Source: an optimization exercise on an open RTL-to-GDS flow (aim: small area, a short achievable clock period and few clock cycles per item). Production flows keep margins and buffers that such runs may drop. RTL that was checked went through simulation tests only; none was proved equivalent to the original. Some runs may be left out. An edit can pass the tests and still lose a function that they never use. Function not checked in runs 5 and 6: the RTL went through the layout flow alone. Power and IR drop assume default switching activity.

### flow/flow/run.sh
#!/bin/bash
# The standard layout, with the smallest buffer on the ports instead of
# the delay buffer buffer_ports would pick by itself, and timing repair
# aiming at a shorter period than the clock's.
set -euo pipefail
export BUFFER_PORTS_ARGS="-buffer_cell sky130_fd_sc_hd__buf_1"
export SETUP_SLACK_MARGIN=6.0
bash standard.sh > standard.log 2>&1
### flow/standard.sh
#!/bin/bash
# synth_recipe.tcl (not shown) runs the flow's synth.tcl, then flattens the netlist and writes it again
# the make line also repeats each setting of config.mk as NAME=value (left out here)
make -C /OpenROAD-flow-scripts/flow DESIGN_CONFIG=/design/flow/config.mk WORK_HOME=/design/flow/orfs CLKGATE_MAP_FILE= SYNTH_SCRIPT=/design/flow/synth_recipe.tcl "${@:-finish}"
### flow/config.mk
export PLATFORM = sky130hd
export DESIGN_NAME = sig_16_hw
export DESIGN_NICKNAME = sig_16_hw
export VERILOG_FILES = /design/flow/design.v
export SDC_FILE = /design/flow/constraint.sdc
export NUM_CORES = 4
export LEC_CHECK = 0
export ABC_AREA = 1
export CAP_MARGIN = 20
export CORE_MARGIN = 2
export CORE_UTILIZATION = 40
export PLACE_DENSITY = 0.6
export SLEW_MARGIN = 20
### flow/constraint.sdc
create_clock -name core_clock -period 10.0 [get_ports {clk}]
set_input_delay 2.0000 -clock core_clock [delete_from_list [all_inputs] [get_ports {clk}]]
set_output_delay 2.0000 -clock core_clock [all_outputs]
set_load 0.01 [all_outputs]
### flow/design.v
module sig_16_hw #(parameter K=16,DWIDTH=32,EXPONENT_WIDTH=8, BIAS=8'd127)(input [DWIDTH-1:0] x_in,input clk,start,rst,output reg valid, output reg [DWIDTH-1:0] y_out);
function ge;
	input [30:0] a, t;
	integer i;
	begin
		ge = 1'b1;
		for (i = 0; i < 31; i = i + 1)
			ge = t[i] ? (a[i] & ge) : (a[i] | ge);
	end
endfunction
wire        s = x_in[31];
wire [30:0] a = x_in[30:0];				 
wire nan = ~ge(31'h7f800000, a);			 
wire sat = ge(a, 31'h40a00000);				 
wire zs  = a[30:23] == 8'd0;				 
reg [3:0] idx;
always @(*)
begin
	if      (ge(a, 31'h40918000)) idx = 4'd15;	 
	else if (ge(a, 31'h4085c000)) idx = 4'd14;	 
	else if (ge(a, 31'h40768000)) idx = 4'd13;	 
	else if (ge(a, 31'h40628000)) idx = 4'd12;	 
	else if (ge(a, 31'h404f0000)) idx = 4'd11;	 
	else if (ge(a, 31'h403b8000)) idx = 4'd10;	 
	else if (ge(a, 31'h40288000)) idx = 4'd9;	 
	else if (ge(a, 31'h40158000)) idx = 4'd8;	 
	else if (ge(a, 31'h40030000)) idx = 4'd7;	 
	else if (ge(a, 31'h3fe00000)) idx = 4'd6;	 
	else if (ge(a, 31'h3fbb0000)) idx = 4'd5;	 
	else if (ge(a, 31'h3f950000)) idx = 4'd4;	 
	else if (ge(a, 31'h3f600000)) idx = 4'd3;	 
	else if (ge(a, 31'h3f140000)) idx = 4'd2;	 
	else if (ge(a, 31'h3e940000)) idx = 4'd1;	 
	else                        idx = 4'd0;
end
reg [3:0] idx_q;
reg       sp_q, s_q;
always @(posedge clk)
begin
	idx_q <= {idx[3:1], idx[0] & ~nan};
	sp_q  <= nan | sat | zs;
	s_q   <= s;
	if (rst)
		valid <= 1'b0;
	else
		valid <= start;
end
reg [31:0] pos, neg;
always @(*)
begin
	case (idx_q)
	4'd0: begin pos = 32'h3f0954ae; neg = 32'h3eed56a4; end
	4'd1: begin pos = 32'h3f1b9919; neg = 32'h3ec8cdce; end
	4'd2: begin pos = 32'h3f2cc04d; neg = 32'h3ea67f66; end
	4'd3: begin pos = 32'h3f3c3e29; neg = 32'h3e8783ae; end
	4'd4: begin pos = 32'h3f49c160; neg = 32'h3e58fa80; end
	4'd5: begin pos = 32'h3f553144; neg = 32'h3e2b3af0; end
	4'd6: begin pos = 32'h3f5ea1f0; neg = 32'h3e057840; end
	4'd7: begin pos = 32'h3f6643c9; neg = 32'h3dcde1b8; end
	4'd8: begin pos = 32'h3f6c54be; neg = 32'h3d9d5a10; end
	4'd9: begin pos = 32'h3f711600; neg = 32'h3d6ea000; end
	4'd10: begin pos = 32'h3f74c578; neg = 32'h3d33a880; end
	4'd11: begin pos = 32'h3f779b0a; neg = 32'h3d064f60; end
	4'd12: begin pos = 32'h3f79c7a9; neg = 32'h3cc70ae0; end
	4'd13: begin pos = 32'h3f7b7531; neg = 32'h3c9159e0; end
	4'd14: begin pos = 32'h3f7cc688; neg = 32'h3c4e5e00; end
	4'd15: begin pos = 32'h3f7dd76c; neg = 32'h3c0a2500; end
	endcase
end
always @(*)
begin
	if (sp_q)
		y_out = !idx_q[0] ? (idx_q[1] ? 32'h7fc00000 : 32'h3f000000) :
		        s_q ? 32'h00000000 : 32'h3f800000;
	else
		y_out = s_q ? neg : pos;
end
endmodule
Run 1, gate families picked out:
The bar under the picture is 20 um long.
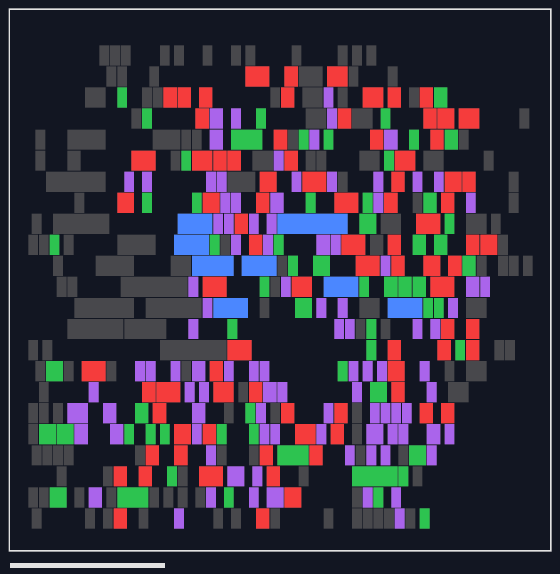
- green: NOR gates (cells 61)
- blue: adder and majority cells (cells 8; where centre)
- purple: NAND gates (cells 97)
- red: inverting AOI/OAI gates (cells 83)

Run 1, metal layers overlaid:
The bar under the picture is 20 um long.
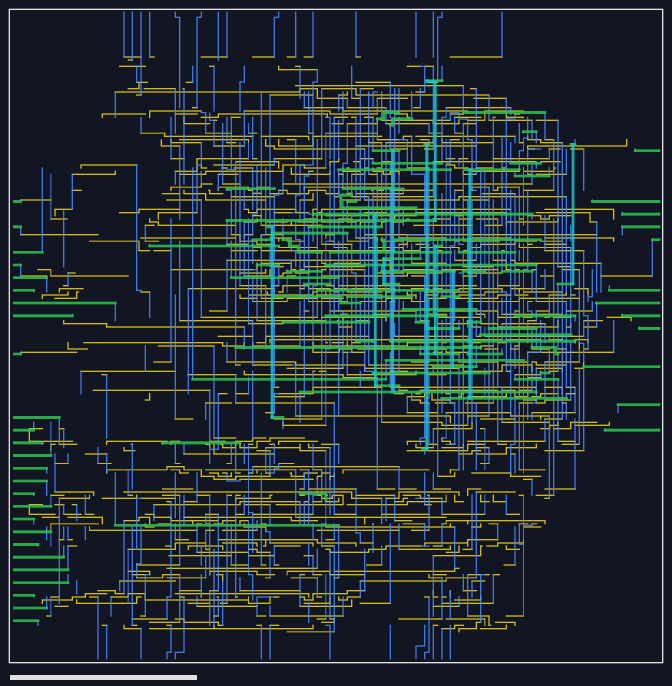
- blue: met2 (wire length 2690 um)
- cyan: met4 (wire length 177 um)
- yellow: met1 (wire length 2850 um)
- green: met3 (wire length 689 um)

Run 1, signal wires on met1:
The bar under the picture is 20 um long. Supply wires on this layer in grey.
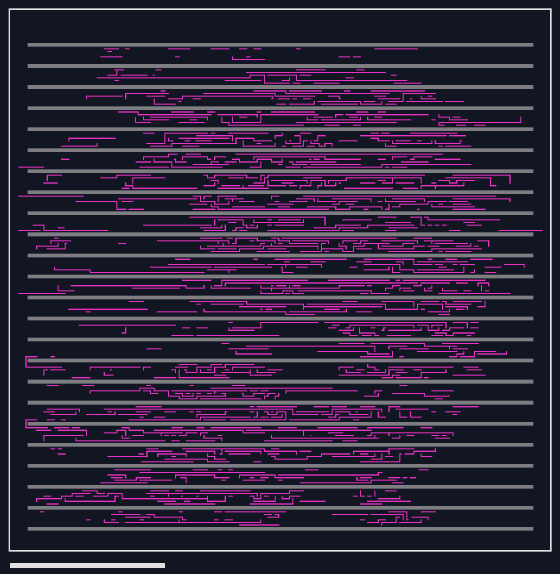
- share of all routed wire: 44%
- main direction: horizontal

==> impl_metrics.tcl, run 1 <==
set metrics [dict create \
    status "no timing/DRC/antenna violations" \
    synth_edf_count 0 \
    ir_drop_mv 0.0910 \
    drive_gt1_frac 0.112 \
    synth_top_family_by_area "simple AND/OR/NAND/NOR gates" \
    use_met3 0.0422 \
    ys_warn_count 1 \
    grt_max_degree 33 \
    rows 23 \
    start_util 0.424 \
    buffers 76 \
    crit_path_end "y_out[5]" \
    seq_share 0.0701 \
    fmax_mhz 256 \
    crit_chain "ha_2 -> inv_1 -> nor2_1 -> nor2_1 -> inv_1 -> o21ai_0 -> o22ai_1 -> buf_1" \
    fin_util 0.524 \
    critPathMaxStageDelay_ps 420 \
    grt_pass1_wl_um 10200 \
    io_buffer_count 66 \
    leakagePower_uw 0.000974 \
    fillCellCount 466 \
    hold_class "in -> reg" \
    synth-adder-area-share 0.0578 \
    hold_violations 0 \
    nonClockInverterCount 51 \
    firstDrtPassIters 5 \
    rsz0062_at_grt "false" \
    period_needed_ps 3910 \
    period_share 0.391 \
    crit_buf_inv 3 \
    wirelength_um 6410 \
    synthToLayoutAreaGrowth_pct 23.6 \
    drc 0 \
    synth_compound_area_frac 0.306 \
    min_to "s_q" \
    path_clk_slew_ps 40 \
    overflow 0 \
    layout_commonest_cell "nand2_1" \
    seq_area_frac_synth 0.0809 \
    cts_num_sinks 7 \
    drtAntennaViolNets 0 \
    avgSynthCellArea_um2 5.30 \
    comb.multi_input.count 254 \
    largest_class "multi-input combinational cells" \
    buf_share 0.154 \
    clockBufferCount 3 \
    hpwlAfterDp_um 4860 \
    nWellTaps 50 \
    cp.arrival_ps 1910 \
    critPathSlowestCell "dfxtp_2" \
    cts_buffers 3 \
    grt_pass1_vias 2212 \
    startpoint "idx_q[0]" \
    syn_area_um2 1730 \
    path_max_fanout 8 \
    track_usage 0.248 \
    ioPinCount 68 \
    die_x_um 69.8 \
    met1_usage 0.359 \
    synthXorXnorAreaFrac 0 \
    route.vias.total 2518 \
    root_buffer "clkbuf_8" \
    synth_nets 370 \
    drtIter0Drc 445 \
    hold_buffers 0 \
    ys_ff_latch 7 \
    dr_wl_met3_um 688 \
    fin_setup_tns_ps 0 \
    cp_top_family "flip-flops" \
    cp.depth 8 \
    grtUsageMet2 0.374 \
    grt-busiest-layer "met2" \
    whs_ps 1870 \
    hold_depth 1 \
    cap_violations 0 \
    setup_ws_ps 6090 \
    dieArea_um2 4870 \
    hold_start "x_in[31]" \
    worstSetupPathType "reg -> out" \
    required_ps 8000 \
    synthMuxAreaShare 0 \
    multi_input_area_um2 1340 \
    place_ws_ps 6010 \
    seq_cells 7 \
    synth-main-ff-cell "dfxtp_1" \
    nets 436 \
    slew_violations 0 \
    top_layer "met4" \
    mostFrequentLayoutCells "79 x nand2_1, 66 x buf_1, 40 x inv_1" \
    seq_area_um2 150 \
    cts_buffer_depth 2 \
    setup_viol 0 \
    cts_htree_levels 1 \
    yosys.area_share.simple 0.391 \
    wl_met1_um 2850 \
    startpoint_type "flop" \
    ys_async_sr_fraction 0 \
    wl_met2_um 2690 \
    powerDensity_nw_per_um2 80.6 \
    multi_input_area_share 0.628 \
    core_area_um2 4090 \
    antenna_found_initial 0 \
    postCtsSetupRepairBufs 0 \
    cts_tree "built" \
    ys_types 40 \
    wl_per_cell_um 14.5 \
]
Testbench counts for the RTL of run 1, summed over its fixed seeds: cycles 6,392, items 3,200.
run 1: sequential cells by signal (all words and copies together) (netlist names):
signal / count
valid: 1
idx_q: 4
sp_q: 1
s_q: 1
run 1: stage by stage:
stage | instance area [um^2] | total power [uW] | cells
floorplan | 1730 | 95.6 | 327
global placement | 1960 | 126 | 428
detailed placement | 1960 | 124 | 428
CTS | 2020 | 165 | 433
global route | 2140 | 186 | 442
finish | 2140 | 173 | 442
run 1: cell usage after synthesis, types with 4 or more instances:
cell type | count | area (um^2)
clkbuf_1 | 7 | 26.3
ha_1 | 8 | 100
nand3_1 | 14 | 70.1
nor3_1 | 10 | 50.1
o32ai_1 | 6 | 52.6
nor4_1 | 4 | 25.0
inv_1 | 42 | 158
o22ai_1 | 8 | 50.1
dfxtp_1 | 7 | 140
inv_2 | 4 | 15.0
o21ai_0 | 34 | 170
a21oi_1 | 16 | 80.1
buf_4 | 4 | 30.0
nor2_1 | 42 | 158
nand2_1 | 79 | 297
run 1: power breakdown:
group / switching (uW) / total, uW / internal [uW]
registers: 5.15 / 35.0 / 29.9
logic: 64.9 / 99.1 / 34.1
clock network: 11.6 / 38.5 / 26.9
Run 1, full-chip view from the flow's report step:
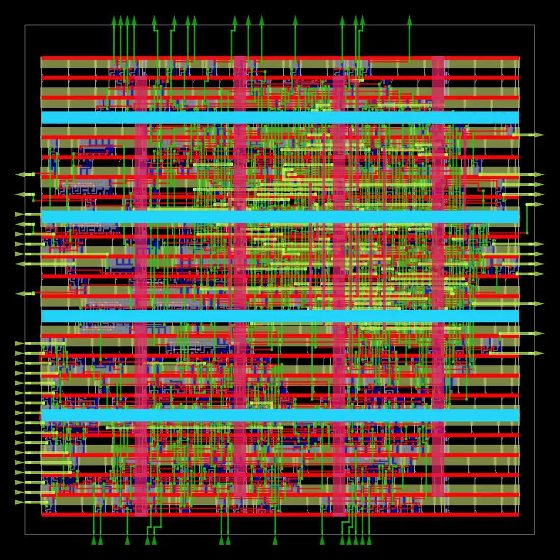

--- run 2 (diff from run 1) ---
--- a/flow/flow/run.sh
+++ b/flow/flow/run.sh
@@ -5,4 +5,4 @@
 set -euo pipefail
 export BUFFER_PORTS_ARGS="-buffer_cell sky130_fd_sc_hd__buf_1"
-export SETUP_SLACK_MARGIN=6.0
+export SETUP_SLACK_MARGIN=5.6
 bash standard.sh > standard.log 2>&1
Run 2, full-chip view from the flow's report step:
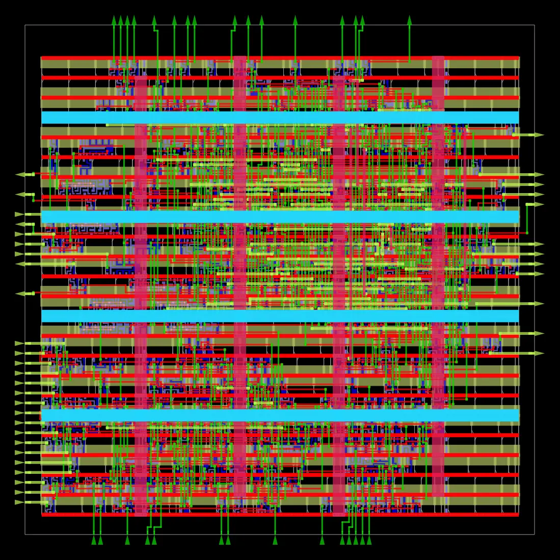
non-filler cells, final: 432
Final Util: 0.491
Vert. Die Dim: 69.8 um

Run 2, routing congestion map:
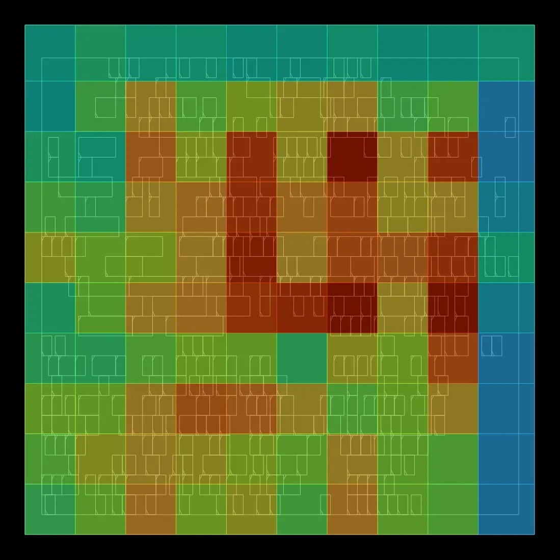
met1 GRT Util: 0.363
met3 track demand over resource: 0.0436
GR Util All Layers: 0.246
layer with the highest usage: met2
met2 GRT Util: 0.365

Run 2, nets reached from selected ports:
The bar under the picture is 20 um long.
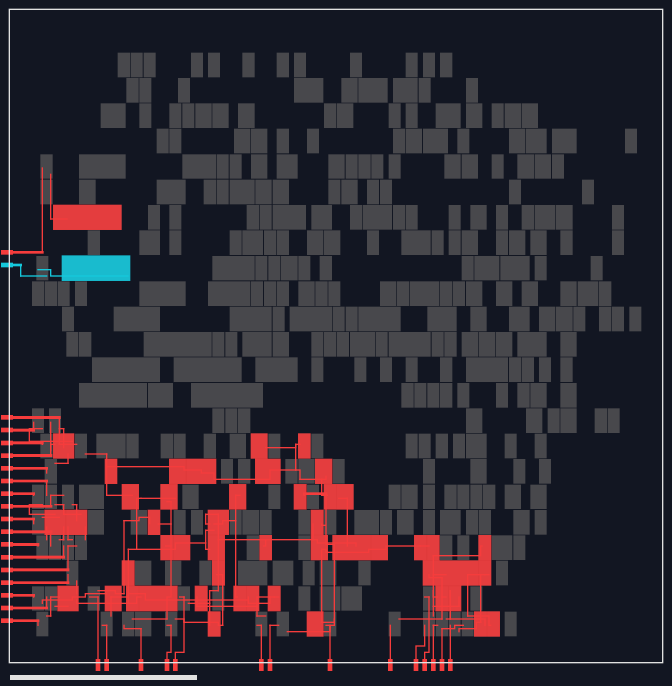
- cyan: valid (bits 1; direction output; end cells 1; buffers 1; wire 15.0 um)
- red: x_in (bits 32; direction input; end cells 48; buffers 32; wire 541 um)
Port Buffer Count: 66
# IOs: 68

Run 2, signal wires on met1:
The bar under the picture is 20 um long. Supply wires on this layer in grey.
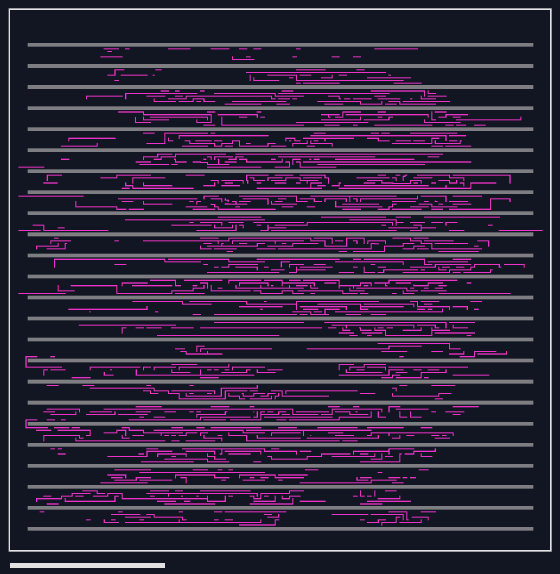
Vias: 2446
total wire length: 6070 um

==> run 2 against run 1 <==
  * Clock power hardly changed
  * Largest power group unchanged
  * Still clean
  * Die area stayed put
  * Flip-flop and latch count stayed put
  * Via count is 2.9% lower
  * Worst hold slack stayed put
  * Synthesized cell count stayed put
  * Critical path type unchanged
  * Non-clock buffer count is 8 lower
  * Clock-buffer cell count stayed put
  * Wire length is 5.3% lower
  * Combinational power is 7.4% lower
  * Sequential share of layout area hardly changed
  * Highest routed layer unchanged
  * Critical path depth is 1 lower
==> impl_metrics.tcl, run 2 <==
set metrics [dict create \
    p_sw_frac 0.475 \
    gp_congestion 1.01 \
    largest_register "idx_q" \
    mostFrequentLayoutCells "79 x nand2_1, 66 x buf_1, 42 x inv_1, 42 x nor2_1, 34 x o21ai_0" \
    p_int_uw 86.6 \
    path_clk_slew_ps 40 \
    place_ws_ps 6010 \
    drtIter0Drc 340 \
    yosys-top-cells-count "79 x nand2_1, 42 x inv_1, 42 x nor2_1, 34 x o21ai_0, 16 x a21oi_1" \
    ys_ff_latch 7 \
    powerDensity_nw_per_um2 82.2 \
    design_area_um2 2010 \
    avgSynthCellArea_um2 5.30 \
    antenna_cells_inserted 0 \
    synthToLayoutAreaGrowth_pct 15.9 \
    seq_area_um2 141 \
    top_power_group "combinational cells" \
    status "no timing/DRC/antenna violations" \
    ir_drop_mv 0.0855 \
    synth_edf_count 0 \
    p_comb_uw 91.8 \
    setup_ws_ps 5780 \
    p_clk_frac 0.235 \
    synth_nets 370 \
    hold_start "x_in[31]" \
    setup_viol 0 \
    critPathMaxStageDelay_ps 510 \
    whs_ps 1870 \
    synthTopCellsByArea "nand2_1 17%, o21ai_0 9.8%, inv_1 9.1%" \
    hpwlAfterDp_um 4860 \
    leakagePower_uw 0.000946 \
    drive_gt1_frac 0.0550 \
    critPathSlowestCell "dfxtp_1" \
    min_to "s_q" \
    yosys.area.top_type "nand2_1" \
    cp.arrival_ps 2220 \
    period_share 0.422 \
    drtAntennaViolNets 0 \
    clk-power_uw 38.7 \
    p_seq_uw 34.5 \
    crit_buf_inv 2 \
    power_switching_uw 78.3 \
    fmax_mhz 237 \
    hold_violations 0 \
    firstDrtPassIters 5 \
    power_frac_seq 0.209 \
    yosysMostFrequentCell "nand2_1" \
    hold_class "in -> reg" \
    root_buffer "clkbuf_8" \
    cp-end-kind "primary output" \
    syn_inst 327 \
    antenna_found_initial 0 \
    drc 0 \
    totalPowerFinal_uw 165 \
    period_needed_ps 4220 \
    rsz0062_at_grt "false" \
    relSlewSlack 0.523 \
    grt_pass1_wl_um 10100 \
    rows 23 \
    fillCellCount 474 \
    wl_per_cell_um 14.0 \
    die_x_um 69.8 \
    path_common_cell "nor2_1" \
    hold_depth 1 \
    crit_chain "inv_1 -> ha_1 -> nor2_1 -> nor2_1 -> a211oi_1 -> a31o_1 -> buf_1" \
    grt_pass1_vias 2181 \
    place_area_um2 1960 \
    start_util 0.424 \
    seq_area_frac_synth 0.0809 \
    cts_htree_levels 1 \
    overflow 0 \
    hold_buffers 0 \
    syn_area_um2 1730 \
    ys_types 40 \
    dieArea_um2 4870 \
    path_max_fanout 8 \
    viasPerCell 5.66 \
    slew_violations 0 \
    startpoint_type "flop" \
    dp.cells 428 \
    cap_violations 0 \
    cts_num_sinks 7 \
    cts_buffers 3 \
    cts_tree "built" \
    cp_top_family "flip-flops" \
    multi_input_area_um2 1310 \
    worst_pin_slew_ps 715 \
    grt_max_degree 32 \
    fin_setup_tns_ps 0 \
    layout_commonest_cell "nand2_1" \
    p_comb_frac 0.556 \
    worstSetupPathType "reg -> out" \
    largest_register_ffs 4 \
    required_ps 8000 \
    synth-main-ff-cell "dfxtp_1" \
    ys_async_sr_fraction 0 \
    yosys.area.top_type_share 0.171 \
    cts_buffer_depth 2 \
    core_area_um2 4090 \
    ys_warn_count 1 \
    nets 426 \
]
-- run 2: layout make-up --
class,instances,area share
multi-input combinational,254,0.653
tap,50,0.0312
timing repair buffer,68,0.131
inverter,49,0.0916
sequential,7,0.0704
clock buffer,3,0.0206
clock inverter,1,0.00249
-- run 2: per-layer routing --
metal,GRT usage,share of wire
met3,0.0436,0.11
met1,0.363,0.46
met5,0,0
met2,0.365,0.41
met4,0.0620,0.015
-- run 2: what timing repair did --
item / CTS / global route
setup endpoints to repair: 0 / 4
resized for setup: 0 / 1
setup buffers: 0 / 0
-- run 2: how the worst max path moves through the flow --
stage	cells past startpoint	from	to	slack, ps
global placement	7	idx_q[1]	y_out[10]	5990
floorplan	5	idx_q[0]	y_out[15]	6490
detailed placement	7	idx_q[2]	y_out[22]	6010
finish	7	idx_q[0]	y_out[10]	5780
global route	7	idx_q[3]	y_out[6]	5650
CTS	7	idx_q[2]	y_out[22]	5760
-- run 2: cell families (layout without fill, tap and decap cells) --
kind of cell    Yosys count  in the layout  synth area share
other cells               1              1           0.00217
simple gates            158            158             0.391
buf+inv                  66            121             0.163
compound gates           87             87             0.306
fa+ha+maj                 8              8            0.0578
flops                     7              7            0.0809
Run 2, gate families picked out:
The bar under the picture is 20 um long.
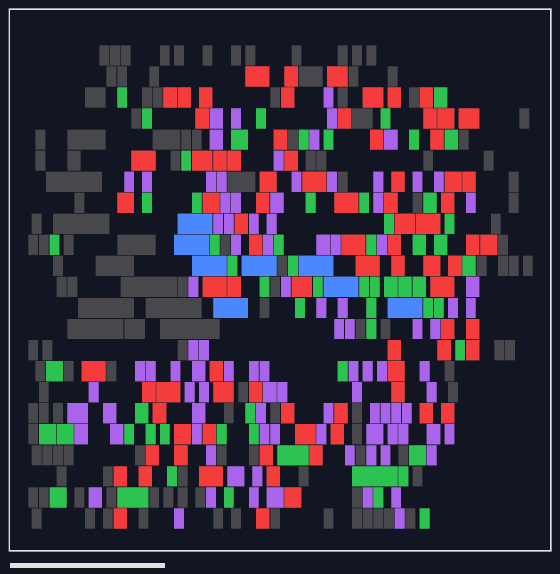

--- run 3 (diff from run 2) ---
--- a/flow/flow/run.sh
+++ b/flow/flow/run.sh
@@ -5,4 +5,4 @@
 set -euo pipefail
 export BUFFER_PORTS_ARGS="-buffer_cell sky130_fd_sc_hd__buf_1"
-export SETUP_SLACK_MARGIN=5.6
+export SETUP_SLACK_MARGIN=6.0
 bash standard.sh > standard.log 2>&1
--- a/flow/config.mk
+++ b/flow/config.mk
@@ -10,4 +10,5 @@
 export CORE_MARGIN = 2
 export CORE_UTILIZATION = 40
+export CTS_BUF_LIST = sky130_fd_sc_hd__clkbuf_2
 export PLACE_DENSITY = 0.6
 export SLEW_MARGIN = 20
Run 3, gate families picked out:
The bar under the picture is 20 um long.
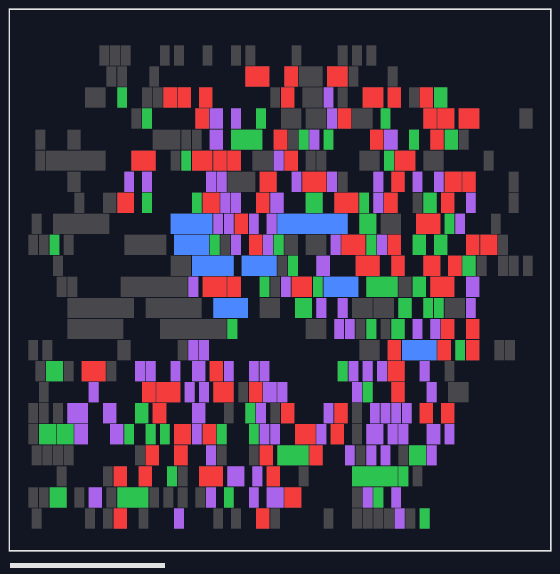
- green: NOR gates (cells 61)
- purple: NAND gates (cells 97)
- blue: adder and majority cells (cells 8; where centre)
- red: inverting AOI/OAI gates (cells 83)

Run 3, metal layers overlaid:
The bar under the picture is 20 um long.
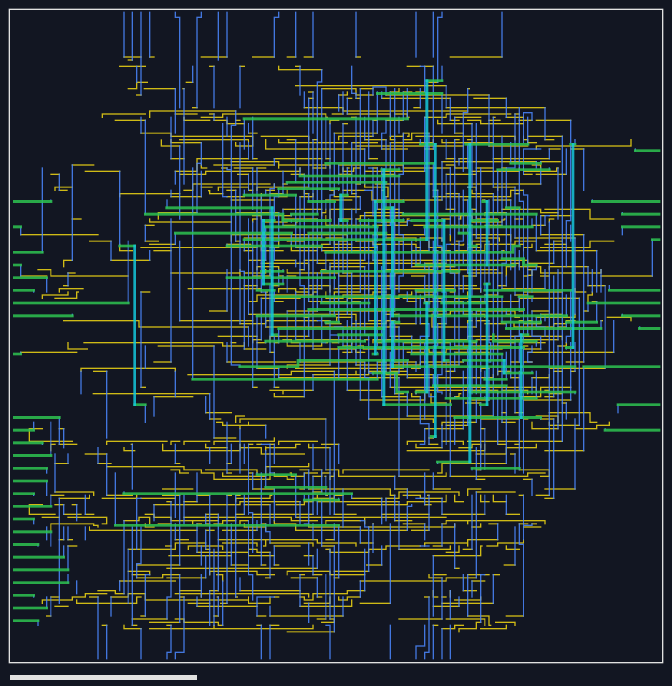
- yellow: met1 (wire length 2710 um)
- blue: met2 (wire length 2660 um)
- green: met3 (wire length 841 um)
- cyan: met4 (wire length 256 um)

Run 3, full-chip view from the flow's report step:
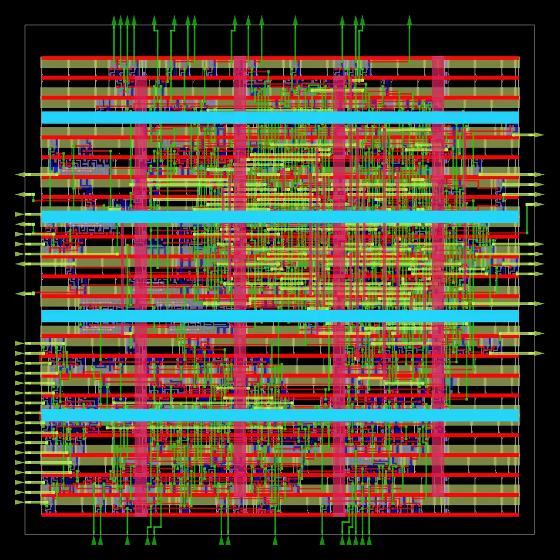
total wire length: 6470 um
area of the die: 4870 um^2
Die W: 69.8 um

Run 3, nets reached from selected ports:
The bar under the picture is 20 um long.
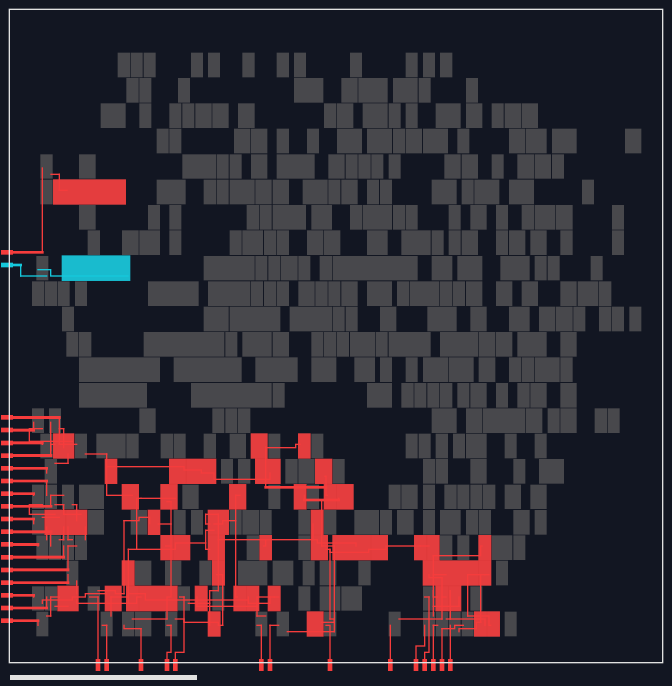

==> run 3 against run 2 <==
  * Highest routed layer unchanged
  * Area after synthesis unchanged
  * Critical endpoint is now y_out[3]
  * Final cell count grew 3.2%
  * Synthesized cell count unchanged
  * Flip-flop and latch count unchanged
  * Combinational power increased by about 10%
  * Largest power group unchanged
==> impl_metrics.tcl, run 3 <==
set metrics [dict create \
    status "no timing/DRC/antenna violations" \
    synth_nets 370 \
    dp.cells 428 \
    drtIter0Drc 417 \
    core_area_um2 4090 \
    antenna_cells_inserted 0 \
    syn_inst 327 \
    seq_area_um2 153 \
    layout_commonest_cell "nand2_1" \
    startpoint "idx_q[2]" \
    synthTopCellsByArea "nand2_1 17%, o21ai_0 9.8%, inv_1 9.1%" \
    slew_violations 0 \
    whs_ps 1860 \
    setup_ws_ps 6070 \
    ioPinCount 68 \
    multi_input_area_um2 1350 \
    yosys.area.top_type "nand2_1" \
    overflow 0 \
    drc 0 \
    grt_pass1_vias 2251 \
    yosys.area.top_type_share 0.171 \
    wl_per_cell_um 14.5 \
    startpoint_type "flop" \
    ys_warn_count 1 \
    ctsResizeCount 7 \
    cts_num_sinks 7 \
    syn_area_um2 1730 \
    crit_chain "clkinvlp_2 -> nand2_1 -> nand3_1 -> o22ai_1 -> buf_1" \
    setup_viol 0 \
    path_clk_slew_ps 80 \
    hold_class "in -> reg" \
    root_buffer "clkbuf_2" \
    synth-main-ff-cell "dfxtp_1" \
    period_needed_ps 3930 \
    path_max_fanout 23 \
    min_to "s_q" \
    ir_drop_mv 0.0515 \
    rsz0062_at_grt "false" \
    route.vias.total 2586 \
    totalPowerFinal_uw 156 \
    powerDensity_nw_per_um2 72.5 \
    start_util 0.424 \
    drive_gt1_frac 0.126 \
    grt_pass1_wl_um 10400 \
    cp.arrival_ps 1930 \
    hold_depth 1 \
    design_area_um2 2150 \
    rows 23 \
    track_usage 0.253 \
    ys_ff_latch 7 \
    yosysMostFrequentCell "nand2_1" \
    postCtsSetupRepairBufs 3 \
    cp-end-kind "primary output" \
    gp_congestion 1.01 \
    yosys-top-cells-count "79 x nand2_1, 42 x inv_1, 42 x nor2_1, 34 x o21ai_0, 16 x a21oi_1" \
    firstDrtPassIters 6 \
    hold_violations 0 \
    synth_edf_count 0 \
    cts_buffers 3 \
    mostFrequentLayoutCells "79 x nand2_1, 65 x buf_1, 39 x inv_1" \
    required_ps 8000 \
    crit_path_end "y_out[3]" \
    ys_async_sr_fraction 0 \
    cap_violations 0 \
    fin_setup_tns_ps 0 \
    critPathSlowestCell "dfxtp_4" \
    io_buffer_count 66 \
    grt_max_degree 33 \
    critPathMaxStageDelay_ps 520 \
    seq_area_frac_synth 0.0809 \
    ys_types 40 \
    worstSetupPathType "reg -> out" \
    antenna_found_initial 0 \
    place_area_um2 1960 \
    hold_start "x_in[31]" \
    synthToLayoutAreaGrowth_pct 24.3 \
    fmax_mhz 255 \
    final_cells 446 \
    largest_register_ffs 4 \
    leakagePower_uw 0.000977 \
    fin_util 0.527 \
    period_share 0.393 \
    nets 440 \
    avgSynthCellArea_um2 5.30 \
    largest_register "idx_q" \
    place_ws_ps 6010 \
    cts_tree "built" \
    drtAntennaViolNets 0 \
    fillCellCount 463 \
    cts_htree_levels 1 \
    hold_buffers 0 \
    hpwlAfterDp_um 4860 \
    viasPerCell 5.80 \
    cts_buffer_depth 2 \
]
run 3: per-layer routing:
layer / wire length, um / share of wire / track usage / vias up
met5: 0 / 0 / 0 / -
met1: 2710 / 0.42 / 0.359 / 1104
met3: 840 / 0.13 / 0.0465 / 40
li1: - / - / - / 1236
met4: 256 / 0.040 / 0.0940 / 0
met2: 2660 / 0.41 / 0.377 / 206
run 3: logic make-up after synthesis:
kind of cell,synth area share
flops,0.0809
fa+ha+maj,0.0578
simple gates,0.391
compound gates,0.306
other cells,0.00217
buf+inv,0.163
run 3: final cells by class:
class,instances,area share
flip-flops and latches,7,0.0709
repair inverters,3,0.00813
repair buffers,79,0.164
well taps,50,0.0291
multi-input cells,254,0.626
clock inverters,1,0.00232
clock buffers,3,0.00697
inverters,49,0.0924
run 3: power by group:
| group | switching, uW | leakage, uW | internal, uW |
|---|---|---|---|
| logic | 65.8 | 0.000901 | 35.6 |
| clock network | 10.8 | 0.0000164 | 9.06 |
| registers | 5.32 | 0.0000594 | 29.6 |
| total | 81.9 | 0.000977 | 74.2 |
run 3: critical path: cells and delay by family (launching register included):
family                 cells  cell delay, ps
AND/OR/NAND/NOR            2             400
flip-flops                 1             520
AO/OA/AOI/OAI              1             280
buffers and inverters      2             480
Run 3, signal wires on met1:
The bar under the picture is 20 um long. Supply wires on this layer in grey.
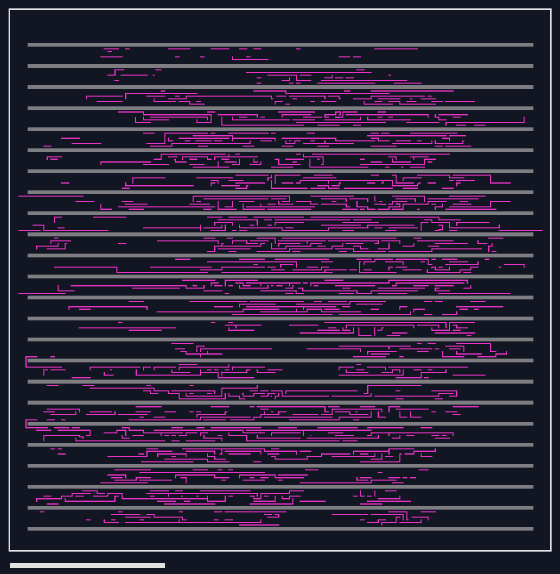

--- run 4 (diff from run 3) ---
--- a/flow/flow/run.sh
+++ b/flow/flow/run.sh
@@ -5,4 +5,4 @@
 set -euo pipefail
 export BUFFER_PORTS_ARGS="-buffer_cell sky130_fd_sc_hd__buf_1"
-export SETUP_SLACK_MARGIN=6.0
+export SETUP_SLACK_MARGIN=6.4
 bash standard.sh > standard.log 2>&1
Run 4, signal wires on met1:
The bar under the picture is 20 um long. Supply wires on this layer in grey.
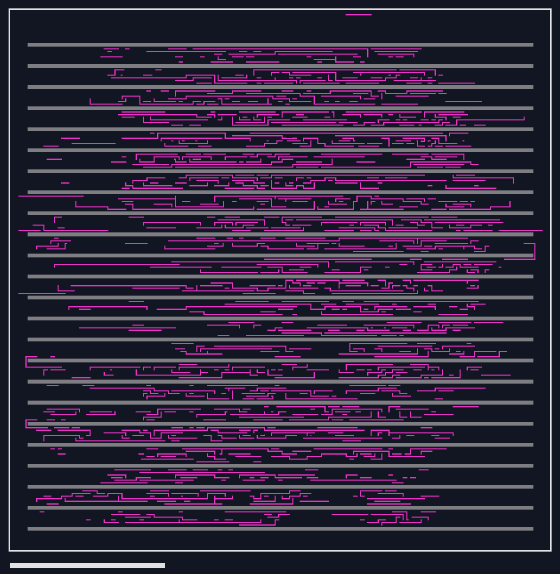
- share of all routed wire: 40%
- wire length on this layer: 3120 um
- main direction: horizontal
- longest straight run: 24.8 um
- nets with wire on the layer: 410

Run 4, nets reached from selected ports:
The bar under the picture is 20 um long.
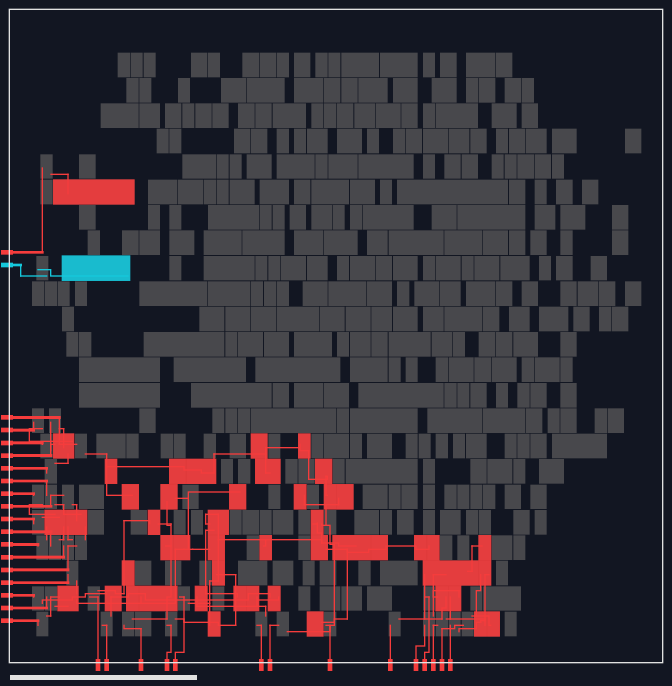

Run 4, metal layers overlaid:
The bar under the picture is 20 um long.
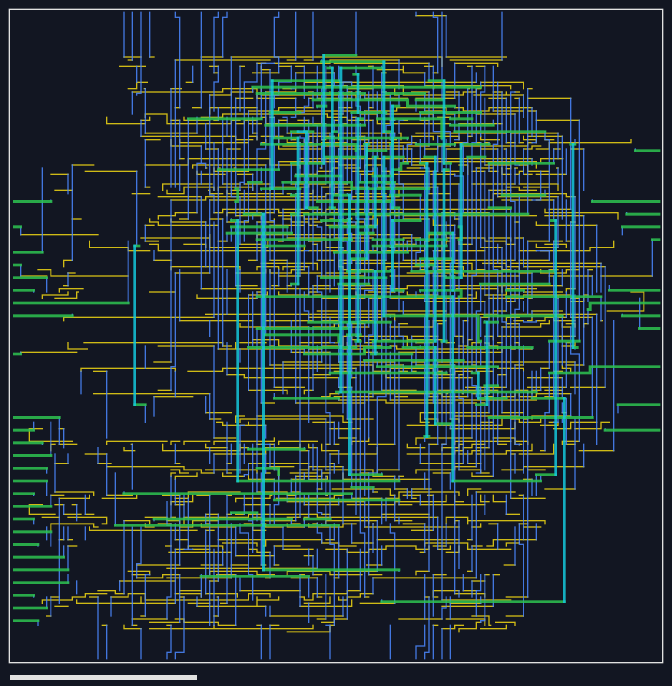
- blue: met2 (wire length 3240 um)
- green: met3 (wire length 955 um)
- cyan: met4 (wire length 516 um)
- yellow: met1 (wire length 3120 um)

Run 4, routing congestion map:
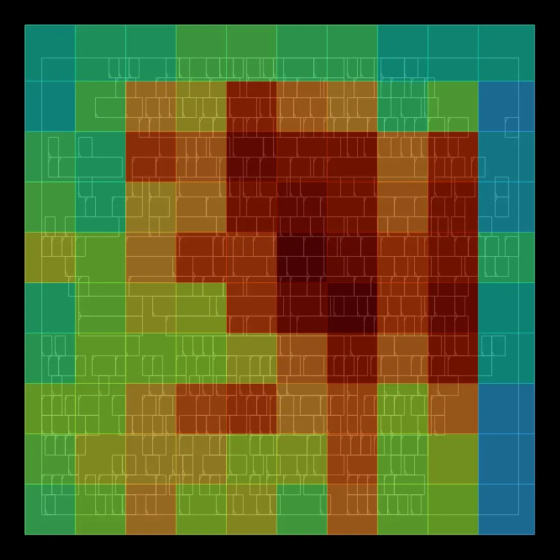
met3 track demand over resource: 0.0465
Final Util: 0.649
GR Util All Layers: 0.285
met1 GRT Util: 0.389

==> run 4 against run 3 <==
  * Still clean
  * Worst setup slack worse by 4.4 ps
  * Worst hold slack better by 4.0 ps
  * Die area unchanged
  * Combinational power up about 40%
  * Fmax down 0.11%
  * Final area up 23%
  * Via count up 9.4%
  * First-iteration DRC count up 12%
  * Clock-buffer cell count unchanged
  * Sequential share of layout area down 1.1 points
  * Critical path type unchanged
  * Critical endpoint is now y_out[16]
  * Largest cell class unchanged
==> impl_metrics.tcl, run 4 <==
set metrics [dict create \
    status "no timing/DRC/antenna violations" \
    min_to "s_q" \
    rsz0062_at_grt "true" \
    layout_commonest_cell "nand2_1" \
    top_power_group "combinational cells" \
    path_clk_slew_ps 80 \
    cts_num_sinks 7 \
    cts_tree "built" \
    cts_buffers 3 \
    power_frac_seq 0.171 \
    cts_buffer_depth 2 \
    place_area_um2 1960 \
    avgSynthCellArea_um2 5.30 \
    synthTopCellsByArea "nand2_1 17%, o21ai_0 9.8%, inv_1 9.1%" \
    die_h_um 69.8 \
    dieArea_um2 4870 \
    dp.cells 428 \
    viasPerCell 6.02 \
    synth_nets 370 \
    gp_congestion 1.01 \
    route.vias.total 2830 \
    yosysMostFrequentCell "nand2_1" \
    overflow 0 \
    grt_pass1_wl_um 11600 \
    wl_met2_um 3240 \
    p_comb_uw 141 \
    place_ws_ps 6010 \
    largest_register "idx_q" \
    dr_wl_met3_um 954 \
    rows 23 \
    period_share 0.393 \
    synth_edf_count 0 \
    top_layer "met4" \
    ys_warn_count 1 \
    io_buffer_count 66 \
    wl_met1_um 3120 \
    hold_start "x_in[31]" \
    synth_compound_area_frac 0.306 \
    hold_class "in -> reg" \
    powerDensity_nw_per_um2 72.9 \
    drtAntennaViolNets 0 \
    design_area_um2 2650 \
    fillCellCount 372 \
    grt_max_degree 17 \
    synthXorXnorAreaFrac 0 \
    drc 0 \
    whs_ps 1860 \
    synth-adder-area-share 0.0578 \
    antenna_found_initial 0 \
    largest_register_ffs 4 \
    p_clk_frac 0.102 \
    hold_violations 0 \
    drive_gt1_frac 0.321 \
    critPathMaxStageDelay_ps 400 \
    synthMuxAreaShare 0 \
    yosys.area.top_type "nand2_1" \
    ir_drop_mv 0.0546 \
    setup_viol 0 \
    synth_top_family_by_area "simple AND/OR/NAND/NOR gates" \
    p_sw_frac 0.513 \
    start_util 0.424 \
    p_seq_uw 33.0 \
    yosys-top-cells-count "79 x nand2_1, 42 x inv_1, 42 x nor2_1, 34 x o21ai_0, 16 x a21oi_1" \
    critPathSlowestCell "ha_4" \
    ys_ff_latch 7 \
    crit_chain "clkinvlp_4 -> ha_4 -> nor2_4 -> o32ai_2 -> nand2_1 -> o21ai_1 -> inv_1 -> clkbuf_2" \
    antenna_cells_inserted 0 \
    hold_depth 1 \
    seq_area_frac_synth 0.0809 \
    grt_pass1_vias 2523 \
    cp.arrival_ps 1930 \
    clk-power_uw 19.7 \
    fin_setup_tns_ps 0 \
    hold_buffers 0 \
    wl_per_cell_um 16.7 \
    synth-main-ff-cell "dfxtp_1" \
    required_ps 8000 \
    cp-end-kind "primary output" \
    path_max_fanout 7 \
    yosys.area_share.simple 0.391 \
    core_area_um2 4090 \
    ys_types 40 \
    drtIter0Drc 468 \
    hpwlAfterDp_um 4860 \
    fmax_mhz 254 \
    syn_area_um2 1730 \
    cap_violations 0 \
    synthToLayoutAreaGrowth_pct 53.2 \
    p_int_uw 94.3 \
    ioPinCount 68 \
    worstSetupPathType "reg -> out" \
    p_comb_frac 0.728 \
    yosys.area.top_type_share 0.171 \
    mostFrequentLayoutCells "74 x nand2_1, 47 x buf_1, 34 x inv_1" \
    root_buffer "clkbuf_2" \
    totalPowerFinal_uw 193 \
    final_cells 470 \
    ys_async_sr_fraction 0 \
    cp_top_family "adder cells" \
    crit_buf_inv 3 \
    cts_htree_levels 1 \
    slew_violations 0 \
    firstDrtPassIters 5 \
    startpoint_type "flop" \
    leakagePower_uw 0.00121 \
    syn_inst 327 \
    power_switching_uw 99.2 \
    setup_ws_ps 6070 \
    period_needed_ps 3930 \
    nets 464 \
    die_x_um 69.8 \
    wirelength_um 7830 \
]
==> run 4: cell count changes in the layout (fill, tap and decap cells not counted), sizes merged <==
cell / change
inv: -2
clkinv: +1
buf: +18
bufbuf: +1
clkbuf: +5
clkinvlp: +1
==> run 4: what timing repair did <==
item,in CTS,in global routing
gates resized for setup,67,52
buffers inserted,22,12
cloned,3,1
setup endpoints to repair,26,26
pin swaps,4,8
==> run 4: layer usage <==
metal  global-route usage  vias up
met5                    0        -
met4                0.137        0
met3               0.0465       68
met2                0.432      277
met1                0.389     1198
li1                     -     1287
==> run 4: layout make-up <==
cell class,count,area (um^2),area share
timing repair inverter,3,20.0,0.00755
clock inverter,1,5.00,0.00189
sequential,7,160,0.0604
inverter,49,206,0.0778
clock buffer,3,15.0,0.00566
multi-input combinational,254,1560,0.590
tap,50,62.6,0.0236
timing repair buffer,103,619,0.233
==> run 4: how the worst max path moves through the flow <==
stage              from  cells after the start        end
5_1_grt        idx_q[1]                      9  y_out[21]
4_1_cts        idx_q[1]                      8  y_out[14]
6_report       idx_q[0]                      8  y_out[16]
3_5_place_dp   idx_q[2]                      7  y_out[22]
2_1_floorplan  idx_q[0]                      5  y_out[15]
3_3_place_gp   idx_q[1]                      7  y_out[10]
Run 4, full-chip view from the flow's report step:
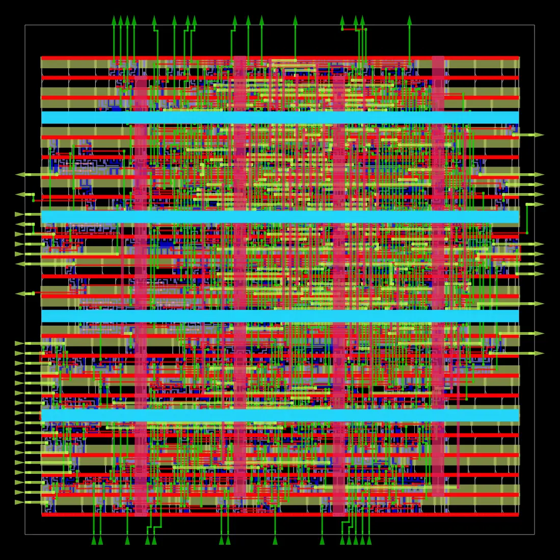

--- run 5 (diff from run 4) ---
--- a/flow/design.v
+++ b/flow/design.v
@@ -34,11 +34,11 @@
 	else                        idx = 4'd0;
 end
+wire [1:0] cls = nan ? 2'd3 : sat ? 2'd2 : zs ? 2'd1 : 2'd0;
 reg [3:0] idx_q;
-reg       sp_q, s_q;
+reg [1:0] cls_q;
 always @(posedge clk)
 begin
-	idx_q <= {idx[3:1], idx[0] & ~nan};
-	sp_q  <= nan | sat | zs;
-	s_q   <= s;
+	idx_q <= idx;
+	cls_q <= cls;
 	if (rst)
 		valid <= 1'b0;
@@ -70,9 +70,10 @@
 always @(*)
 begin
-	if (sp_q)
-		y_out = !idx_q[0] ? (idx_q[1] ? 32'h7fc00000 : 32'h3f000000) :
-		        s_q ? 32'h00000000 : 32'h3f800000;
-	else
-		y_out = s_q ? neg : pos;
+	case (cls_q)
+	2'd3:    y_out = 32'h7fc00000;
+	2'd2:    y_out = s ? 32'h00000000 : 32'h3f800000;
+	2'd1:    y_out = 32'h3f000000;
+	default: y_out = s ? neg : pos;
+	endcase
 end
 endmodule
==> flow/flow/run.sh (replaced) <==
#!/bin/bash
# The standard layout, with the smallest buffer on the ports instead of
# the delay buffer buffer_ports would pick by itself.
set -euo pipefail
export BUFFER_PORTS_ARGS="-buffer_cell sky130_fd_sc_hd__buf_1"
bash standard.sh > standard.log 2>&1
--- a/flow/config.mk
+++ b/flow/config.mk
@@ -10,5 +10,4 @@
 export CORE_MARGIN = 2
 export CORE_UTILIZATION = 40
-export CTS_BUF_LIST = sky130_fd_sc_hd__clkbuf_2
 export PLACE_DENSITY = 0.6
 export SLEW_MARGIN = 20
Run 5, full-chip view from the flow's report step:
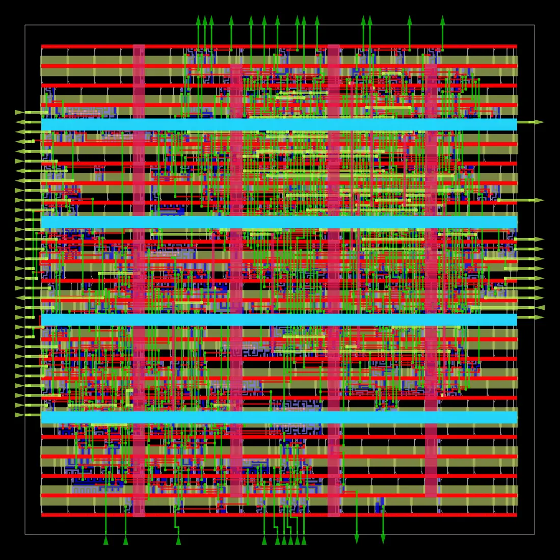
row count: 24
area of the die: 5040 um^2
Final Util: 0.473
Final Instance Area: 2040 um^2
Vert. Die Dim: 71.0 um

Run 5, signal wires on met1:
The bar under the picture is 20 um long. Supply wires on this layer in grey.
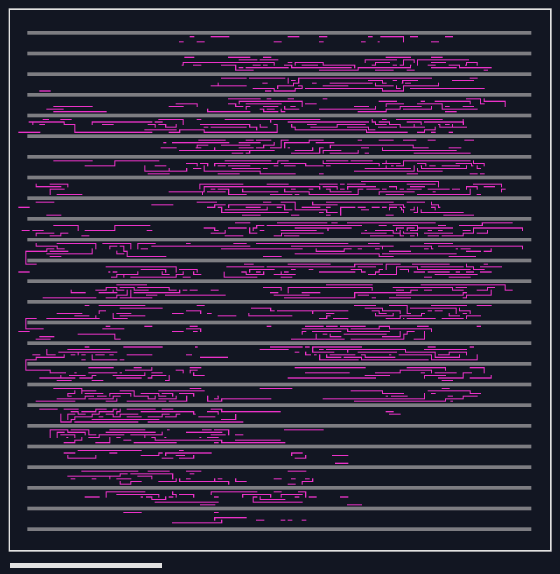
- wire length on this layer: 2510 um
- nets with wire on the layer: 369
met1 GRT Util: 0.333
total wire length: 6000 um
Vias: 2439

==> run 5 against run 4 <==
  * Still clean on timing, DRC and antenna
  * Power down 12%
  * Final area down 23%
  * Utilization down 18 points
  * Wire length down 23%
  * Clock-buffer cell count up 1
  * Clock power up 97%
  * Critical path type is now in -> out
  * Critical endpoint is now y_out[17]
  * Largest cell class unchanged
  * Largest power group unchanged
==> impl_metrics.tcl, run 5 <==
set metrics [dict create \
    top_regs "idx_q x4, cls_q x2, valid x1" \
    die_x_um 71.0 \
    synth-main-ff-cell "dfxtp_1" \
    required_ps 8000 \
    place_area_um2 2000 \
    start_util 0.415 \
    cp_top_family "buffers and inverters" \
    ys_async_sr_fraction 0 \
    io_buffer_count 66 \
    p_int_uw 88.5 \
    power_switching_uw 81.0 \
    yosys-top-cells-count "67 x nand2_1, 52 x inv_1, 43 x nor2_1, 34 x o21ai_0, 19 x a21oi_1" \
    drive_gt1_frac 0.0391 \
    wl_met1_um 2510 \
    grt_pass1_vias 2230 \
    wl_met2_um 2790 \
    rsz0062_at_grt "false" \
    hold_start "rst" \
    fmax_mhz 167 \
    top_layer "met4" \
    path_max_fanout 14 \
    cap_violations 0 \
    root_buffer "clkbuf_8" \
    place_ws_ps 4100 \
    hpwlAfterDp_um 4720 \
    largest_register_ffs 4 \
    track_usage 0.246 \
    yosys.area.top_type_share 0.140 \
    worstSetupPathType "in -> out" \
    drtAntennaViolNets 0 \
    startpoint_type "input pin" \
    cp.arrival_ps 3990 \
    cts_htree_levels 1 \
    core_area_um2 4320 \
    cts_buffers 3 \
    setup_ws_ps 4010 \
    critPathSlowestCell "buf_1" \
    avgSynthCellArea_um2 5.39 \
    use_met3 0.0399 \
    yosys.area.top_type "nand2_1" \
    synthTopCellsByArea "nand2_1 14%, inv_1 11%, o21ai_0 9.5%" \
    cts_buffer_depth 2 \
    whs_ps 1930 \
    layout_commonest_cell "nand2_1" \
    seq_area_frac_synth 0.0780 \
    p_comb_frac 0.563 \
    ys_ff_latch 7 \
    hold_class "in -> reg" \
    drc 0 \
    dr_wl_met3_um 566 \
    critPathMaxStageDelay_ps 480 \
    p_sw_frac 0.478 \
    viasPerCell 5.59 \
    setup_viol 0 \
    synth_nets 375 \
    path_clk_slew_ps 40 \
    ys_warn_count 1 \
    hold_violations 0 \
    drtIter0Drc 301 \
    gp_congestion 1.03 \
    p_clk_frac 0.229 \
    grt_max_degree 27 \
    crit_buf_inv 4 \
    startpoint "x_in[31]" \
    cts_tree "built" \
    mostFrequentLayoutCells "67 x nand2_1, 66 x buf_1, 52 x inv_1" \
    syn_area_um2 1800 \
    period_needed_ps 5990 \
    overflow 0 \
    syn_inst 333 \
    slew_violations 0 \
    power_frac_seq 0.208 \
    worst_pin_slew_ps 914 \
    leakagePower_uw 0.000963 \
    grt-busiest-layer "met2" \
    antenna_found_initial 0 \
    hold_buffers 0 \
    nets 427 \
    ys_types 43 \
    largest_register "idx_q" \
    cts_num_sinks 7 \
    status "no timing/DRC/antenna violations" \
    synthToLayoutAreaGrowth_pct 13.9 \
    grt_pass1_wl_um 10300 \
    cp-end-kind "primary output" \
    synth_edf_count 0 \
    ir_drop_mv 0.0432 \
    antenna_cells_inserted 0 \
    crit_chain "buf_1 -> inv_1 -> nor2_1 -> inv_1 -> o32ai_1 -> buf_1" \
    postCtsSetupRepairBufs 0 \
    fin_setup_tns_ps 0 \
    period_share 0.599 \
    firstDrtPassIters 5 \
    ioPinCount 68 \
    yosysMostFrequentCell "nand2_1" \
    powerDensity_nw_per_um2 82.9 \
    relSlewSlack 0.390 \
    ctsResizeCount 0 \
]
Run 5, routing congestion map:
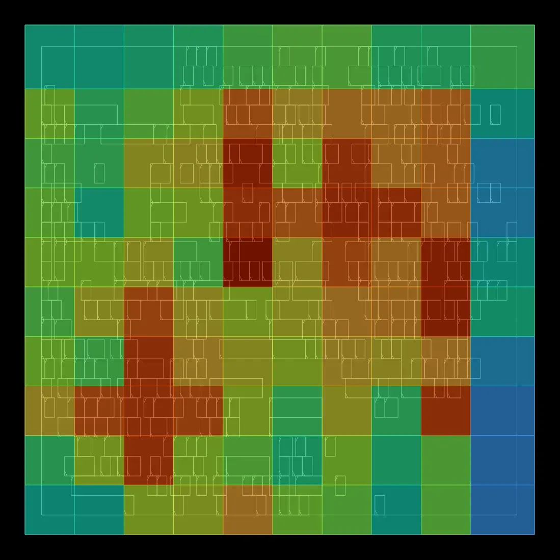
average wire per standard cell: 13.8 um
met2 GRT Util: 0.400

Run 5, metal layers overlaid:
The bar under the picture is 20 um long.
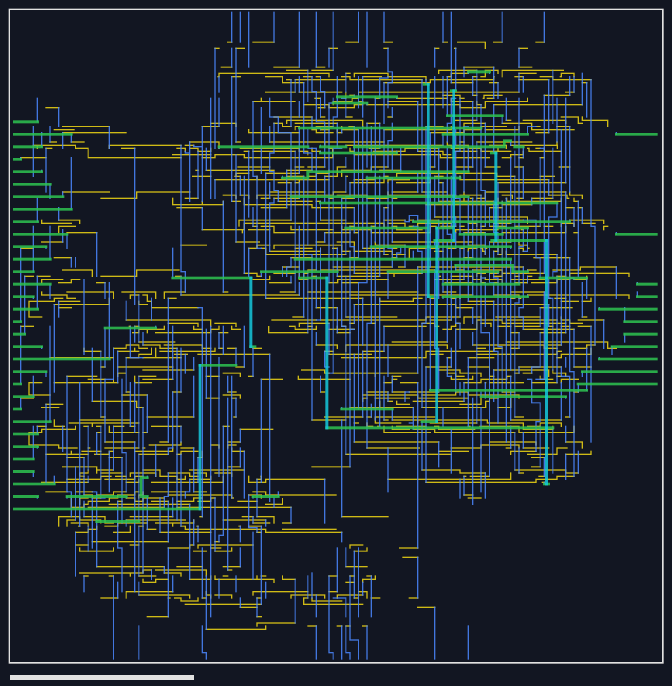
- cyan: met4 (wire length 136 um)
- green: met3 (wire length 566 um)
- yellow: met1 (wire length 2510 um)
- blue: met2 (wire length 2790 um)

run 5: final cells by class:
class / instances / area (um^2)
multi-input combinational: 254 / 1350
clock buffer: 4 / 45.0
tap: 52 / 65.1
inverter: 53 / 199
fill: 519 / 2280
timing repair buffer: 66 / 248
sequential: 7 / 140
run 5: power by group through the flow:
stage | combinational [uW] | clock (uW) | sequential [uW]
floorplan | 70.0 | 0 | 31.6
global placement | 94.7 | 0 | 35.6
detailed placement | 93.5 | 0 | 35.5
CTS | 93.8 | 40.3 | 35.0
global route | 108 | 42.4 | 35.6
finish | 95.5 | 38.8 | 35.2
run 5: through the flow:
step	total power, uW	util	cells
finish	170	0.473	436
global route	186	0.473	436
CTS	169	0.473	436
detailed placement	129	0.462	432
global placement	130	0.462	432
floorplan	102	-	333
run 5: logic make-up after synthesis:
logic type               Yosys count  synth area share
adder cells (fa/ha/maj)            7            0.0488
AO/OA/AOI/OAI                     83             0.284
buffers and inverters             72             0.171
flip-flops                         7            0.0780
other                              1           0.00209
AND/OR/NAND/NOR                  163             0.415
run 5: worst paths after layout:
| kind | cells after the start | end |
|---|---|---|
| worst min-delay path | 2 | valid |
| worst max-delay path | 6 | y_out[17] |
Run 5, gate families picked out:
The bar under the picture is 20 um long.
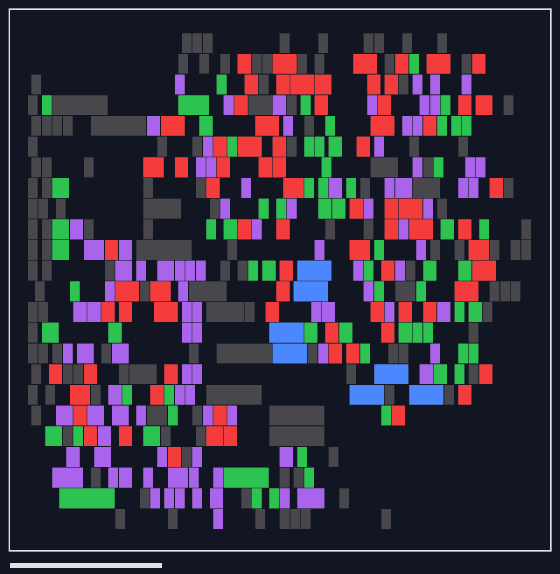

--- run 6 (diff from run 5) ---
--- a/flow/design.v
+++ b/flow/design.v
@@ -37,8 +37,10 @@
 reg [3:0] idx_q;
 reg [1:0] cls_q;
+reg       s_q;
 always @(posedge clk)
 begin
 	idx_q <= idx;
 	cls_q <= cls;
+	s_q   <= s;
 	if (rst)
 		valid <= 1'b0;
@@ -72,7 +74,7 @@
 	case (cls_q)
 	2'd3:    y_out = 32'h7fc00000;
-	2'd2:    y_out = s ? 32'h00000000 : 32'h3f800000;
+	2'd2:    y_out = s_q ? 32'h00000000 : 32'h3f800000;
 	2'd1:    y_out = 32'h3f000000;
-	default: y_out = s ? neg : pos;
+	default: y_out = s_q ? neg : pos;
 	endcase
 end
Run 6, gate families picked out:
The bar under the picture is 20 um long.
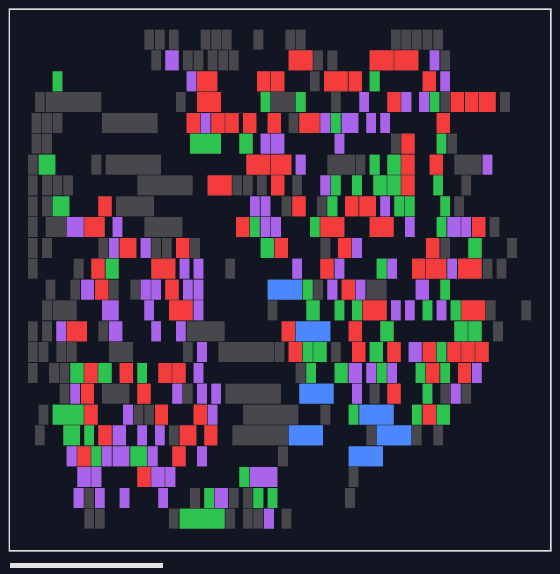
- purple: NAND gates (cells 89)
- green: NOR gates (cells 65)
- blue: adder and majority cells (cells 7; where bottom centre)
- red: inverting AOI/OAI gates (cells 84; where all over the die)
commonest non-fill, non-tap cell in the layout: nand2_1
non-filler cells, final: 438
fraction of area in multi-input gates: 0.647

Run 6, routing congestion map:
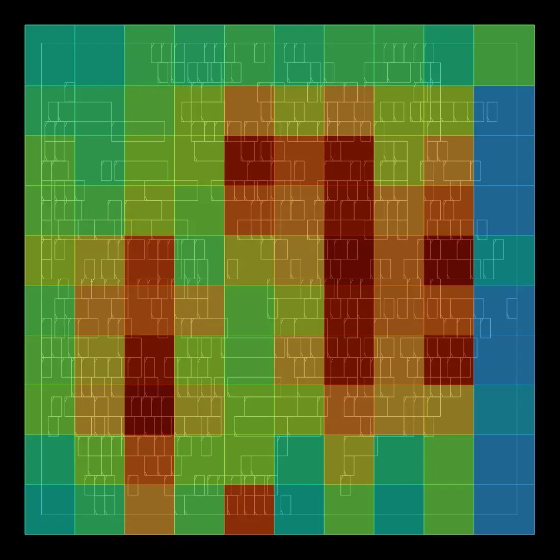
GR Util All Layers: 0.238
met1 GRT Util: 0.283
Final Util: 0.476
average wire per standard cell: 13.6 um

Run 6, full-chip view from the flow's report step:
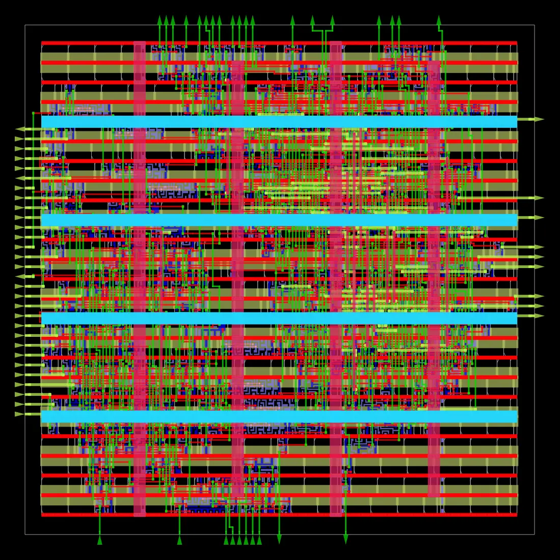
total wire length: 5950 um
area of the die: 4970 um^2

Run 6, nets reached from selected ports:
The bar under the picture is 20 um long.
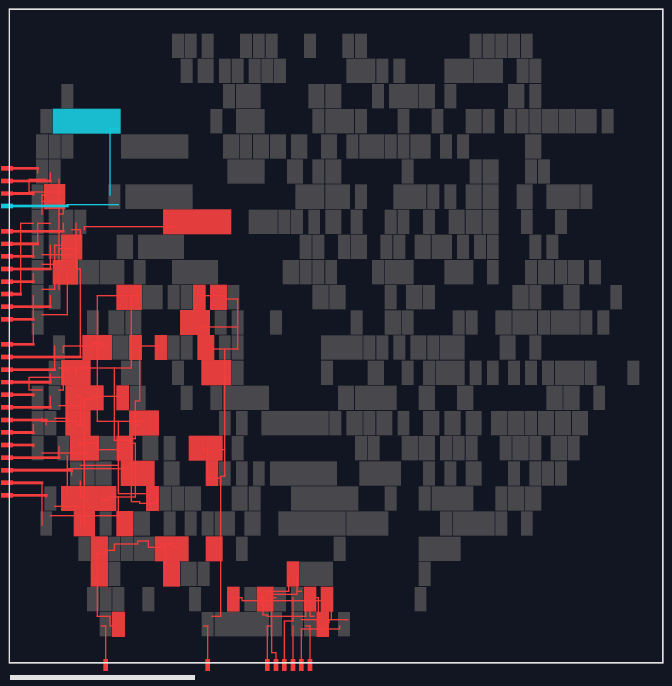
- red: x_in (bits 32; direction input; end cells 47; buffers 32; wire 541 um)
- cyan: valid (bits 1; direction output; end cells 1; buffers 1; wire 19.5 um)

==> run 6 against run 5 <==
  * Critical path depth up 2
  * Power down 1.7%
  * Combinational power down 5.5%
  * Utilization up 0.33 points
  * Die area down 1.4%
  * Final area unchanged
  * Still clean
  * Worst hold slack worse by 47 ps
  * Area after synthesis down 1.5%
  * Worst setup slack better by 1300 ps
  * First-iteration DRC count up 17%
==> impl_metrics.tcl, run 6 <==
set metrics [dict create \
    status "no timing/DRC/antenna violations" \
    syn_area_um2 1770 \
    wl_met1_um 2400 \
    cts_buffers 3 \
    cts_htree_levels 1 \
    hold_buffers 0 \
    whs_ps 1880 \
    gp_congestion 1.00 \
    route.vias.total 2453 \
    grt-busiest-layer "met2" \
    syn_inst 333 \
    worstSetupPathType "reg -> out" \
    ys_warn_count 1 \
    cp.depth 8 \
    ioPinCount 68 \
    top_power_group "combinational cells" \
    viasPerCell 5.60 \
    grtUsageMet2 0.428 \
    crit_path_end "y_out[6]" \
    startpoint "idx_q[3]" \
    power_switching_uw 76.9 \
    rsz0062_at_grt "false" \
    ir_drop_mv 0.0713 \
    multi_input_area_um2 1320 \
    crit_buf_inv 3 \
    cp_top_family "flip-flops" \
    required_ps 8000 \
    nets 430 \
    cts_tree "built" \
    buffers 66 \
    nWellTaps 52 \
    p_comb_uw 90.2 \
    leakagePower_uw 0.000967 \
    root_buffer "clkbuf_8" \
    top_regs "idx_q x4, cls_q x2" \
    slew_violations 0 \
    seq_area_frac_synth 0.0905 \
    cp.arrival_ps 2710 \
    largest_class "multi-input combinational cells" \
    ys_ff_latch 8 \
    largest_register_ffs 4 \
    drtIter0Drc 351 \
    fmax_mhz 212 \
    hold_violations 0 \
    period_share 0.471 \
    yosys.area.top_type_share 0.153 \
    clockBufferCount 3 \
    ys_async_sr_fraction 0 \
    clk_share 0.0202 \
    path_max_fanout 25 \
    die_h_um 70.5 \
    critPathMaxStageDelay_ps 850 \
    relSlewSlack 0.406 \
    yosys-top-cells-count "72 x nand2_1, 54 x inv_1, 41 x nor2_1, 38 x o21ai_0, 20 x a21oi_1" \
    dr_wl_met3_um 486 \
    path_clk_slew_ps 40 \
    p_comb_frac 0.541 \
    antenna_cells_inserted 0 \
    p_sw_frac 0.461 \
    worst_pin_slew_ps 890 \
    drtAntennaViolNets 0 \
    yosys.area.top_type "nand2_1" \
    postCtsSetupRepairBufs 0 \
    avgSynthCellArea_um2 5.31 \
    startpoint_type "flop" \
    drc 0 \
    use_met3 0.0231 \
    grt_pass1_wl_um 9720 \
    dp.cells 435 \
    seq_area_um2 160 \
    largest_register "idx_q" \
    clk-power_uw 36.8 \
    buf_share 0.121 \
    comb.multi_input.count 254 \
    die_x_um 70.5 \
    cap_violations 0 \
    synthTopCellsByArea "nand2_1 15%, inv_1 11%, o21ai_0 11%" \
    ys_types 42 \
    totalPowerFinal_uw 167 \
    synth_nets 375 \
    setup_viol 0 \
    critPathSlowestCell "dfxtp_1" \
    synthToLayoutAreaGrowth_pct 15.6 \
    design_area_um2 2040 \
    drive_gt1_frac 0.0311 \
    antenna_found_initial 0 \
]
-- run 6: changes by cell type after synthesis, moves of 2 or more --
cell | before | now
nand3b_1 | 2 | 0
buf_6 | 2 | 0
o21ai_0 | 34 | 38
nand4_1 | 7 | 3
inv_1 | 52 | 54
nor4_1 | 4 | 2
nor3_1 | 15 | 17
nor2_1 | 43 | 41
nand2_1 | 67 | 72
nand3_1 | 16 | 12
-- run 6: worst min path at each step --
stage | start | endpoint | slack [ps] | cells past startpoint
after CTS | x_in[31] | s_q | 1880 | 1
after global routing | x_in[31] | s_q | 1880 | 1
after floorplan | x_in[31] | s_q | 2030 | 0
after detailed placement | x_in[31] | s_q | 2110 | 1
after global placement | x_in[31] | s_q | 2100 | 1
final | x_in[31] | s_q | 1880 | 1
-- run 6: cell families after synthesis --
family | count (synthesis) | synth area share
AO/OA/AOI/OAI | 90 | 0.310
adder cells (fa/ha/maj) | 7 | 0.0495
buffers and inverters | 71 | 0.161
flip-flops | 8 | 0.0905
other | 1 | 0.00212
AND/OR/NAND/NOR | 156 | 0.387
Run 6, signal wires on met1:
The bar under the picture is 20 um long. Supply wires on this layer in grey.
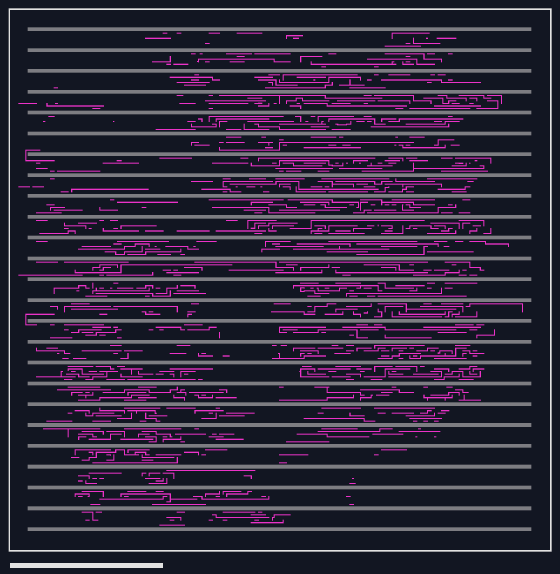

--- run 7 (changed files replaced; the others as in run 6) ---
==> flow/design.v <==
module sig_16_hw #(parameter K=16,DWIDTH=32,EXPONENT_WIDTH=8, BIAS=8'd127)(input [DWIDTH-1:0] x_in,input clk,start,rst,output reg valid, output [DWIDTH-1:0] y_out);
wire [3:0] idxo;
wire       sp;
reg  [3:0] idx_q;
reg        sp_q, s_q;
always @(posedge clk)
begin
	idx_q <= idxo;
	sp_q  <= sp;
	s_q   <= x_in[31];
	if (rst)
		valid <= 1'b0;
	else
		valid <= start;
end
wire pa_n38, pa_n39, pa_n40, pa_n41, pa_n42, pa_n43, pa_n44, pa_n45, pa_n46, pa_n47, pa_n48, pa_n49, pa_n50, pa_n51, pa_n52, pa_n53, pa_n54, pa_n55, pa_n56, pa_n57, pa_n58, pa_n59, pa_n60, pa_n61, pa_n62, pa_n63, pa_n64, pa_n65, pa_n66, pa_n67, pa_n68, pa_n69, pa_n70, pa_n71, pa_n72, pa_n73, pa_n74, pa_n75, pa_n76, pa_n77, pa_n78, pa_n79, pa_n80, pa_n81, pa_n82, pa_n83, pa_n84, pa_n85, pa_n86, pa_n87, pa_n88, pa_n89, pa_n90, pa_n91, pa_n92, pa_n93, pa_n95, pa_n96, pa_n97, pa_n98, pa_n99, pa_n100, pa_n101, pa_n102, pa_n103, pa_n104, pa_n105, pa_n106, pa_n107, pa_n108, pa_n109, pa_n110, pa_n111, pa_n112, pa_n113, pa_n114, pa_n115, pa_n116, pa_n117, pa_n118, pa_n119, pa_n120, pa_n121, pa_n122, pa_n123, pa_n124, pa_n125, pa_n126, pa_n127, pa_n128, pa_n129, pa_n130, pa_n131, pa_n132, pa_n133, pa_n134, pa_n135, pa_n136, pa_n137, pa_n138, pa_n139, pa_n140, pa_n141, pa_n142, pa_n143, pa_n144, pa_n145, pa_n146, pa_n147, pa_n148, pa_n149, pa_n150, pa_n152, pa_n153, pa_n154, pa_n155, pa_n156, pa_n157, pa_n159, pa_n160, pa_n162, pa_n163, pa_n164;
assign pa_n38 = x_in[16]& x_in[17];
assign pa_n39 = ~x_in[18]& ~pa_n38;
assign pa_n40 = x_in[19]& x_in[20];
assign pa_n41 = x_in[21]& pa_n40;
assign pa_n42 = ~pa_n39 & pa_n41;
assign pa_n43 = ~x_in[22]& ~pa_n42;
assign pa_n44 = ~x_in[15]& ~x_in[18];
assign pa_n45 = ~x_in[22]& pa_n44;
assign pa_n46 = x_in[30]& ~pa_n45;
assign pa_n47 = ~pa_n43 & pa_n46;
assign pa_n48 = x_in[18]& x_in[19];
assign pa_n49 = pa_n38 & pa_n48;
assign pa_n50 = ~x_in[20]& ~x_in[21];
assign pa_n51 = ~pa_n49 & pa_n50;
assign pa_n52 = pa_n47 & ~pa_n51;
assign pa_n53 = x_in[25]& x_in[26];
assign pa_n54 = x_in[27]& x_in[28];
assign pa_n55 = x_in[29]& pa_n54;
assign pa_n56 = pa_n53 & pa_n55;
assign pa_n57 = x_in[24]& pa_n56;
assign pa_n58 = ~x_in[21]& ~x_in[22];
assign pa_n59 = ~x_in[18]& ~x_in[19];
assign pa_n60 = x_in[20]& ~pa_n59;
assign pa_n61 = pa_n58 & ~pa_n60;
assign pa_n62 = x_in[23]& ~pa_n61;
assign pa_n63 = ~x_in[19]& pa_n58;
assign pa_n64 = ~x_in[16]& ~x_in[17];
assign pa_n65 = pa_n63 & pa_n64;
assign pa_n66 = pa_n62 & ~pa_n65;
assign pa_n67 = pa_n57 & pa_n66;
assign pa_n68 = pa_n43 & pa_n67;
assign pa_n69 = x_in[21]& x_in[22];
assign pa_n70 = ~pa_n61 & ~pa_n69;
assign pa_n71 = x_in[24]& ~pa_n70;
assign pa_n72 = ~pa_n62 & ~pa_n71;
assign pa_n73 = pa_n56 & ~pa_n72;
assign pa_n74 = ~pa_n68 & pa_n73;
assign pa_n75 = x_in[23]& pa_n57;
assign pa_n76 = pa_n69 & pa_n75;
assign pa_n77 = ~x_in[30]& ~pa_n76;
assign pa_n78 = ~x_in[20]& pa_n63;
assign pa_n79 = pa_n39 & pa_n78;
assign pa_n80 = ~pa_n77 & ~pa_n79;
assign pa_n81 = ~pa_n74 & ~pa_n80;
assign pa_n82 = ~x_in[24]& ~x_in[25];
assign pa_n83 = ~x_in[26]& ~x_in[27];
assign pa_n84 = ~x_in[28]& ~x_in[29];
assign pa_n85 = pa_n83 & pa_n84;
assign pa_n86 = pa_n82 & pa_n85;
assign pa_n87 = ~x_in[23]& pa_n86;
assign pa_n88 = x_in[30]& ~pa_n87;
assign pa_n89 = x_in[15]& x_in[16];
assign pa_n90 = ~x_in[17]& ~pa_n89;
assign pa_n91 = pa_n63 & pa_n90;
assign pa_n92 = x_in[30]& ~pa_n61;
assign pa_n93 = ~pa_n91 & pa_n92;
assign idxo[3]= pa_n88 | pa_n93;
assign pa_n95 = ~pa_n77 & ~idxo[3];
assign pa_n96 = pa_n74 & pa_n95;
assign pa_n97 = pa_n44 & pa_n64;
assign pa_n98 = x_in[19]& ~pa_n97;
assign pa_n99 = ~x_in[20]& ~pa_n98;
assign pa_n100 = x_in[21]& ~pa_n99;
assign pa_n101 = idxo[3]& ~pa_n100;
assign pa_n102 = ~pa_n96 & ~pa_n101;
assign pa_n103 = ~pa_n81 & pa_n102;
assign pa_n104 = ~pa_n52 & ~pa_n103;
assign pa_n105 = ~x_in[22]& pa_n47;
assign pa_n106 = ~pa_n104 & ~pa_n105;
assign pa_n107 = ~x_in[15]& ~x_in[16];
assign pa_n108 = x_in[17]& ~pa_n107;
assign pa_n109 = ~x_in[20]& pa_n59;
assign pa_n110 = ~pa_n108 & pa_n109;
assign pa_n111 = x_in[30]& pa_n69;
assign pa_n112 = ~pa_n110 & pa_n111;
assign pa_n113 = ~pa_n88 & ~pa_n112;
assign pa_n114 = ~pa_n106 & pa_n113;
assign pa_n115 = x_in[14]& pa_n89;
assign pa_n116 = ~x_in[17]& ~pa_n115;
assign pa_n117 = x_in[18]& ~pa_n116;
assign pa_n118 = pa_n78 & pa_n86;
assign pa_n119 = ~pa_n117 & pa_n118;
assign pa_n120 = pa_n88 & ~pa_n119;
assign pa_n121 = ~pa_n113 & ~pa_n120;
assign pa_n122 = x_in[20]& ~pa_n90;
assign pa_n123 = pa_n86 & ~pa_n122;
assign pa_n124 = pa_n61 & pa_n123;
assign pa_n125 = ~x_in[19]& ~pa_n108;
assign pa_n126 = pa_n60 & ~pa_n125;
assign pa_n127 = ~pa_n124 & ~pa_n126;
assign pa_n128 = pa_n121 & pa_n127;
assign pa_n129 = pa_n120 & pa_n124;
assign pa_n130 = ~x_in[8]& ~x_in[9];
assign pa_n131 = ~x_in[10]& ~x_in[11];
assign pa_n132 = pa_n130 & pa_n131;
assign pa_n133 = ~x_in[4]& ~x_in[5];
assign pa_n134 = ~x_in[6]& ~x_in[7];
assign pa_n135 = pa_n133 & pa_n134;
assign pa_n136 = pa_n132 & pa_n135;
assign pa_n137 = ~x_in[12]& ~x_in[13];
assign pa_n138 = ~x_in[14]& pa_n137;
assign pa_n139 = pa_n97 & pa_n138;
assign pa_n140 = pa_n136 & pa_n139;
assign pa_n141 = ~x_in[0]& ~x_in[1];
assign pa_n142 = ~x_in[2]& ~x_in[3];
assign pa_n143 = pa_n141 & pa_n142;
assign pa_n144 = pa_n58 & pa_n143;
assign pa_n145 = pa_n110 & pa_n144;
assign pa_n146 = pa_n140 & pa_n145;
assign pa_n147 = x_in[30]& pa_n75;
assign pa_n148 = ~pa_n146 & pa_n147;
assign pa_n149 = ~pa_n129 & ~pa_n148;
assign pa_n150 = ~pa_n128 & pa_n149;
assign idxo[0]= ~pa_n114 & pa_n150;
assign pa_n152 = ~x_in[23]& pa_n61;
assign pa_n153 = pa_n57 & ~pa_n152;
assign pa_n154 = ~pa_n66 & pa_n153;
assign pa_n155 = ~pa_n47 & ~pa_n120;
assign pa_n156 = ~pa_n154 & pa_n155;
assign pa_n157 = ~pa_n95 & pa_n156;
assign idxo[1]= ~pa_n121 & ~pa_n157;
assign pa_n159 = ~x_in[30]& ~pa_n67;
assign pa_n160 = ~idxo[3]& ~pa_n159;
assign idxo[2]= ~pa_n113 | pa_n160;
assign pa_n162 = pa_n58 & pa_n86;
assign pa_n163 = pa_n88 & ~pa_n162;
assign pa_n164 = ~x_in[30]& pa_n87;
assign sp = pa_n163 | pa_n164;
wire pb_n40, pb_n41, pb_n42, pb_n43, pb_n44, pb_n45, pb_n46, pb_n47, pb_n48, pb_n49, pb_n50, pb_n51, pb_n53, pb_n54, pb_n55, pb_n56, pb_n57, pb_n58, pb_n59, pb_n60, pb_n61, pb_n62, pb_n64, pb_n65, pb_n66, pb_n67, pb_n68, pb_n69, pb_n70, pb_n71, pb_n72, pb_n73, pb_n74, pb_n75, pb_n77, pb_n78, pb_n79, pb_n80, pb_n81, pb_n82, pb_n84, pb_n85, pb_n86, pb_n87, pb_n88, pb_n89, pb_n90, pb_n91, pb_n92, pb_n93, pb_n94, pb_n95, pb_n96, pb_n97, pb_n98, pb_n99, pb_n101, pb_n102, pb_n103, pb_n104, pb_n105, pb_n106, pb_n107, pb_n108, pb_n109, pb_n110, pb_n111, pb_n112, pb_n113, pb_n114, pb_n115, pb_n116, pb_n117, pb_n119, pb_n120, pb_n121, pb_n122, pb_n123, pb_n124, pb_n125, pb_n126, pb_n127, pb_n129, pb_n130, pb_n131, pb_n132, pb_n133, pb_n134, pb_n135, pb_n137, pb_n138, pb_n139, pb_n140, pb_n141, pb_n142, pb_n143, pb_n144, pb_n146, pb_n147, pb_n148, pb_n149, pb_n151, pb_n152, pb_n153, pb_n154, pb_n155, pb_n156, pb_n157, pb_n158, pb_n159, pb_n160, pb_n161, pb_n163, pb_n164, pb_n165, pb_n166, pb_n167, pb_n168, pb_n169, pb_n170, pb_n172, pb_n173, pb_n174, pb_n175, pb_n176, pb_n177, pb_n178, pb_n180, pb_n181, pb_n182, pb_n183, pb_n184, pb_n185, pb_n186, pb_n188, pb_n189, pb_n190, pb_n191, pb_n192, pb_n193, pb_n194, pb_n196, pb_n197, pb_n198, pb_n199, pb_n200, pb_n201, pb_n202, pb_n203, pb_n205, pb_n206, pb_n207, pb_n208, pb_n209, pb_n210, pb_n211, pb_n213, pb_n214, pb_n215, pb_n217, pb_n218, pb_n219, pb_n220, pb_n221, pb_n222, pb_n223, pb_n224, pb_n225, pb_n227, pb_n228, pb_n229, pb_n230, pb_n231, pb_n233, pb_n234, pb_n235, pb_n236, pb_n237, pb_n239, pb_n240, pb_n241, pb_n243, pb_n244, pb_n245, pb_n246, pb_n247, pb_n249, pb_n250, pb_n252, pb_n253, pb_n254, pb_n256, pb_n257, pb_n258, pb_n260, pb_n261, pb_n262, pb_n264;
assign pb_n40 = ~s_q & ~sp_q;
assign pb_n41 = ~idx_q[2]& ~idx_q[3];
assign pb_n42 = idx_q[2]& idx_q[3];
assign pb_n43 = idx_q[1]& idx_q[2];
assign pb_n44 = ~pb_n42 & ~pb_n43;
assign pb_n45 = ~pb_n41 & pb_n44;
assign pb_n46 = idx_q[0]& ~idx_q[3];
assign pb_n47 = ~idx_q[1]& idx_q[2];
assign pb_n48 = idx_q[1]& ~idx_q[2];
assign pb_n49 = ~pb_n47 & ~pb_n48;
assign pb_n50 = ~pb_n46 & pb_n49;
assign pb_n51 = ~pb_n45 & ~pb_n50;
assign y_out[0]= pb_n40 & pb_n51;
assign pb_n53 = ~idx_q[0]& ~idx_q[1];
assign pb_n54 = ~idx_q[2]& pb_n53;
assign pb_n55 = ~s_q & ~pb_n54;
assign pb_n56 = ~idx_q[2]& idx_q[3];
assign pb_n57 = idx_q[0]& idx_q[1];
assign pb_n58 = pb_n56 & pb_n57;
assign pb_n59 = pb_n55 & ~pb_n58;
assign pb_n60 = pb_n41 & ~pb_n53;
assign pb_n61 = s_q & ~pb_n60;
assign pb_n62 = ~sp_q & ~pb_n61;
assign y_out[1]= ~pb_n59 & pb_n62;
assign pb_n64 = idx_q[0]& pb_n47;
assign pb_n65 = ~idx_q[0]& ~pb_n47;
assign pb_n66 = ~pb_n64 & ~pb_n65;
assign pb_n67 = ~pb_n43 & ~pb_n66;
assign pb_n68 = ~idx_q[3]& ~pb_n67;
assign pb_n69 = ~s_q & ~pb_n68;
assign pb_n70 = idx_q[3]& ~pb_n54;
assign pb_n71 = idx_q[0]& pb_n43;
assign pb_n72 = pb_n70 & ~pb_n71;
assign pb_n73 = pb_n69 & ~pb_n72;
assign pb_n74 = s_q & pb_n41;
assign pb_n75 = ~pb_n73 & ~pb_n74;
assign y_out[2]= ~sp_q & ~pb_n75;
assign pb_n77 = idx_q[0]& ~idx_q[1];
assign pb_n78 = idx_q[3]& ~pb_n77;
assign pb_n79 = ~pb_n41 & ~pb_n57;
assign pb_n80 = ~pb_n78 & pb_n79;
assign pb_n81 = s_q & ~pb_n46;
assign pb_n82 = ~sp_q & ~pb_n81;
assign y_out[3]= ~pb_n80 & pb_n82;
assign pb_n84 = idx_q[3]& ~pb_n67;
assign pb_n85 = ~idx_q[3]& ~pb_n71;
assign pb_n86 = ~s_q & ~pb_n48;
assign pb_n87 = pb_n85 & pb_n86;
assign pb_n88 = ~pb_n69 & ~pb_n87;
assign pb_n89 = ~pb_n84 & ~pb_n88;
assign pb_n90 = ~idx_q[2]& ~pb_n57;
assign pb_n91 = idx_q[0]& pb_n90;
assign pb_n92 = ~idx_q[3]& ~pb_n43;
assign pb_n93 = ~pb_n91 & pb_n92;
assign pb_n94 = pb_n89 & ~pb_n93;
assign pb_n95 = idx_q[0]& idx_q[2];
assign pb_n96 = ~idx_q[3]& ~pb_n95;
assign pb_n97 = s_q & ~pb_n96;
assign pb_n98 = ~pb_n70 & pb_n97;
assign pb_n99 = ~pb_n94 & ~pb_n98;
assign y_out[4]= ~sp_q & ~pb_n99;
assign pb_n101 = ~pb_n43 & ~pb_n90;
assign pb_n102 = idx_q[3]& ~pb_n101;
assign pb_n103 = ~idx_q[2]& ~pb_n77;
assign pb_n104 = pb_n96 & ~pb_n103;
assign pb_n105 = ~pb_n102 & ~pb_n104;
assign pb_n106 = s_q & ~pb_n105;
assign pb_n107 = idx_q[2]& ~idx_q[3];
assign pb_n108 = idx_q[1]& pb_n107;
assign pb_n109 = ~pb_n56 & ~pb_n108;
assign pb_n110 = ~idx_q[0]& ~pb_n109;
assign pb_n111 = pb_n42 & pb_n77;
assign pb_n112 = ~pb_n57 & ~pb_n111;
assign pb_n113 = pb_n109 & ~pb_n112;
assign pb_n114 = ~s_q & ~pb_n53;
assign pb_n115 = ~pb_n113 & pb_n114;
assign pb_n116 = ~pb_n110 & pb_n115;
assign pb_n117 = ~sp_q & ~pb_n116;
assign y_out[5]= ~pb_n106 & pb_n117;
assign pb_n119 = ~idx_q[0]& pb_n48;
assign pb_n120 = ~pb_n107 & ~pb_n119;
assign pb_n121 = ~pb_n71 & pb_n120;
assign pb_n122 = ~s_q & ~pb_n121;
assign pb_n123 = ~pb_n53 & ~pb_n57;
assign pb_n124 = ~idx_q[3]& ~pb_n123;
assign pb_n125 = s_q & ~pb_n124;
assign pb_n126 = ~pb_n102 & pb_n125;
assign pb_n127 = ~pb_n122 & ~pb_n126;
assign y_out[6]= ~sp_q & ~pb_n127;
assign pb_n129 = ~pb_n44 & ~pb_n113;
assign pb_n130 = pb_n55 & ~pb_n129;
assign pb_n131 = idx_q[3]& pb_n119;
assign pb_n132 = ~idx_q[1]& ~pb_n56;
assign pb_n133 = pb_n81 & ~pb_n132;
assign pb_n134 = ~pb_n131 & pb_n133;
assign pb_n135 = ~sp_q & ~pb_n134;
assign y_out[7]= ~pb_n130 & pb_n135;
assign pb_n137 = ~idx_q[3]& ~pb_n103;
assign pb_n138 = ~s_q & ~pb_n137;
assign pb_n139 = pb_n42 & ~pb_n123;
assign pb_n140 = idx_q[3]& ~pb_n49;
assign pb_n141 = ~pb_n139 & ~pb_n140;
assign pb_n142 = pb_n138 & pb_n141;
assign pb_n143 = pb_n61 & pb_n112;
assign pb_n144 = ~sp_q & ~pb_n143;
assign y_out[8]= ~pb_n142 & pb_n144;
assign pb_n146 = pb_n78 & pb_n121;
assign pb_n147 = s_q & ~pb_n93;
assign pb_n148 = ~pb_n146 & pb_n147;
assign pb_n149 = ~sp_q & ~pb_n148;
assign y_out[9]= ~pb_n89 & pb_n149;
assign pb_n151 = idx_q[1]& idx_q[3];
assign pb_n152 = ~idx_q[3]& pb_n90;
assign pb_n153 = ~pb_n151 & ~pb_n152;
assign pb_n154 = s_q & ~sp_q;
assign pb_n155 = ~pb_n131 & pb_n154;
assign pb_n156 = ~pb_n153 & pb_n155;
assign pb_n157 = idx_q[1]& ~idx_q[3];
assign pb_n158 = ~idx_q[0]& pb_n157;
assign pb_n159 = ~sp_q & ~pb_n58;
assign pb_n160 = ~pb_n158 & pb_n159;
assign pb_n161 = pb_n138 & pb_n160;
assign y_out[10]= pb_n156 | pb_n161;
assign pb_n163 = ~idx_q[0]& pb_n106;
assign pb_n164 = ~idx_q[0]& ~pb_n43;
assign pb_n165 = ~pb_n71 & ~pb_n164;
assign pb_n166 = ~s_q & pb_n165;
assign pb_n167 = ~pb_n42 & pb_n166;
assign pb_n168 = ~pb_n80 & pb_n167;
assign pb_n169 = ~pb_n126 & ~pb_n168;
assign pb_n170 = ~pb_n163 & pb_n169;
assign y_out[11]= ~sp_q & ~pb_n170;
assign pb_n172 = ~idx_q[0]& ~pb_n49;
assign pb_n173 = pb_n40 & ~pb_n172;
assign pb_n174 = ~pb_n129 & pb_n173;
assign pb_n175 = ~pb_n53 & pb_n56;
assign pb_n176 = pb_n154 & ~pb_n175;
assign pb_n177 = ~pb_n139 & pb_n176;
assign pb_n178 = ~y_out[3]& pb_n177;
assign y_out[12]= pb_n174 | pb_n178;
assign pb_n180 = ~pb_n91 & ~pb_n151;
assign pb_n181 = ~pb_n172 & pb_n180;
assign pb_n182 = pb_n166 & pb_n181;
assign pb_n183 = s_q & ~pb_n111;
assign pb_n184 = ~pb_n80 & pb_n121;
assign pb_n185 = pb_n183 & ~pb_n184;
assign pb_n186 = ~pb_n182 & ~pb_n185;
assign y_out[13]= ~sp_q & ~pb_n186;
assign pb_n188 = ~pb_n54 & ~pb_n108;
assign pb_n189 = ~pb_n104 & pb_n188;
assign pb_n190 = pb_n183 & pb_n189;
assign pb_n191 = pb_n151 & pb_n165;
assign pb_n192 = ~pb_n158 & ~pb_n191;
assign pb_n193 = pb_n190 & pb_n192;
assign pb_n194 = ~sp_q & ~pb_n167;
assign y_out[14]= ~pb_n193 & pb_n194;
assign pb_n196 = ~idx_q[1]& ~pb_n60;
assign pb_n197 = ~pb_n172 & pb_n196;
assign pb_n198 = ~pb_n88 & ~pb_n197;
assign pb_n199 = ~pb_n42 & ~pb_n146;
assign pb_n200 = ~idx_q[3]& ~pb_n66;
assign pb_n201 = s_q & ~pb_n200;
assign pb_n202 = pb_n199 & pb_n201;
assign pb_n203 = ~pb_n198 & ~pb_n202;
assign y_out[15]= ~sp_q & ~pb_n203;
assign pb_n205 = idx_q[3]& pb_n172;
assign pb_n206 = ~pb_n181 & ~pb_n205;
assign pb_n207 = s_q & ~pb_n206;
assign pb_n208 = idx_q[3]& pb_n65;
assign pb_n209 = ~s_q & ~pb_n208;
assign pb_n210 = ~pb_n157 & pb_n209;
assign pb_n211 = ~pb_n207 & ~pb_n210;
assign y_out[16]= ~sp_q & ~pb_n211;
assign pb_n213 = ~pb_n93 & pb_n114;
assign pb_n214 = ~pb_n102 & pb_n213;
assign pb_n215 = ~pb_n190 & ~pb_n214;
assign y_out[17]= ~sp_q & ~pb_n215;
assign pb_n217 = ~idx_q[0]& pb_n120;
assign pb_n218 = idx_q[0]& pb_n56;
assign pb_n219 = s_q & ~pb_n157;
assign pb_n220 = ~pb_n218 & pb_n219;
assign pb_n221 = ~pb_n217 & pb_n220;
assign pb_n222 = idx_q[0]& pb_n107;
assign pb_n223 = ~idx_q[1]& ~pb_n222;
assign pb_n224 = pb_n209 & pb_n223;
assign pb_n225 = ~sp_q & ~pb_n224;
assign y_out[18]= ~pb_n221 & pb_n225;
assign pb_n227 = ~pb_n95 & pb_n157;
assign pb_n228 = pb_n154 & ~pb_n227;
assign pb_n229 = ~pb_n140 & pb_n228;
assign pb_n230 = pb_n40 & ~pb_n175;
assign pb_n231 = ~pb_n222 & pb_n230;
assign y_out[19]= pb_n229 | pb_n231;
assign pb_n233 = ~idx_q[0]& pb_n45;
assign pb_n234 = pb_n183 & ~pb_n233;
assign pb_n235 = ~s_q & ~pb_n70;
assign pb_n236 = ~pb_n165 & pb_n235;
assign pb_n237 = ~sp_q & ~pb_n236;
assign y_out[20]= ~pb_n234 & pb_n237;
assign pb_n239 = ~pb_n68 & pb_n199;
assign pb_n240 = s_q & ~pb_n239;
assign pb_n241 = ~sp_q & ~pb_n87;
assign y_out[21]= ~pb_n240 & pb_n241;
assign pb_n243 = ~pb_n47 & ~pb_n151;
assign pb_n244 = idx_q[0]& ~pb_n243;
assign pb_n245 = pb_n228 & ~pb_n244;
assign pb_n246 = ~pb_n110 & pb_n245;
assign pb_n247 = sp_q & ~idx_q[0];
assign y_out[30]= idx_q[1]& pb_n247;
assign pb_n249 = pb_n40 & ~pb_n41;
assign pb_n250 = ~y_out[30]& ~pb_n249;
assign y_out[22]= pb_n246 | ~pb_n250;
assign pb_n252 = ~sp_q & ~pb_n54;
assign pb_n253 = ~pb_n51 & pb_n252;
assign pb_n254 = sp_q & idx_q[0];
assign y_out[26]= ~s_q | ~pb_n254;
assign pb_n256 = sp_q & pb_n53;
assign pb_n257 = ~pb_n40 & ~pb_n256;
assign pb_n258 = y_out[26]& pb_n257;
assign y_out[23]= ~pb_n253 & pb_n258;
assign pb_n260 = ~pb_n154 & y_out[26];
assign pb_n261 = ~sp_q & ~pb_n85;
assign pb_n262 = ~pb_n109 & pb_n261;
assign y_out[24]= pb_n260 | pb_n262;
assign pb_n264 = ~pb_n254 & ~pb_n261;
assign y_out[25]= ~s_q | pb_n264;
assign y_out[31]= 1'b0;
assign y_out[27]= y_out[26];
assign y_out[28]= y_out[26];
assign y_out[29]= y_out[26];
endmodule
==> flow/flow/run.sh <==
#!/bin/bash
# The standard layout, with the smallest buffer on the ports instead of
# the delay buffer buffer_ports would pick by itself, and timing repair
# aiming at a shorter period than the clock's.
set -euo pipefail
export BUFFER_PORTS_ARGS="-buffer_cell sky130_fd_sc_hd__buf_1"
export SETUP_SLACK_MARGIN=6.0
bash standard.sh > standard.log 2>&1
Run 7, signal wires on met1:
The bar under the picture is 20 um long. Supply wires on this layer in grey.
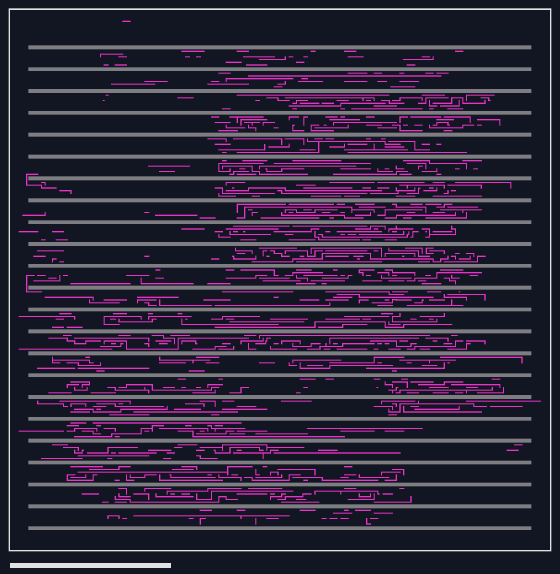
- nets with wire on the layer: 350
- main direction: horizontal
- share of all routed wire: 41%
- wire length on this layer: 2320 um

Run 7, full-chip view from the flow's report step:
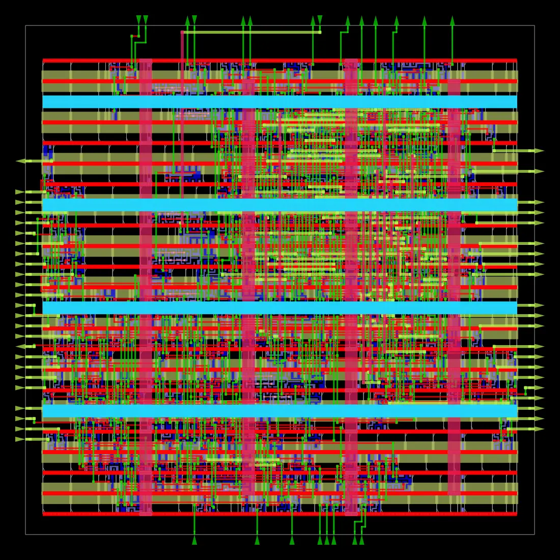
Final Instance Area: 2060 um^2
total wire length: 5620 um
Die W: 67.2 um
non-filler cells, final: 411

Run 7, nets reached from selected ports:
The bar under the picture is 20 um long.
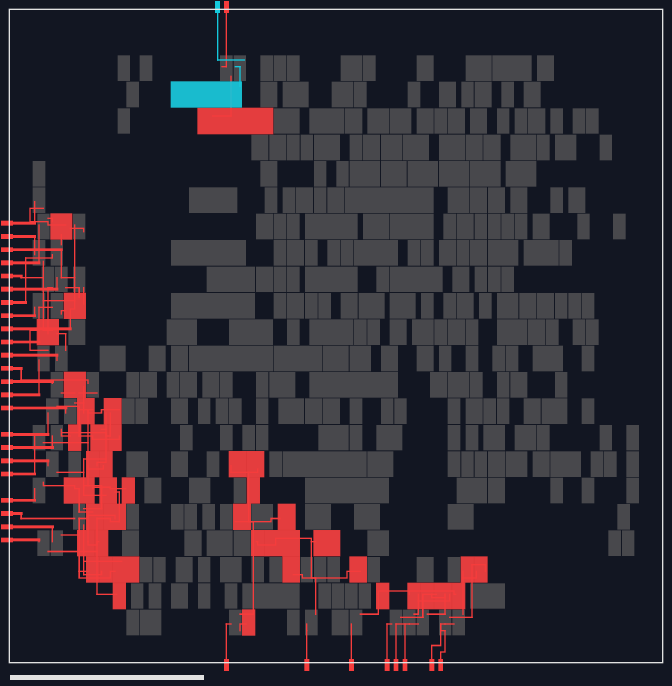
- cyan: valid (bits 1; direction output; end cells 1; buffers 1; wire 10.2 um)
- red: x_in (bits 32; direction input; end cells 41; buffers 32; wire 458 um)

Run 7, gate families picked out:
The bar under the picture is 20 um long.
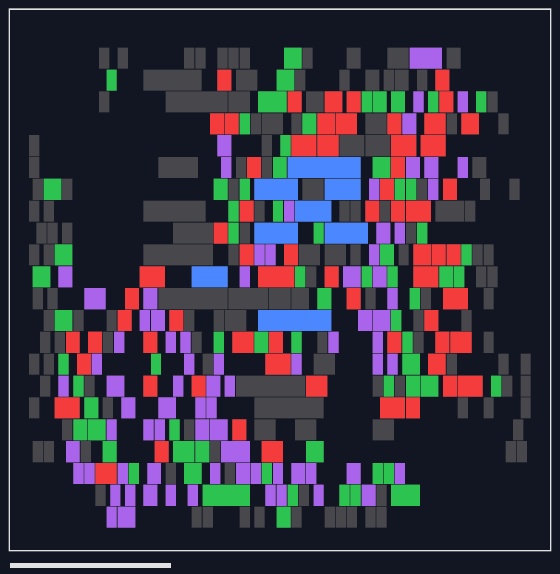
- blue: adder and majority cells (cells 8; where centre)
- red: inverting AOI/OAI gates (cells 64)
- purple: NAND gates (cells 78)
- green: NOR gates (cells 68; where all over the die)

==> run 7 against run 6 <==
  * Worst setup slack improved by 700 ps
  * Area after synthesis fell by 9.7%
  * Non-clock buffer count rose by 12
  * Worst hold slack got worse by 4.7 ps
  * Global-route usage rose by 2.8 points
  * Still clean on timing, DRC and antenna
  * Largest cell class unchanged
  * Sequential share of layout area fell by 0.17 points
  * Sequential power fell by 5.5%
==> impl_metrics.tcl, run 7 <==
set metrics [dict create \
    path_common_cell "o21ai_0" \
    fin_util 0.549 \
    synth_edf_count 0 \
    ys_async_sr_fraction 0 \
    yosys.area.top_type "nand2_1" \
    syn_inst 294 \
    grt_pass1_vias 2074 \
    track_usage 0.266 \
    drc 0 \
    nets 407 \
    leakagePower_uw 0.000896 \
    cp-end-kind "primary output" \
    antenna_found_initial 0 \
    fin_setup_tns_ps 0 \
    hpwlAfterDp_um 4320 \
    hold_buffers 0 \
    cts_htree_levels 1 \
    synth_nets 337 \
    slew_violations 0 \
    status "no timing/DRC/antenna violations" \
    use_met3 0.0317 \
    grt_pass1_wl_um 9300 \
    core_area_um2 3740 \
    seq_area_frac_synth 0.0877 \
    synth-main-ff-cell "dfxtp_1" \
    cap_violations 0 \
    route.vias.total 2279 \
    cts_num_sinks 7 \
    dp.cells 395 \
    synthTopCellsByArea "nand2_1 12%, inv_1 11%, nor2_1 9.9%" \
    ioPinCount 68 \
    drtAntennaViolNets 0 \
    synthToLayoutAreaGrowth_pct 28.7 \
    antenna_cells_inserted 0 \
    largest_register_ffs 4 \
    grt_max_degree 18 \
    drive_gt1_frac 0.179 \
    grtUsageMet2 0.429 \
    overflow 0 \
    cp.depth 8 \
    setup_viol 0 \
    firstDrtPassIters 8 \
    start_util 0.427 \
    period_needed_ps 4020 \
    io_buffer_count 66 \
    hold_start "x_in[31]" \
    syn_area_um2 1600 \
    cp.arrival_ps 2020 \
    hold_depth 1 \
    ys_ff_latch 7 \
    hold_violations 0 \
    yosys.area.top_type_share 0.117 \
    wl_met1_um 2320 \
    cts_buffer_depth 2 \
    startpoint "idx_q[0]" \
    rows 22 \
    wl_met2_um 2460 \
    path_max_fanout 12 \
    crit_chain "ha_1 -> inv_1 -> o21ai_0 -> nand2_1 -> o21ai_0 -> nand3_1 -> o41ai_1 -> buf_1" \
    root_buffer "clkbuf_8" \
    worstSetupPathType "reg -> out" \
    place_area_um2 1820 \
    period_share 0.402 \
    grt-busiest-layer "met2" \
    yosys-top-cells-count "50 x nand2_1, 46 x inv_1, 42 x nor2_1, 24 x o21ai_0, 20 x nand3_1" \
    mostFrequentLayoutCells "61 x buf_1, 49 x nand2_1, 42 x inv_1" \
    largest_register "idx_q" \
    hold_class "in -> reg" \
    gp_congestion 0.959 \
    drtIter0Drc 299 \
    whs_ps 1870 \
    setup_ws_ps 5980 \
    startpoint_type "flop" \
    powerDensity_nw_per_um2 95.2 \
    place_ws_ps 5840 \
    min_to "s_q" \
    top_layer "met4" \
    critPathSlowestCell "dfxtp_4" \
    critPathMaxStageDelay_ps 410 \
    crit_path_end "y_out[12]" \
    fmax_mhz 249 \
    cp_top_family "compound AO/OA/AOI/OAI gates" \
    layout_commonest_cell "buf_1" \
    yosysMostFrequentCell "nand2_1" \
    rsz0062_at_grt "true" \
    crit_buf_inv 2 \
    dr_wl_met3_um 605 \
    ir_drop_mv 0.0522 \
    totalPowerFinal_uw 196 \
    ys_types 40 \
    met1_usage 0.356 \
    cts_buffers 3 \
    ys_warn_count 1 \
    avgSynthCellArea_um2 5.43 \
    dieArea_um2 4520 \
    required_ps 8000 \
    cts_tree "built" \
    path_clk_slew_ps 40 \
    wl_per_cell_um 13.7 \
    viasPerCell 5.55 \
]
Testbench counts for the RTL of run 7, summed over its fixed seeds: cycles 6,392, items 3,200.
## run 7: cell types whose count changed after synthesis, moves of 5 or more
cell,change
inv_1,-8
nand2_1,-22
o21ai_0,-14
clkbuf_1,-6
inv_2,+5
nand3_1,+8
## run 7: report_power, final
group,switching (uW),internal (uW),total (uW)
Clock,11.2,27.5,38.6
Sequential,6.92,30.6,37.5
Combinational,75.6,44.0,120
## run 7: cell type report
| class | count | area, um^2 |
|---|---|---|
| multi-input combinational | 223 | 1250 |
| fill | 411 | 1690 |
| tap | 48 | 60.1 |
| inverter | 51 | 201 |
| sequential | 7 | 158 |
| clock buffer | 4 | 45.0 |
| timing repair buffer | 78 | 344 |
## run 7: what timing repair did
item | in CTS | in global routing
buffers inserted | 8 | 4
endpoints found under the setup margin | 17 | 20
pin swaps | 0 | 4
resized for setup | 21 | 19
## run 7: logic make-up after synthesis
logic type / count (synthesis) / synth area share
buffers and inverters: 64 / 0.173
AOI/OAI and AO/OA: 66 / 0.251
other: 1 / 0.00235
DFF: 7 / 0.0877
and+or+nand+nor: 148 / 0.423
adders and majority gates: 8 / 0.0626
Run 7, routing congestion map:
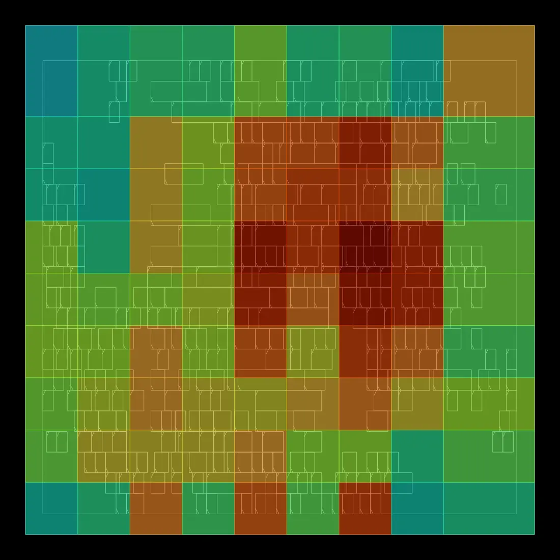

--- run 8 (diff from run 7) ---
--- a/flow/flow/run.sh
+++ b/flow/flow/run.sh
@@ -5,4 +5,4 @@
 set -euo pipefail
 export BUFFER_PORTS_ARGS="-buffer_cell sky130_fd_sc_hd__buf_1"
-export SETUP_SLACK_MARGIN=6.0
+export SETUP_SLACK_MARGIN=5.3
 bash standard.sh > standard.log 2>&1
--- a/flow/config.mk
+++ b/flow/config.mk
@@ -10,4 +10,5 @@
 export CORE_MARGIN = 2
 export CORE_UTILIZATION = 40
+export CTS_BUF_LIST = sky130_fd_sc_hd__clkbuf_2
 export PLACE_DENSITY = 0.6
 export SLEW_MARGIN = 20
Run 8, routing congestion map:
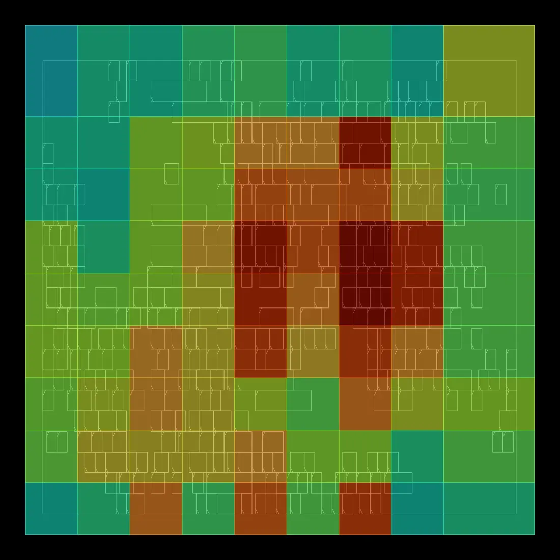
average wire per standard cell: 13.3 um
met2 GRT Util: 0.405
GR Util All Layers: 0.259

Run 8, full-chip view from the flow's report step:
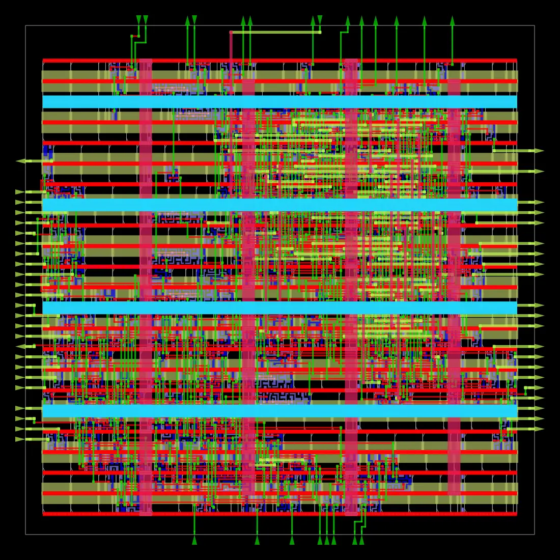
Final Util: 0.492
area of the die: 4520 um^2
Final Instance Area: 1840 um^2
row count: 22

==> run 8 against run 7 <==
  * Still clean on timing, DRC and antenna
  * Via count shrank 2.7%
  * Worst hold slack lost 3.3 ps
  * Largest cell class unchanged
  * Critical path depth grew 3
==> impl_metrics.tcl, run 8 <==
set metrics [dict create \
    status "no timing/DRC/antenna violations" \
    yosysMostFrequentCell "nand2_1" \
    relSlewSlack 0.555 \
    syn_inst 294 \
    powerDensity_nw_per_um2 88.1 \
    p_clk_frac 0.127 \
    hold_start "x_in[31]" \
    synthToLayoutAreaGrowth_pct 15.2 \
    seq_area_frac_synth 0.0877 \
    synth_edf_count 0 \
    ys_types 40 \
    ctsResizeCount 0 \
    cts_htree_levels 1 \
    ys_ff_latch 7 \
    cp-end-kind "primary output" \
    largest_register_ffs 4 \
    seq_area_um2 140 \
    hpwlAfterDp_um 4320 \
    cap_violations 0 \
    ys_warn_count 1 \
    startpoint "idx_q[1]" \
    die_h_um 67.2 \
    largest_register "idx_q" \
    synthTopCellsByArea "nand2_1 12%, inv_1 11%, nor2_1 9.9%" \
    hold_depth 1 \
    fmax_mhz 224 \
    place_ws_ps 5840 \
    viasPerCell 5.56 \
    required_ps 8000 \
    hold_buffers 0 \
    yosys.area.top_type "nand2_1" \
    power_switching_uw 86.8 \
    yosys.area.top_type_share 0.117 \
    crit_chain "inv_1 -> ha_1 -> inv_1 -> ha_1 -> or2_2 -> nand2_1 -> o21ai_1 -> a21oi_1 -> nand2_1 -> a21oi_1 -> buf_1" \
    cts_num_sinks 7 \
    cts_buffers 3 \
    rsz0062_at_grt "false" \
    drtAntennaViolNets 0 \
    overflow 0 \
    cp.arrival_ps 2450 \
    io_buffer_count 66 \
    worstSetupPathType "reg -> out" \
    place_area_um2 1820 \
    min_to "s_q" \
    cp.depth 11 \
    cts_tree "built" \
    ys_async_sr_fraction 0 \
    crit_buf_inv 3 \
    fin_setup_tns_ps 0 \
    firstDrtPassIters 6 \
    ir_drop_mv 0.0370 \
    antenna_found_initial 0 \
    whs_ps 1870 \
    grt_pass1_vias 2006 \
    root_buffer "clkbuf_2" \
    startpoint_type "flop" \
    crit_path_end "y_out[4]" \
    p_comb_frac 0.642 \
    synth_nets 337 \
    mostFrequentLayoutCells "66 x buf_1, 50 x nand2_1, 46 x inv_1" \
    final_cells 399 \
    critPathMaxStageDelay_ps 470 \
    multi_input_area_um2 1180 \
    grt_max_degree 18 \
    period_share 0.445 \
    route.vias.total 2218 \
    setup_ws_ps 5550 \
    worst_pin_slew_ps 666 \
    hold_violations 0 \
    core_area_um2 3740 \
    avgSynthCellArea_um2 5.43 \
    drtIter0Drc 384 \
    antenna_cells_inserted 0 \
    hold_class "in -> reg" \
    dp.cells 395 \
    fillCellCount 437 \
    synth-main-ff-cell "dfxtp_1" \
    nets 395 \
    p_int_uw 75.3 \
    power_frac_seq 0.231 \
    period_needed_ps 4450 \
    setup_viol 0 \
    start_util 0.427 \
    yosys-top-cells-count "50 x nand2_1, 46 x inv_1, 42 x nor2_1, 24 x o21ai_0, 20 x nand3_1" \
    path_clk_slew_ps 70 \
    postCtsSetupRepairBufs 0 \
    critPathSlowestCell "dfxtp_1" \
    p_sw_frac 0.536 \
    cts_buffer_depth 2 \
    grt_pass1_wl_um 9100 \
    ioPinCount 68 \
    path_max_fanout 8 \
    cp_top_family "flip-flops" \
    die_x_um 67.2 \
    leakagePower_uw 0.000824 \
    totalPowerFinal_uw 162 \
    gp_congestion 0.959 \
    wirelength_um 5330 \
    drc 0 \
    drive_gt1_frac 0.0712 \
    syn_area_um2 1600 \
    slew_violations 0 \
]
Run 8, gate families picked out:
The bar under the picture is 20 um long.
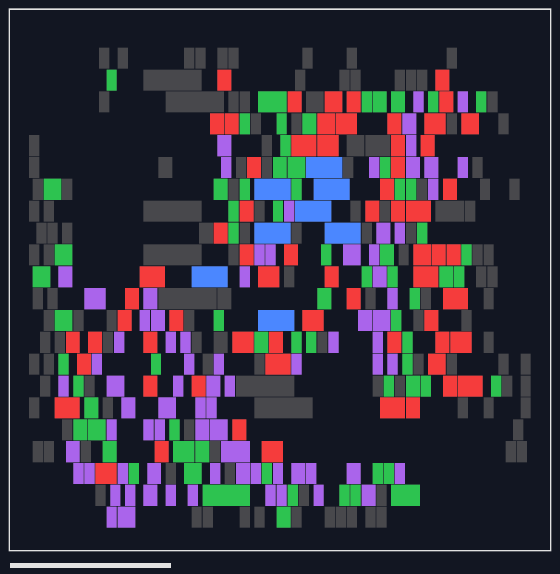
- purple: NAND gates (cells 78)
- red: inverting AOI/OAI gates (cells 64)
- green: NOR gates (cells 68; where all over the die)
- blue: adder and majority cells (cells 8; where centre)
commonest non-fill, non-tap cell in the layout: buf_1
fraction of area in multi-input gates: 0.642

Run 8, nets reached from selected ports:
The bar under the picture is 20 um long.
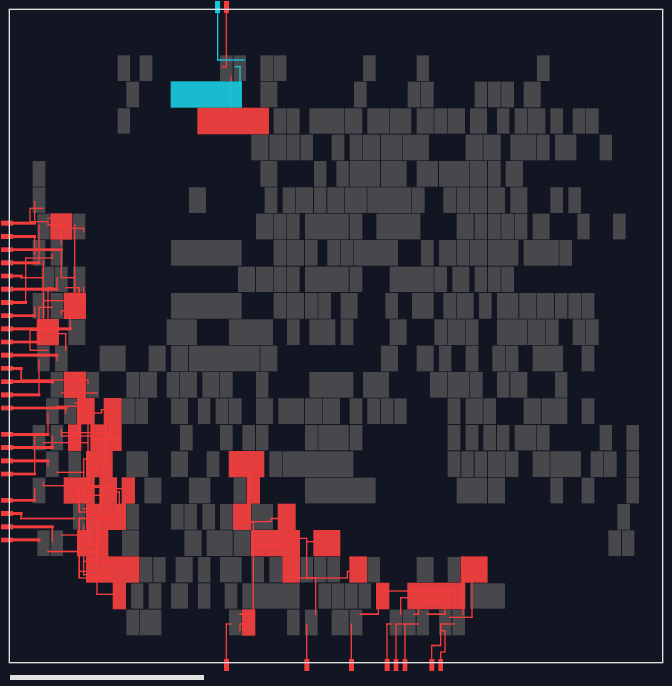
- cyan: valid (bits 1; direction output; end cells 1; buffers 1; wire 10.2 um)
- red: x_in (bits 32; direction input; end cells 41; buffers 32; wire 459 um)

==> run 8: cell counts after synthesis <==
Identical to the previous run, type by type.
==> run 8: cell type report <==
cell class / instances / share of cell area
multi-input cells: 223 / 0.642
repair buffers: 66 / 0.135
inverters: 51 / 0.104
flip-flops and latches: 7 / 0.0761
well taps: 48 / 0.0326
clock buffers: 4 / 0.0109
==> run 8: metal layers <==
| layer | vias up | global-route usage | routed length (um) |
|---|---|---|---|
| li1 | 1094 | - | - |
| met5 | - | 0 | 0 |
| met4 | 0 | 0.125 | 239 |
| met2 | 176 | 0.405 | 2200 |
| met3 | 28 | 0.0300 | 608 |
| met1 | 920 | 0.353 | 2280 |
==> run 8: cells by family after synthesis <==
logic type / Yosys count / synth area share
buf+inv: 64 / 0.173
simple gates: 148 / 0.423
flops: 7 / 0.0877
fa+ha+maj: 8 / 0.0626
other cells: 1 / 0.00235
compound gates: 66 / 0.251
==> run 8: power groups by stage <==
stage / clock [uW] / combinational [uW] / sequential [uW]
floorplan: 0 / 75.5 / 32.6
global placement: 0 / 102 / 37.9
detailed placement: 0 / 101 / 37.7
CTS: 22.1 / 101 / 37.0
global route: 23.4 / 117 / 38.1
finish: 20.6 / 104 / 37.5
Run 8, metal layers overlaid:
The bar under the picture is 20 um long.
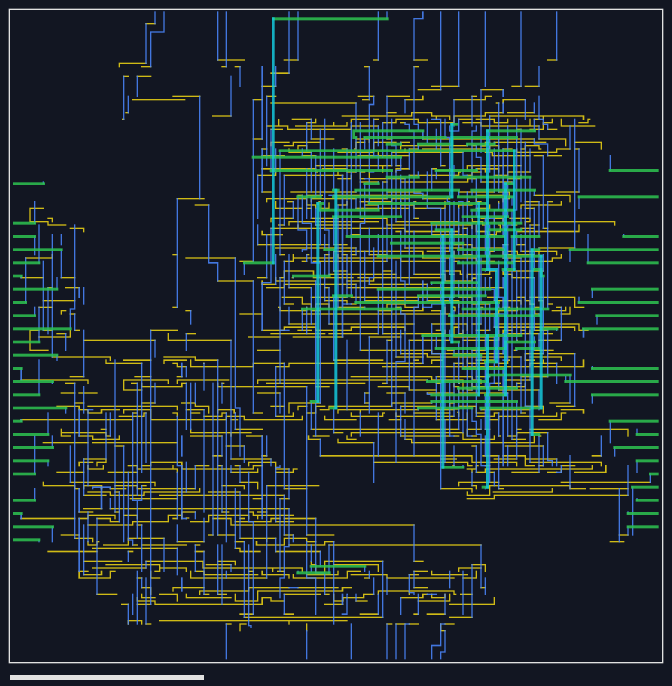

--- run 9 (diff from run 8) ---
--- a/flow/flow/run.sh
+++ b/flow/flow/run.sh
@@ -5,4 +5,4 @@
 set -euo pipefail
 export BUFFER_PORTS_ARGS="-buffer_cell sky130_fd_sc_hd__buf_1"
-export SETUP_SLACK_MARGIN=5.3
+export SETUP_SLACK_MARGIN=6.0
 bash standard.sh > standard.log 2>&1
--- a/flow/config.mk
+++ b/flow/config.mk
@@ -6,5 +6,4 @@
 export NUM_CORES = 4
 export LEC_CHECK = 0
-export ABC_AREA = 1
 export CAP_MARGIN = 20
 export CORE_MARGIN = 2
Run 9, metal layers overlaid:
The bar under the picture is 20 um long.
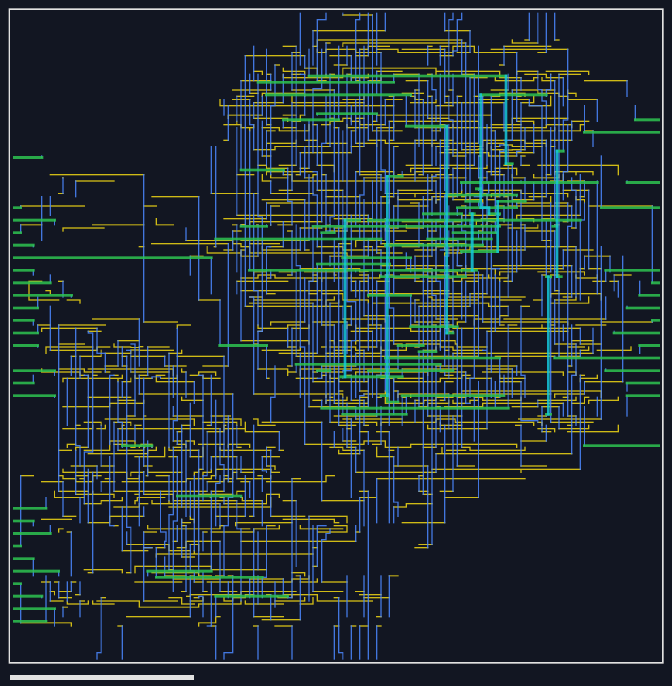
- cyan: met4 (wire length 127 um)
- green: met3 (wire length 572 um)
- blue: met2 (wire length 3050 um)
- yellow: met1 (wire length 2720 um)
total wire length: 6470 um
Vias: 2580
GR Util All Layers: 0.236

Run 9, gate families picked out:
The bar under the picture is 20 um long.
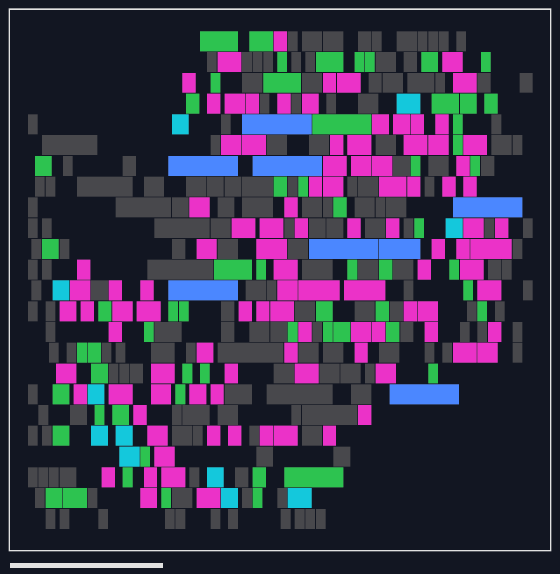
fraction of area in multi-input gates: 0.664

==> run 9 against run 8 <==
  * Critical endpoint is now y_out[8]
  * Area after synthesis rose by 12%
  * Synthesized cell count fell by 2.4%
  * Worst hold slack got worse by 7.8 ps
  * Power rose by 12%
  * Sequential share of layout area fell by 1.4 points
  * Final area rose by 33%
  * Wire length rose by 21%
  * Non-clock buffer count rose by 32
  * Sequential power fell by 12%
  * Global-route usage fell by 2.3 points
  * Clock power barely moved
==> impl_metrics.tcl, run 9 <==
set metrics [dict create \
    antenna_cells_inserted 0 \
    cts_num_sinks 7 \
    ys_types 53 \
    min_to "s_q" \
    antenna_found_initial 0 \
    ioPinCount 68 \
    yosys.area.top_type_share 0.0787 \
    grt_pass1_wl_um 10000 \
    overflow 0 \
    synth_compound_area_frac 0.428 \
    period_share 0.401 \
    drtAntennaViolNets 0 \
    critPathMaxStageDelay_ps 380 \
    syn_area_um2 1780 \
    yosys.area_share.simple 0.317 \
    ys_async_sr_fraction 0 \
    cp_top_family "buffers and inverters" \
    final_cells 411 \
    drtIter0Drc 457 \
    firstDrtPassIters 5 \
    viasPerCell 6.28 \
    drive_gt1_frac 0.209 \
    power_frac_seq 0.181 \
    hold_violations 0 \
    setup_viol 0 \
    syn_inst 287 \
    hold_class "in -> reg" \
    startpoint_type "flop" \
    cp.depth 8 \
    worstSetupPathType "reg -> out" \
    crit_path_end "y_out[8]" \
    cap_violations 0 \
    postCtsSetupRepairBufs 12 \
    layout_commonest_cell "buf_1" \
    setup_ws_ps 5990 \
    synthMuxAreaShare 0.0112 \
    period_needed_ps 4010 \
    fillCellCount 432 \
    largest_register "idx_q" \
    hpwlAfterDp_um 4120 \
    powerDensity_nw_per_um2 74.4 \
    core_area_um2 4320 \
    gp_congestion 0.961 \
    ys_ff_latch 7 \
    path_max_fanout 41 \
    cts_tree "built" \
    synth-main-ff-cell "dfxtp_1" \
    synth_top_family_by_area "compound AO/OA/AOI/OAI gates" \
    p_sw_frac 0.481 \
    seq_area_frac_synth 0.0787 \
    cts_htree_levels 1 \
    whs_ps 1860 \
    ctsResizeCount 30 \
    hold_depth 1 \
    yosysMostFrequentCell "nor2_1" \
    yosys.area.top_type "dfxtp_1" \
    ir_drop_mv 0.0505 \
    rows 24 \
    fmax_mhz 249 \
    crit_chain "buf_12 -> clkinvlp_4 -> buf_4 -> nand2_1 -> nor2_1 -> nor4b_1 -> nor3_1 -> buf_1" \
    multi_input_area_um2 1620 \
    drc 0 \
    critPathSlowestCell "nor4b_1" \
    wl_per_cell_um 15.7 \
    synthToLayoutAreaGrowth_pct 37.1 \
    design_area_um2 2440 \
    totalPowerFinal_uw 182 \
    fin_setup_tns_ps 0 \
    root_buffer "clkbuf_2" \
    synth_nets 330 \
    slew_violations 0 \
    leakagePower_uw 0.000867 \
    synth_edf_count 0 \
    cts_buffer_depth 2 \
    place_ws_ps 5320 \
    p_comb_frac 0.706 \
    largest_register_ffs 4 \
    io_buffer_count 66 \
    hold_buffers 0 \
    crit_buf_inv 4 \
    synthTopCellsByArea "dfxtp_1 7.9%, a21oi_1 6.7%, o21ai_0 6.7%" \
    p_clk_frac 0.114 \
    grt_max_degree 42 \
    synthXorXnorAreaFrac 0 \
    startpoint "idx_q[3]" \
    rsz0062_at_grt "true" \
    start_util 0.412 \
    cts_buffers 3 \
    fin_util 0.565 \
    cp-end-kind "primary output" \
    place_area_um2 1970 \
    cp.arrival_ps 2010 \
    path_clk_slew_ps 70 \
    yosys-top-cells-count "32 x nor2_1, 24 x a21oi_1, 24 x nand2_1, 24 x o21ai_0, 15 x clkbuf_1" \
    seq_area_um2 151 \
    power_switching_uw 87.5 \
    ys_warn_count 1 \
    dp.cells 378 \
    synth-adder-area-share 0.0562 \
    avgSynthCellArea_um2 6.21 \
    required_ps 8000 \
    status "no timing/DRC/antenna violations" \
    mostFrequentLayoutCells "60 x buf_1, 31 x nor2_1, 28 x buf_4" \
    p_int_uw 94.3 \
    nets 403 \
    hold_start "x_in[31]" \
    grt_pass1_vias 2185 \
]
Run 9, full-chip view from the flow's report step:
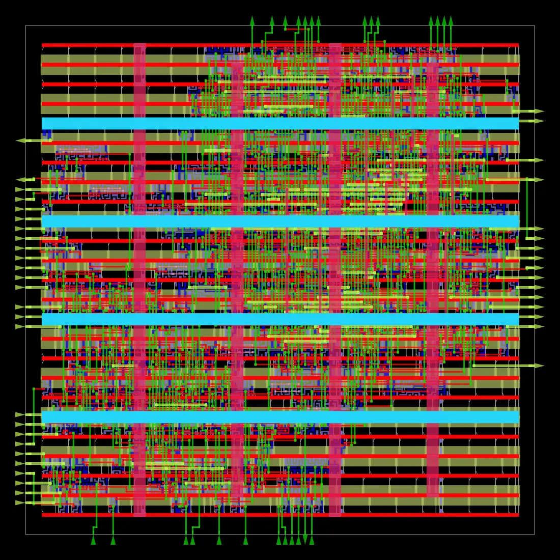
Die W: 70.7 um
area of the die: 5000 um^2
Vert. Die Dim: 70.7 um

Run 9, signal wires on met1:
The bar under the picture is 20 um long. Supply wires on this layer in grey.
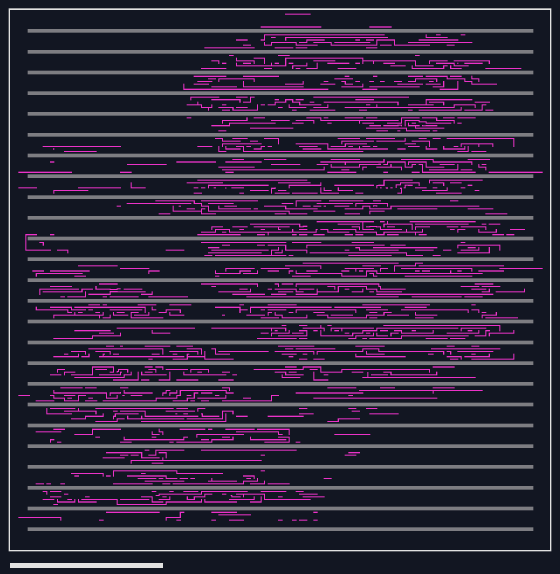
- longest straight run: 19.8 um
- nets with wire on the layer: 354
- main direction: horizontal
- wire length on this layer: 2720 um
- share of all routed wire: 42%
met1 GRT Util: 0.331

==> run 9: per-layer routing <==
layer / up-vias / share of wire / global-route usage
met1: 1176 / 0.42 / 0.331
met3: 20 / 0.088 / 0.0328
met5: - / 0 / 0
met4: 0 / 0.019 / 0.0881
li1: 1230 / - / -
met2: 154 / 0.47 / 0.366
==> run 9: cells by family (layout without fill, tap and decap cells) <==
group / count (synthesis) / in the layout
fa+ha+maj: 8 / 8
mux: 2 / 2
other cells: 1 / 1
flops: 7 / 7
compound gates: 114 / 114
simple gates: 112 / 112
buf+inv: 43 / 115
==> run 9: power by group through the flow <==
| stage | clock [uW] | sequential, uW | combinational (uW) |
|---|---|---|---|
| 6_report | 20.7 | 32.9 | 128 |
| 5_1_grt | 24.5 | 33.1 | 139 |
| 4_1_cts | 22.7 | 32.9 | 109 |
| 3_5_place_dp | 0 | 35.5 | 94.3 |
| 3_3_place_gp | 0 | 35.5 | 94.2 |
| 2_1_floorplan | 0 | 32.2 | 71.3 |
==> run 9: area by class of cell <==
class,instances,share of cell area
timing repair buffer,98,0.213
tap,52,0.0266
clock buffer,4,0.00820
sequential,7,0.0620
inverter,13,0.0261
multi-input combinational,237,0.664

separate check: timing with driven ports:
How much do the figures lean on ideal ports? The routed layouts below were timed once more, with nothing changed but the port constraints. Step 1: set_driving_cell puts a clkbuf_16 on clk and a buf_2 on each other input, an assumption about the parent block. Step 2 moves the port delays by t, midway between the first and last clock arrival at a register: inputs arrive t later, outputs are due t later. That takes back most of the time a late clock gives input paths. Three values: no drivers, after step 1, after step 2; two values: the first two.
run | t, ns | setup WS [ns] | worst setup path after step 2 | clock arrival spread, ns | worst register clock-pin slew, ns
run 1 | 0.239 | 6.086 / 6.069 / 6.308 | register to output | 0.002 / 0.002 | 0.04 / 0.04
run 2 | 0.239 | 5.775 / 5.757 / 5.997 | register to output | 0.003 / 0.003 | 0.04 / 0.04
run 3 | 0.249 | 6.074 / 6.058 / 6.308 | register to output | 0.005 / 0.005 | 0.08 / 0.08
run 4 | 0.245 | 6.070 / 6.054 / 6.299 | register to output | 0.005 / 0.005 | 0.08 / 0.08
run 5 | 0.246 | 4.007 / 3.978 / 3.978 | input to output | 0.003 / 0.003 | 0.04 / 0.04
run 6 | 0.247 | 5.286 / 5.260 / 5.507 | register to output | 0.000 / 0.000 | 0.04 / 0.04
run 7 | 0.243 | 5.984 / 5.961 / 6.204 | register to output | 0.003 / 0.003 | 0.04 / 0.04
run 8 | 0.243 | 5.545 / 5.524 / 5.767 | register to output | 0.006 / 0.006 | 0.07 / 0.07
run 9 | 0.241 | 5.990 / 5.973 / 6.214 | register to output | 0.003 / 0.003 | 0.07 / 0.07
After both steps every run listed still meets setup and hold. The setup slack of run 5, which loses most, moves by -0.029 ns with the drivers and by -0.029 ns with both steps.
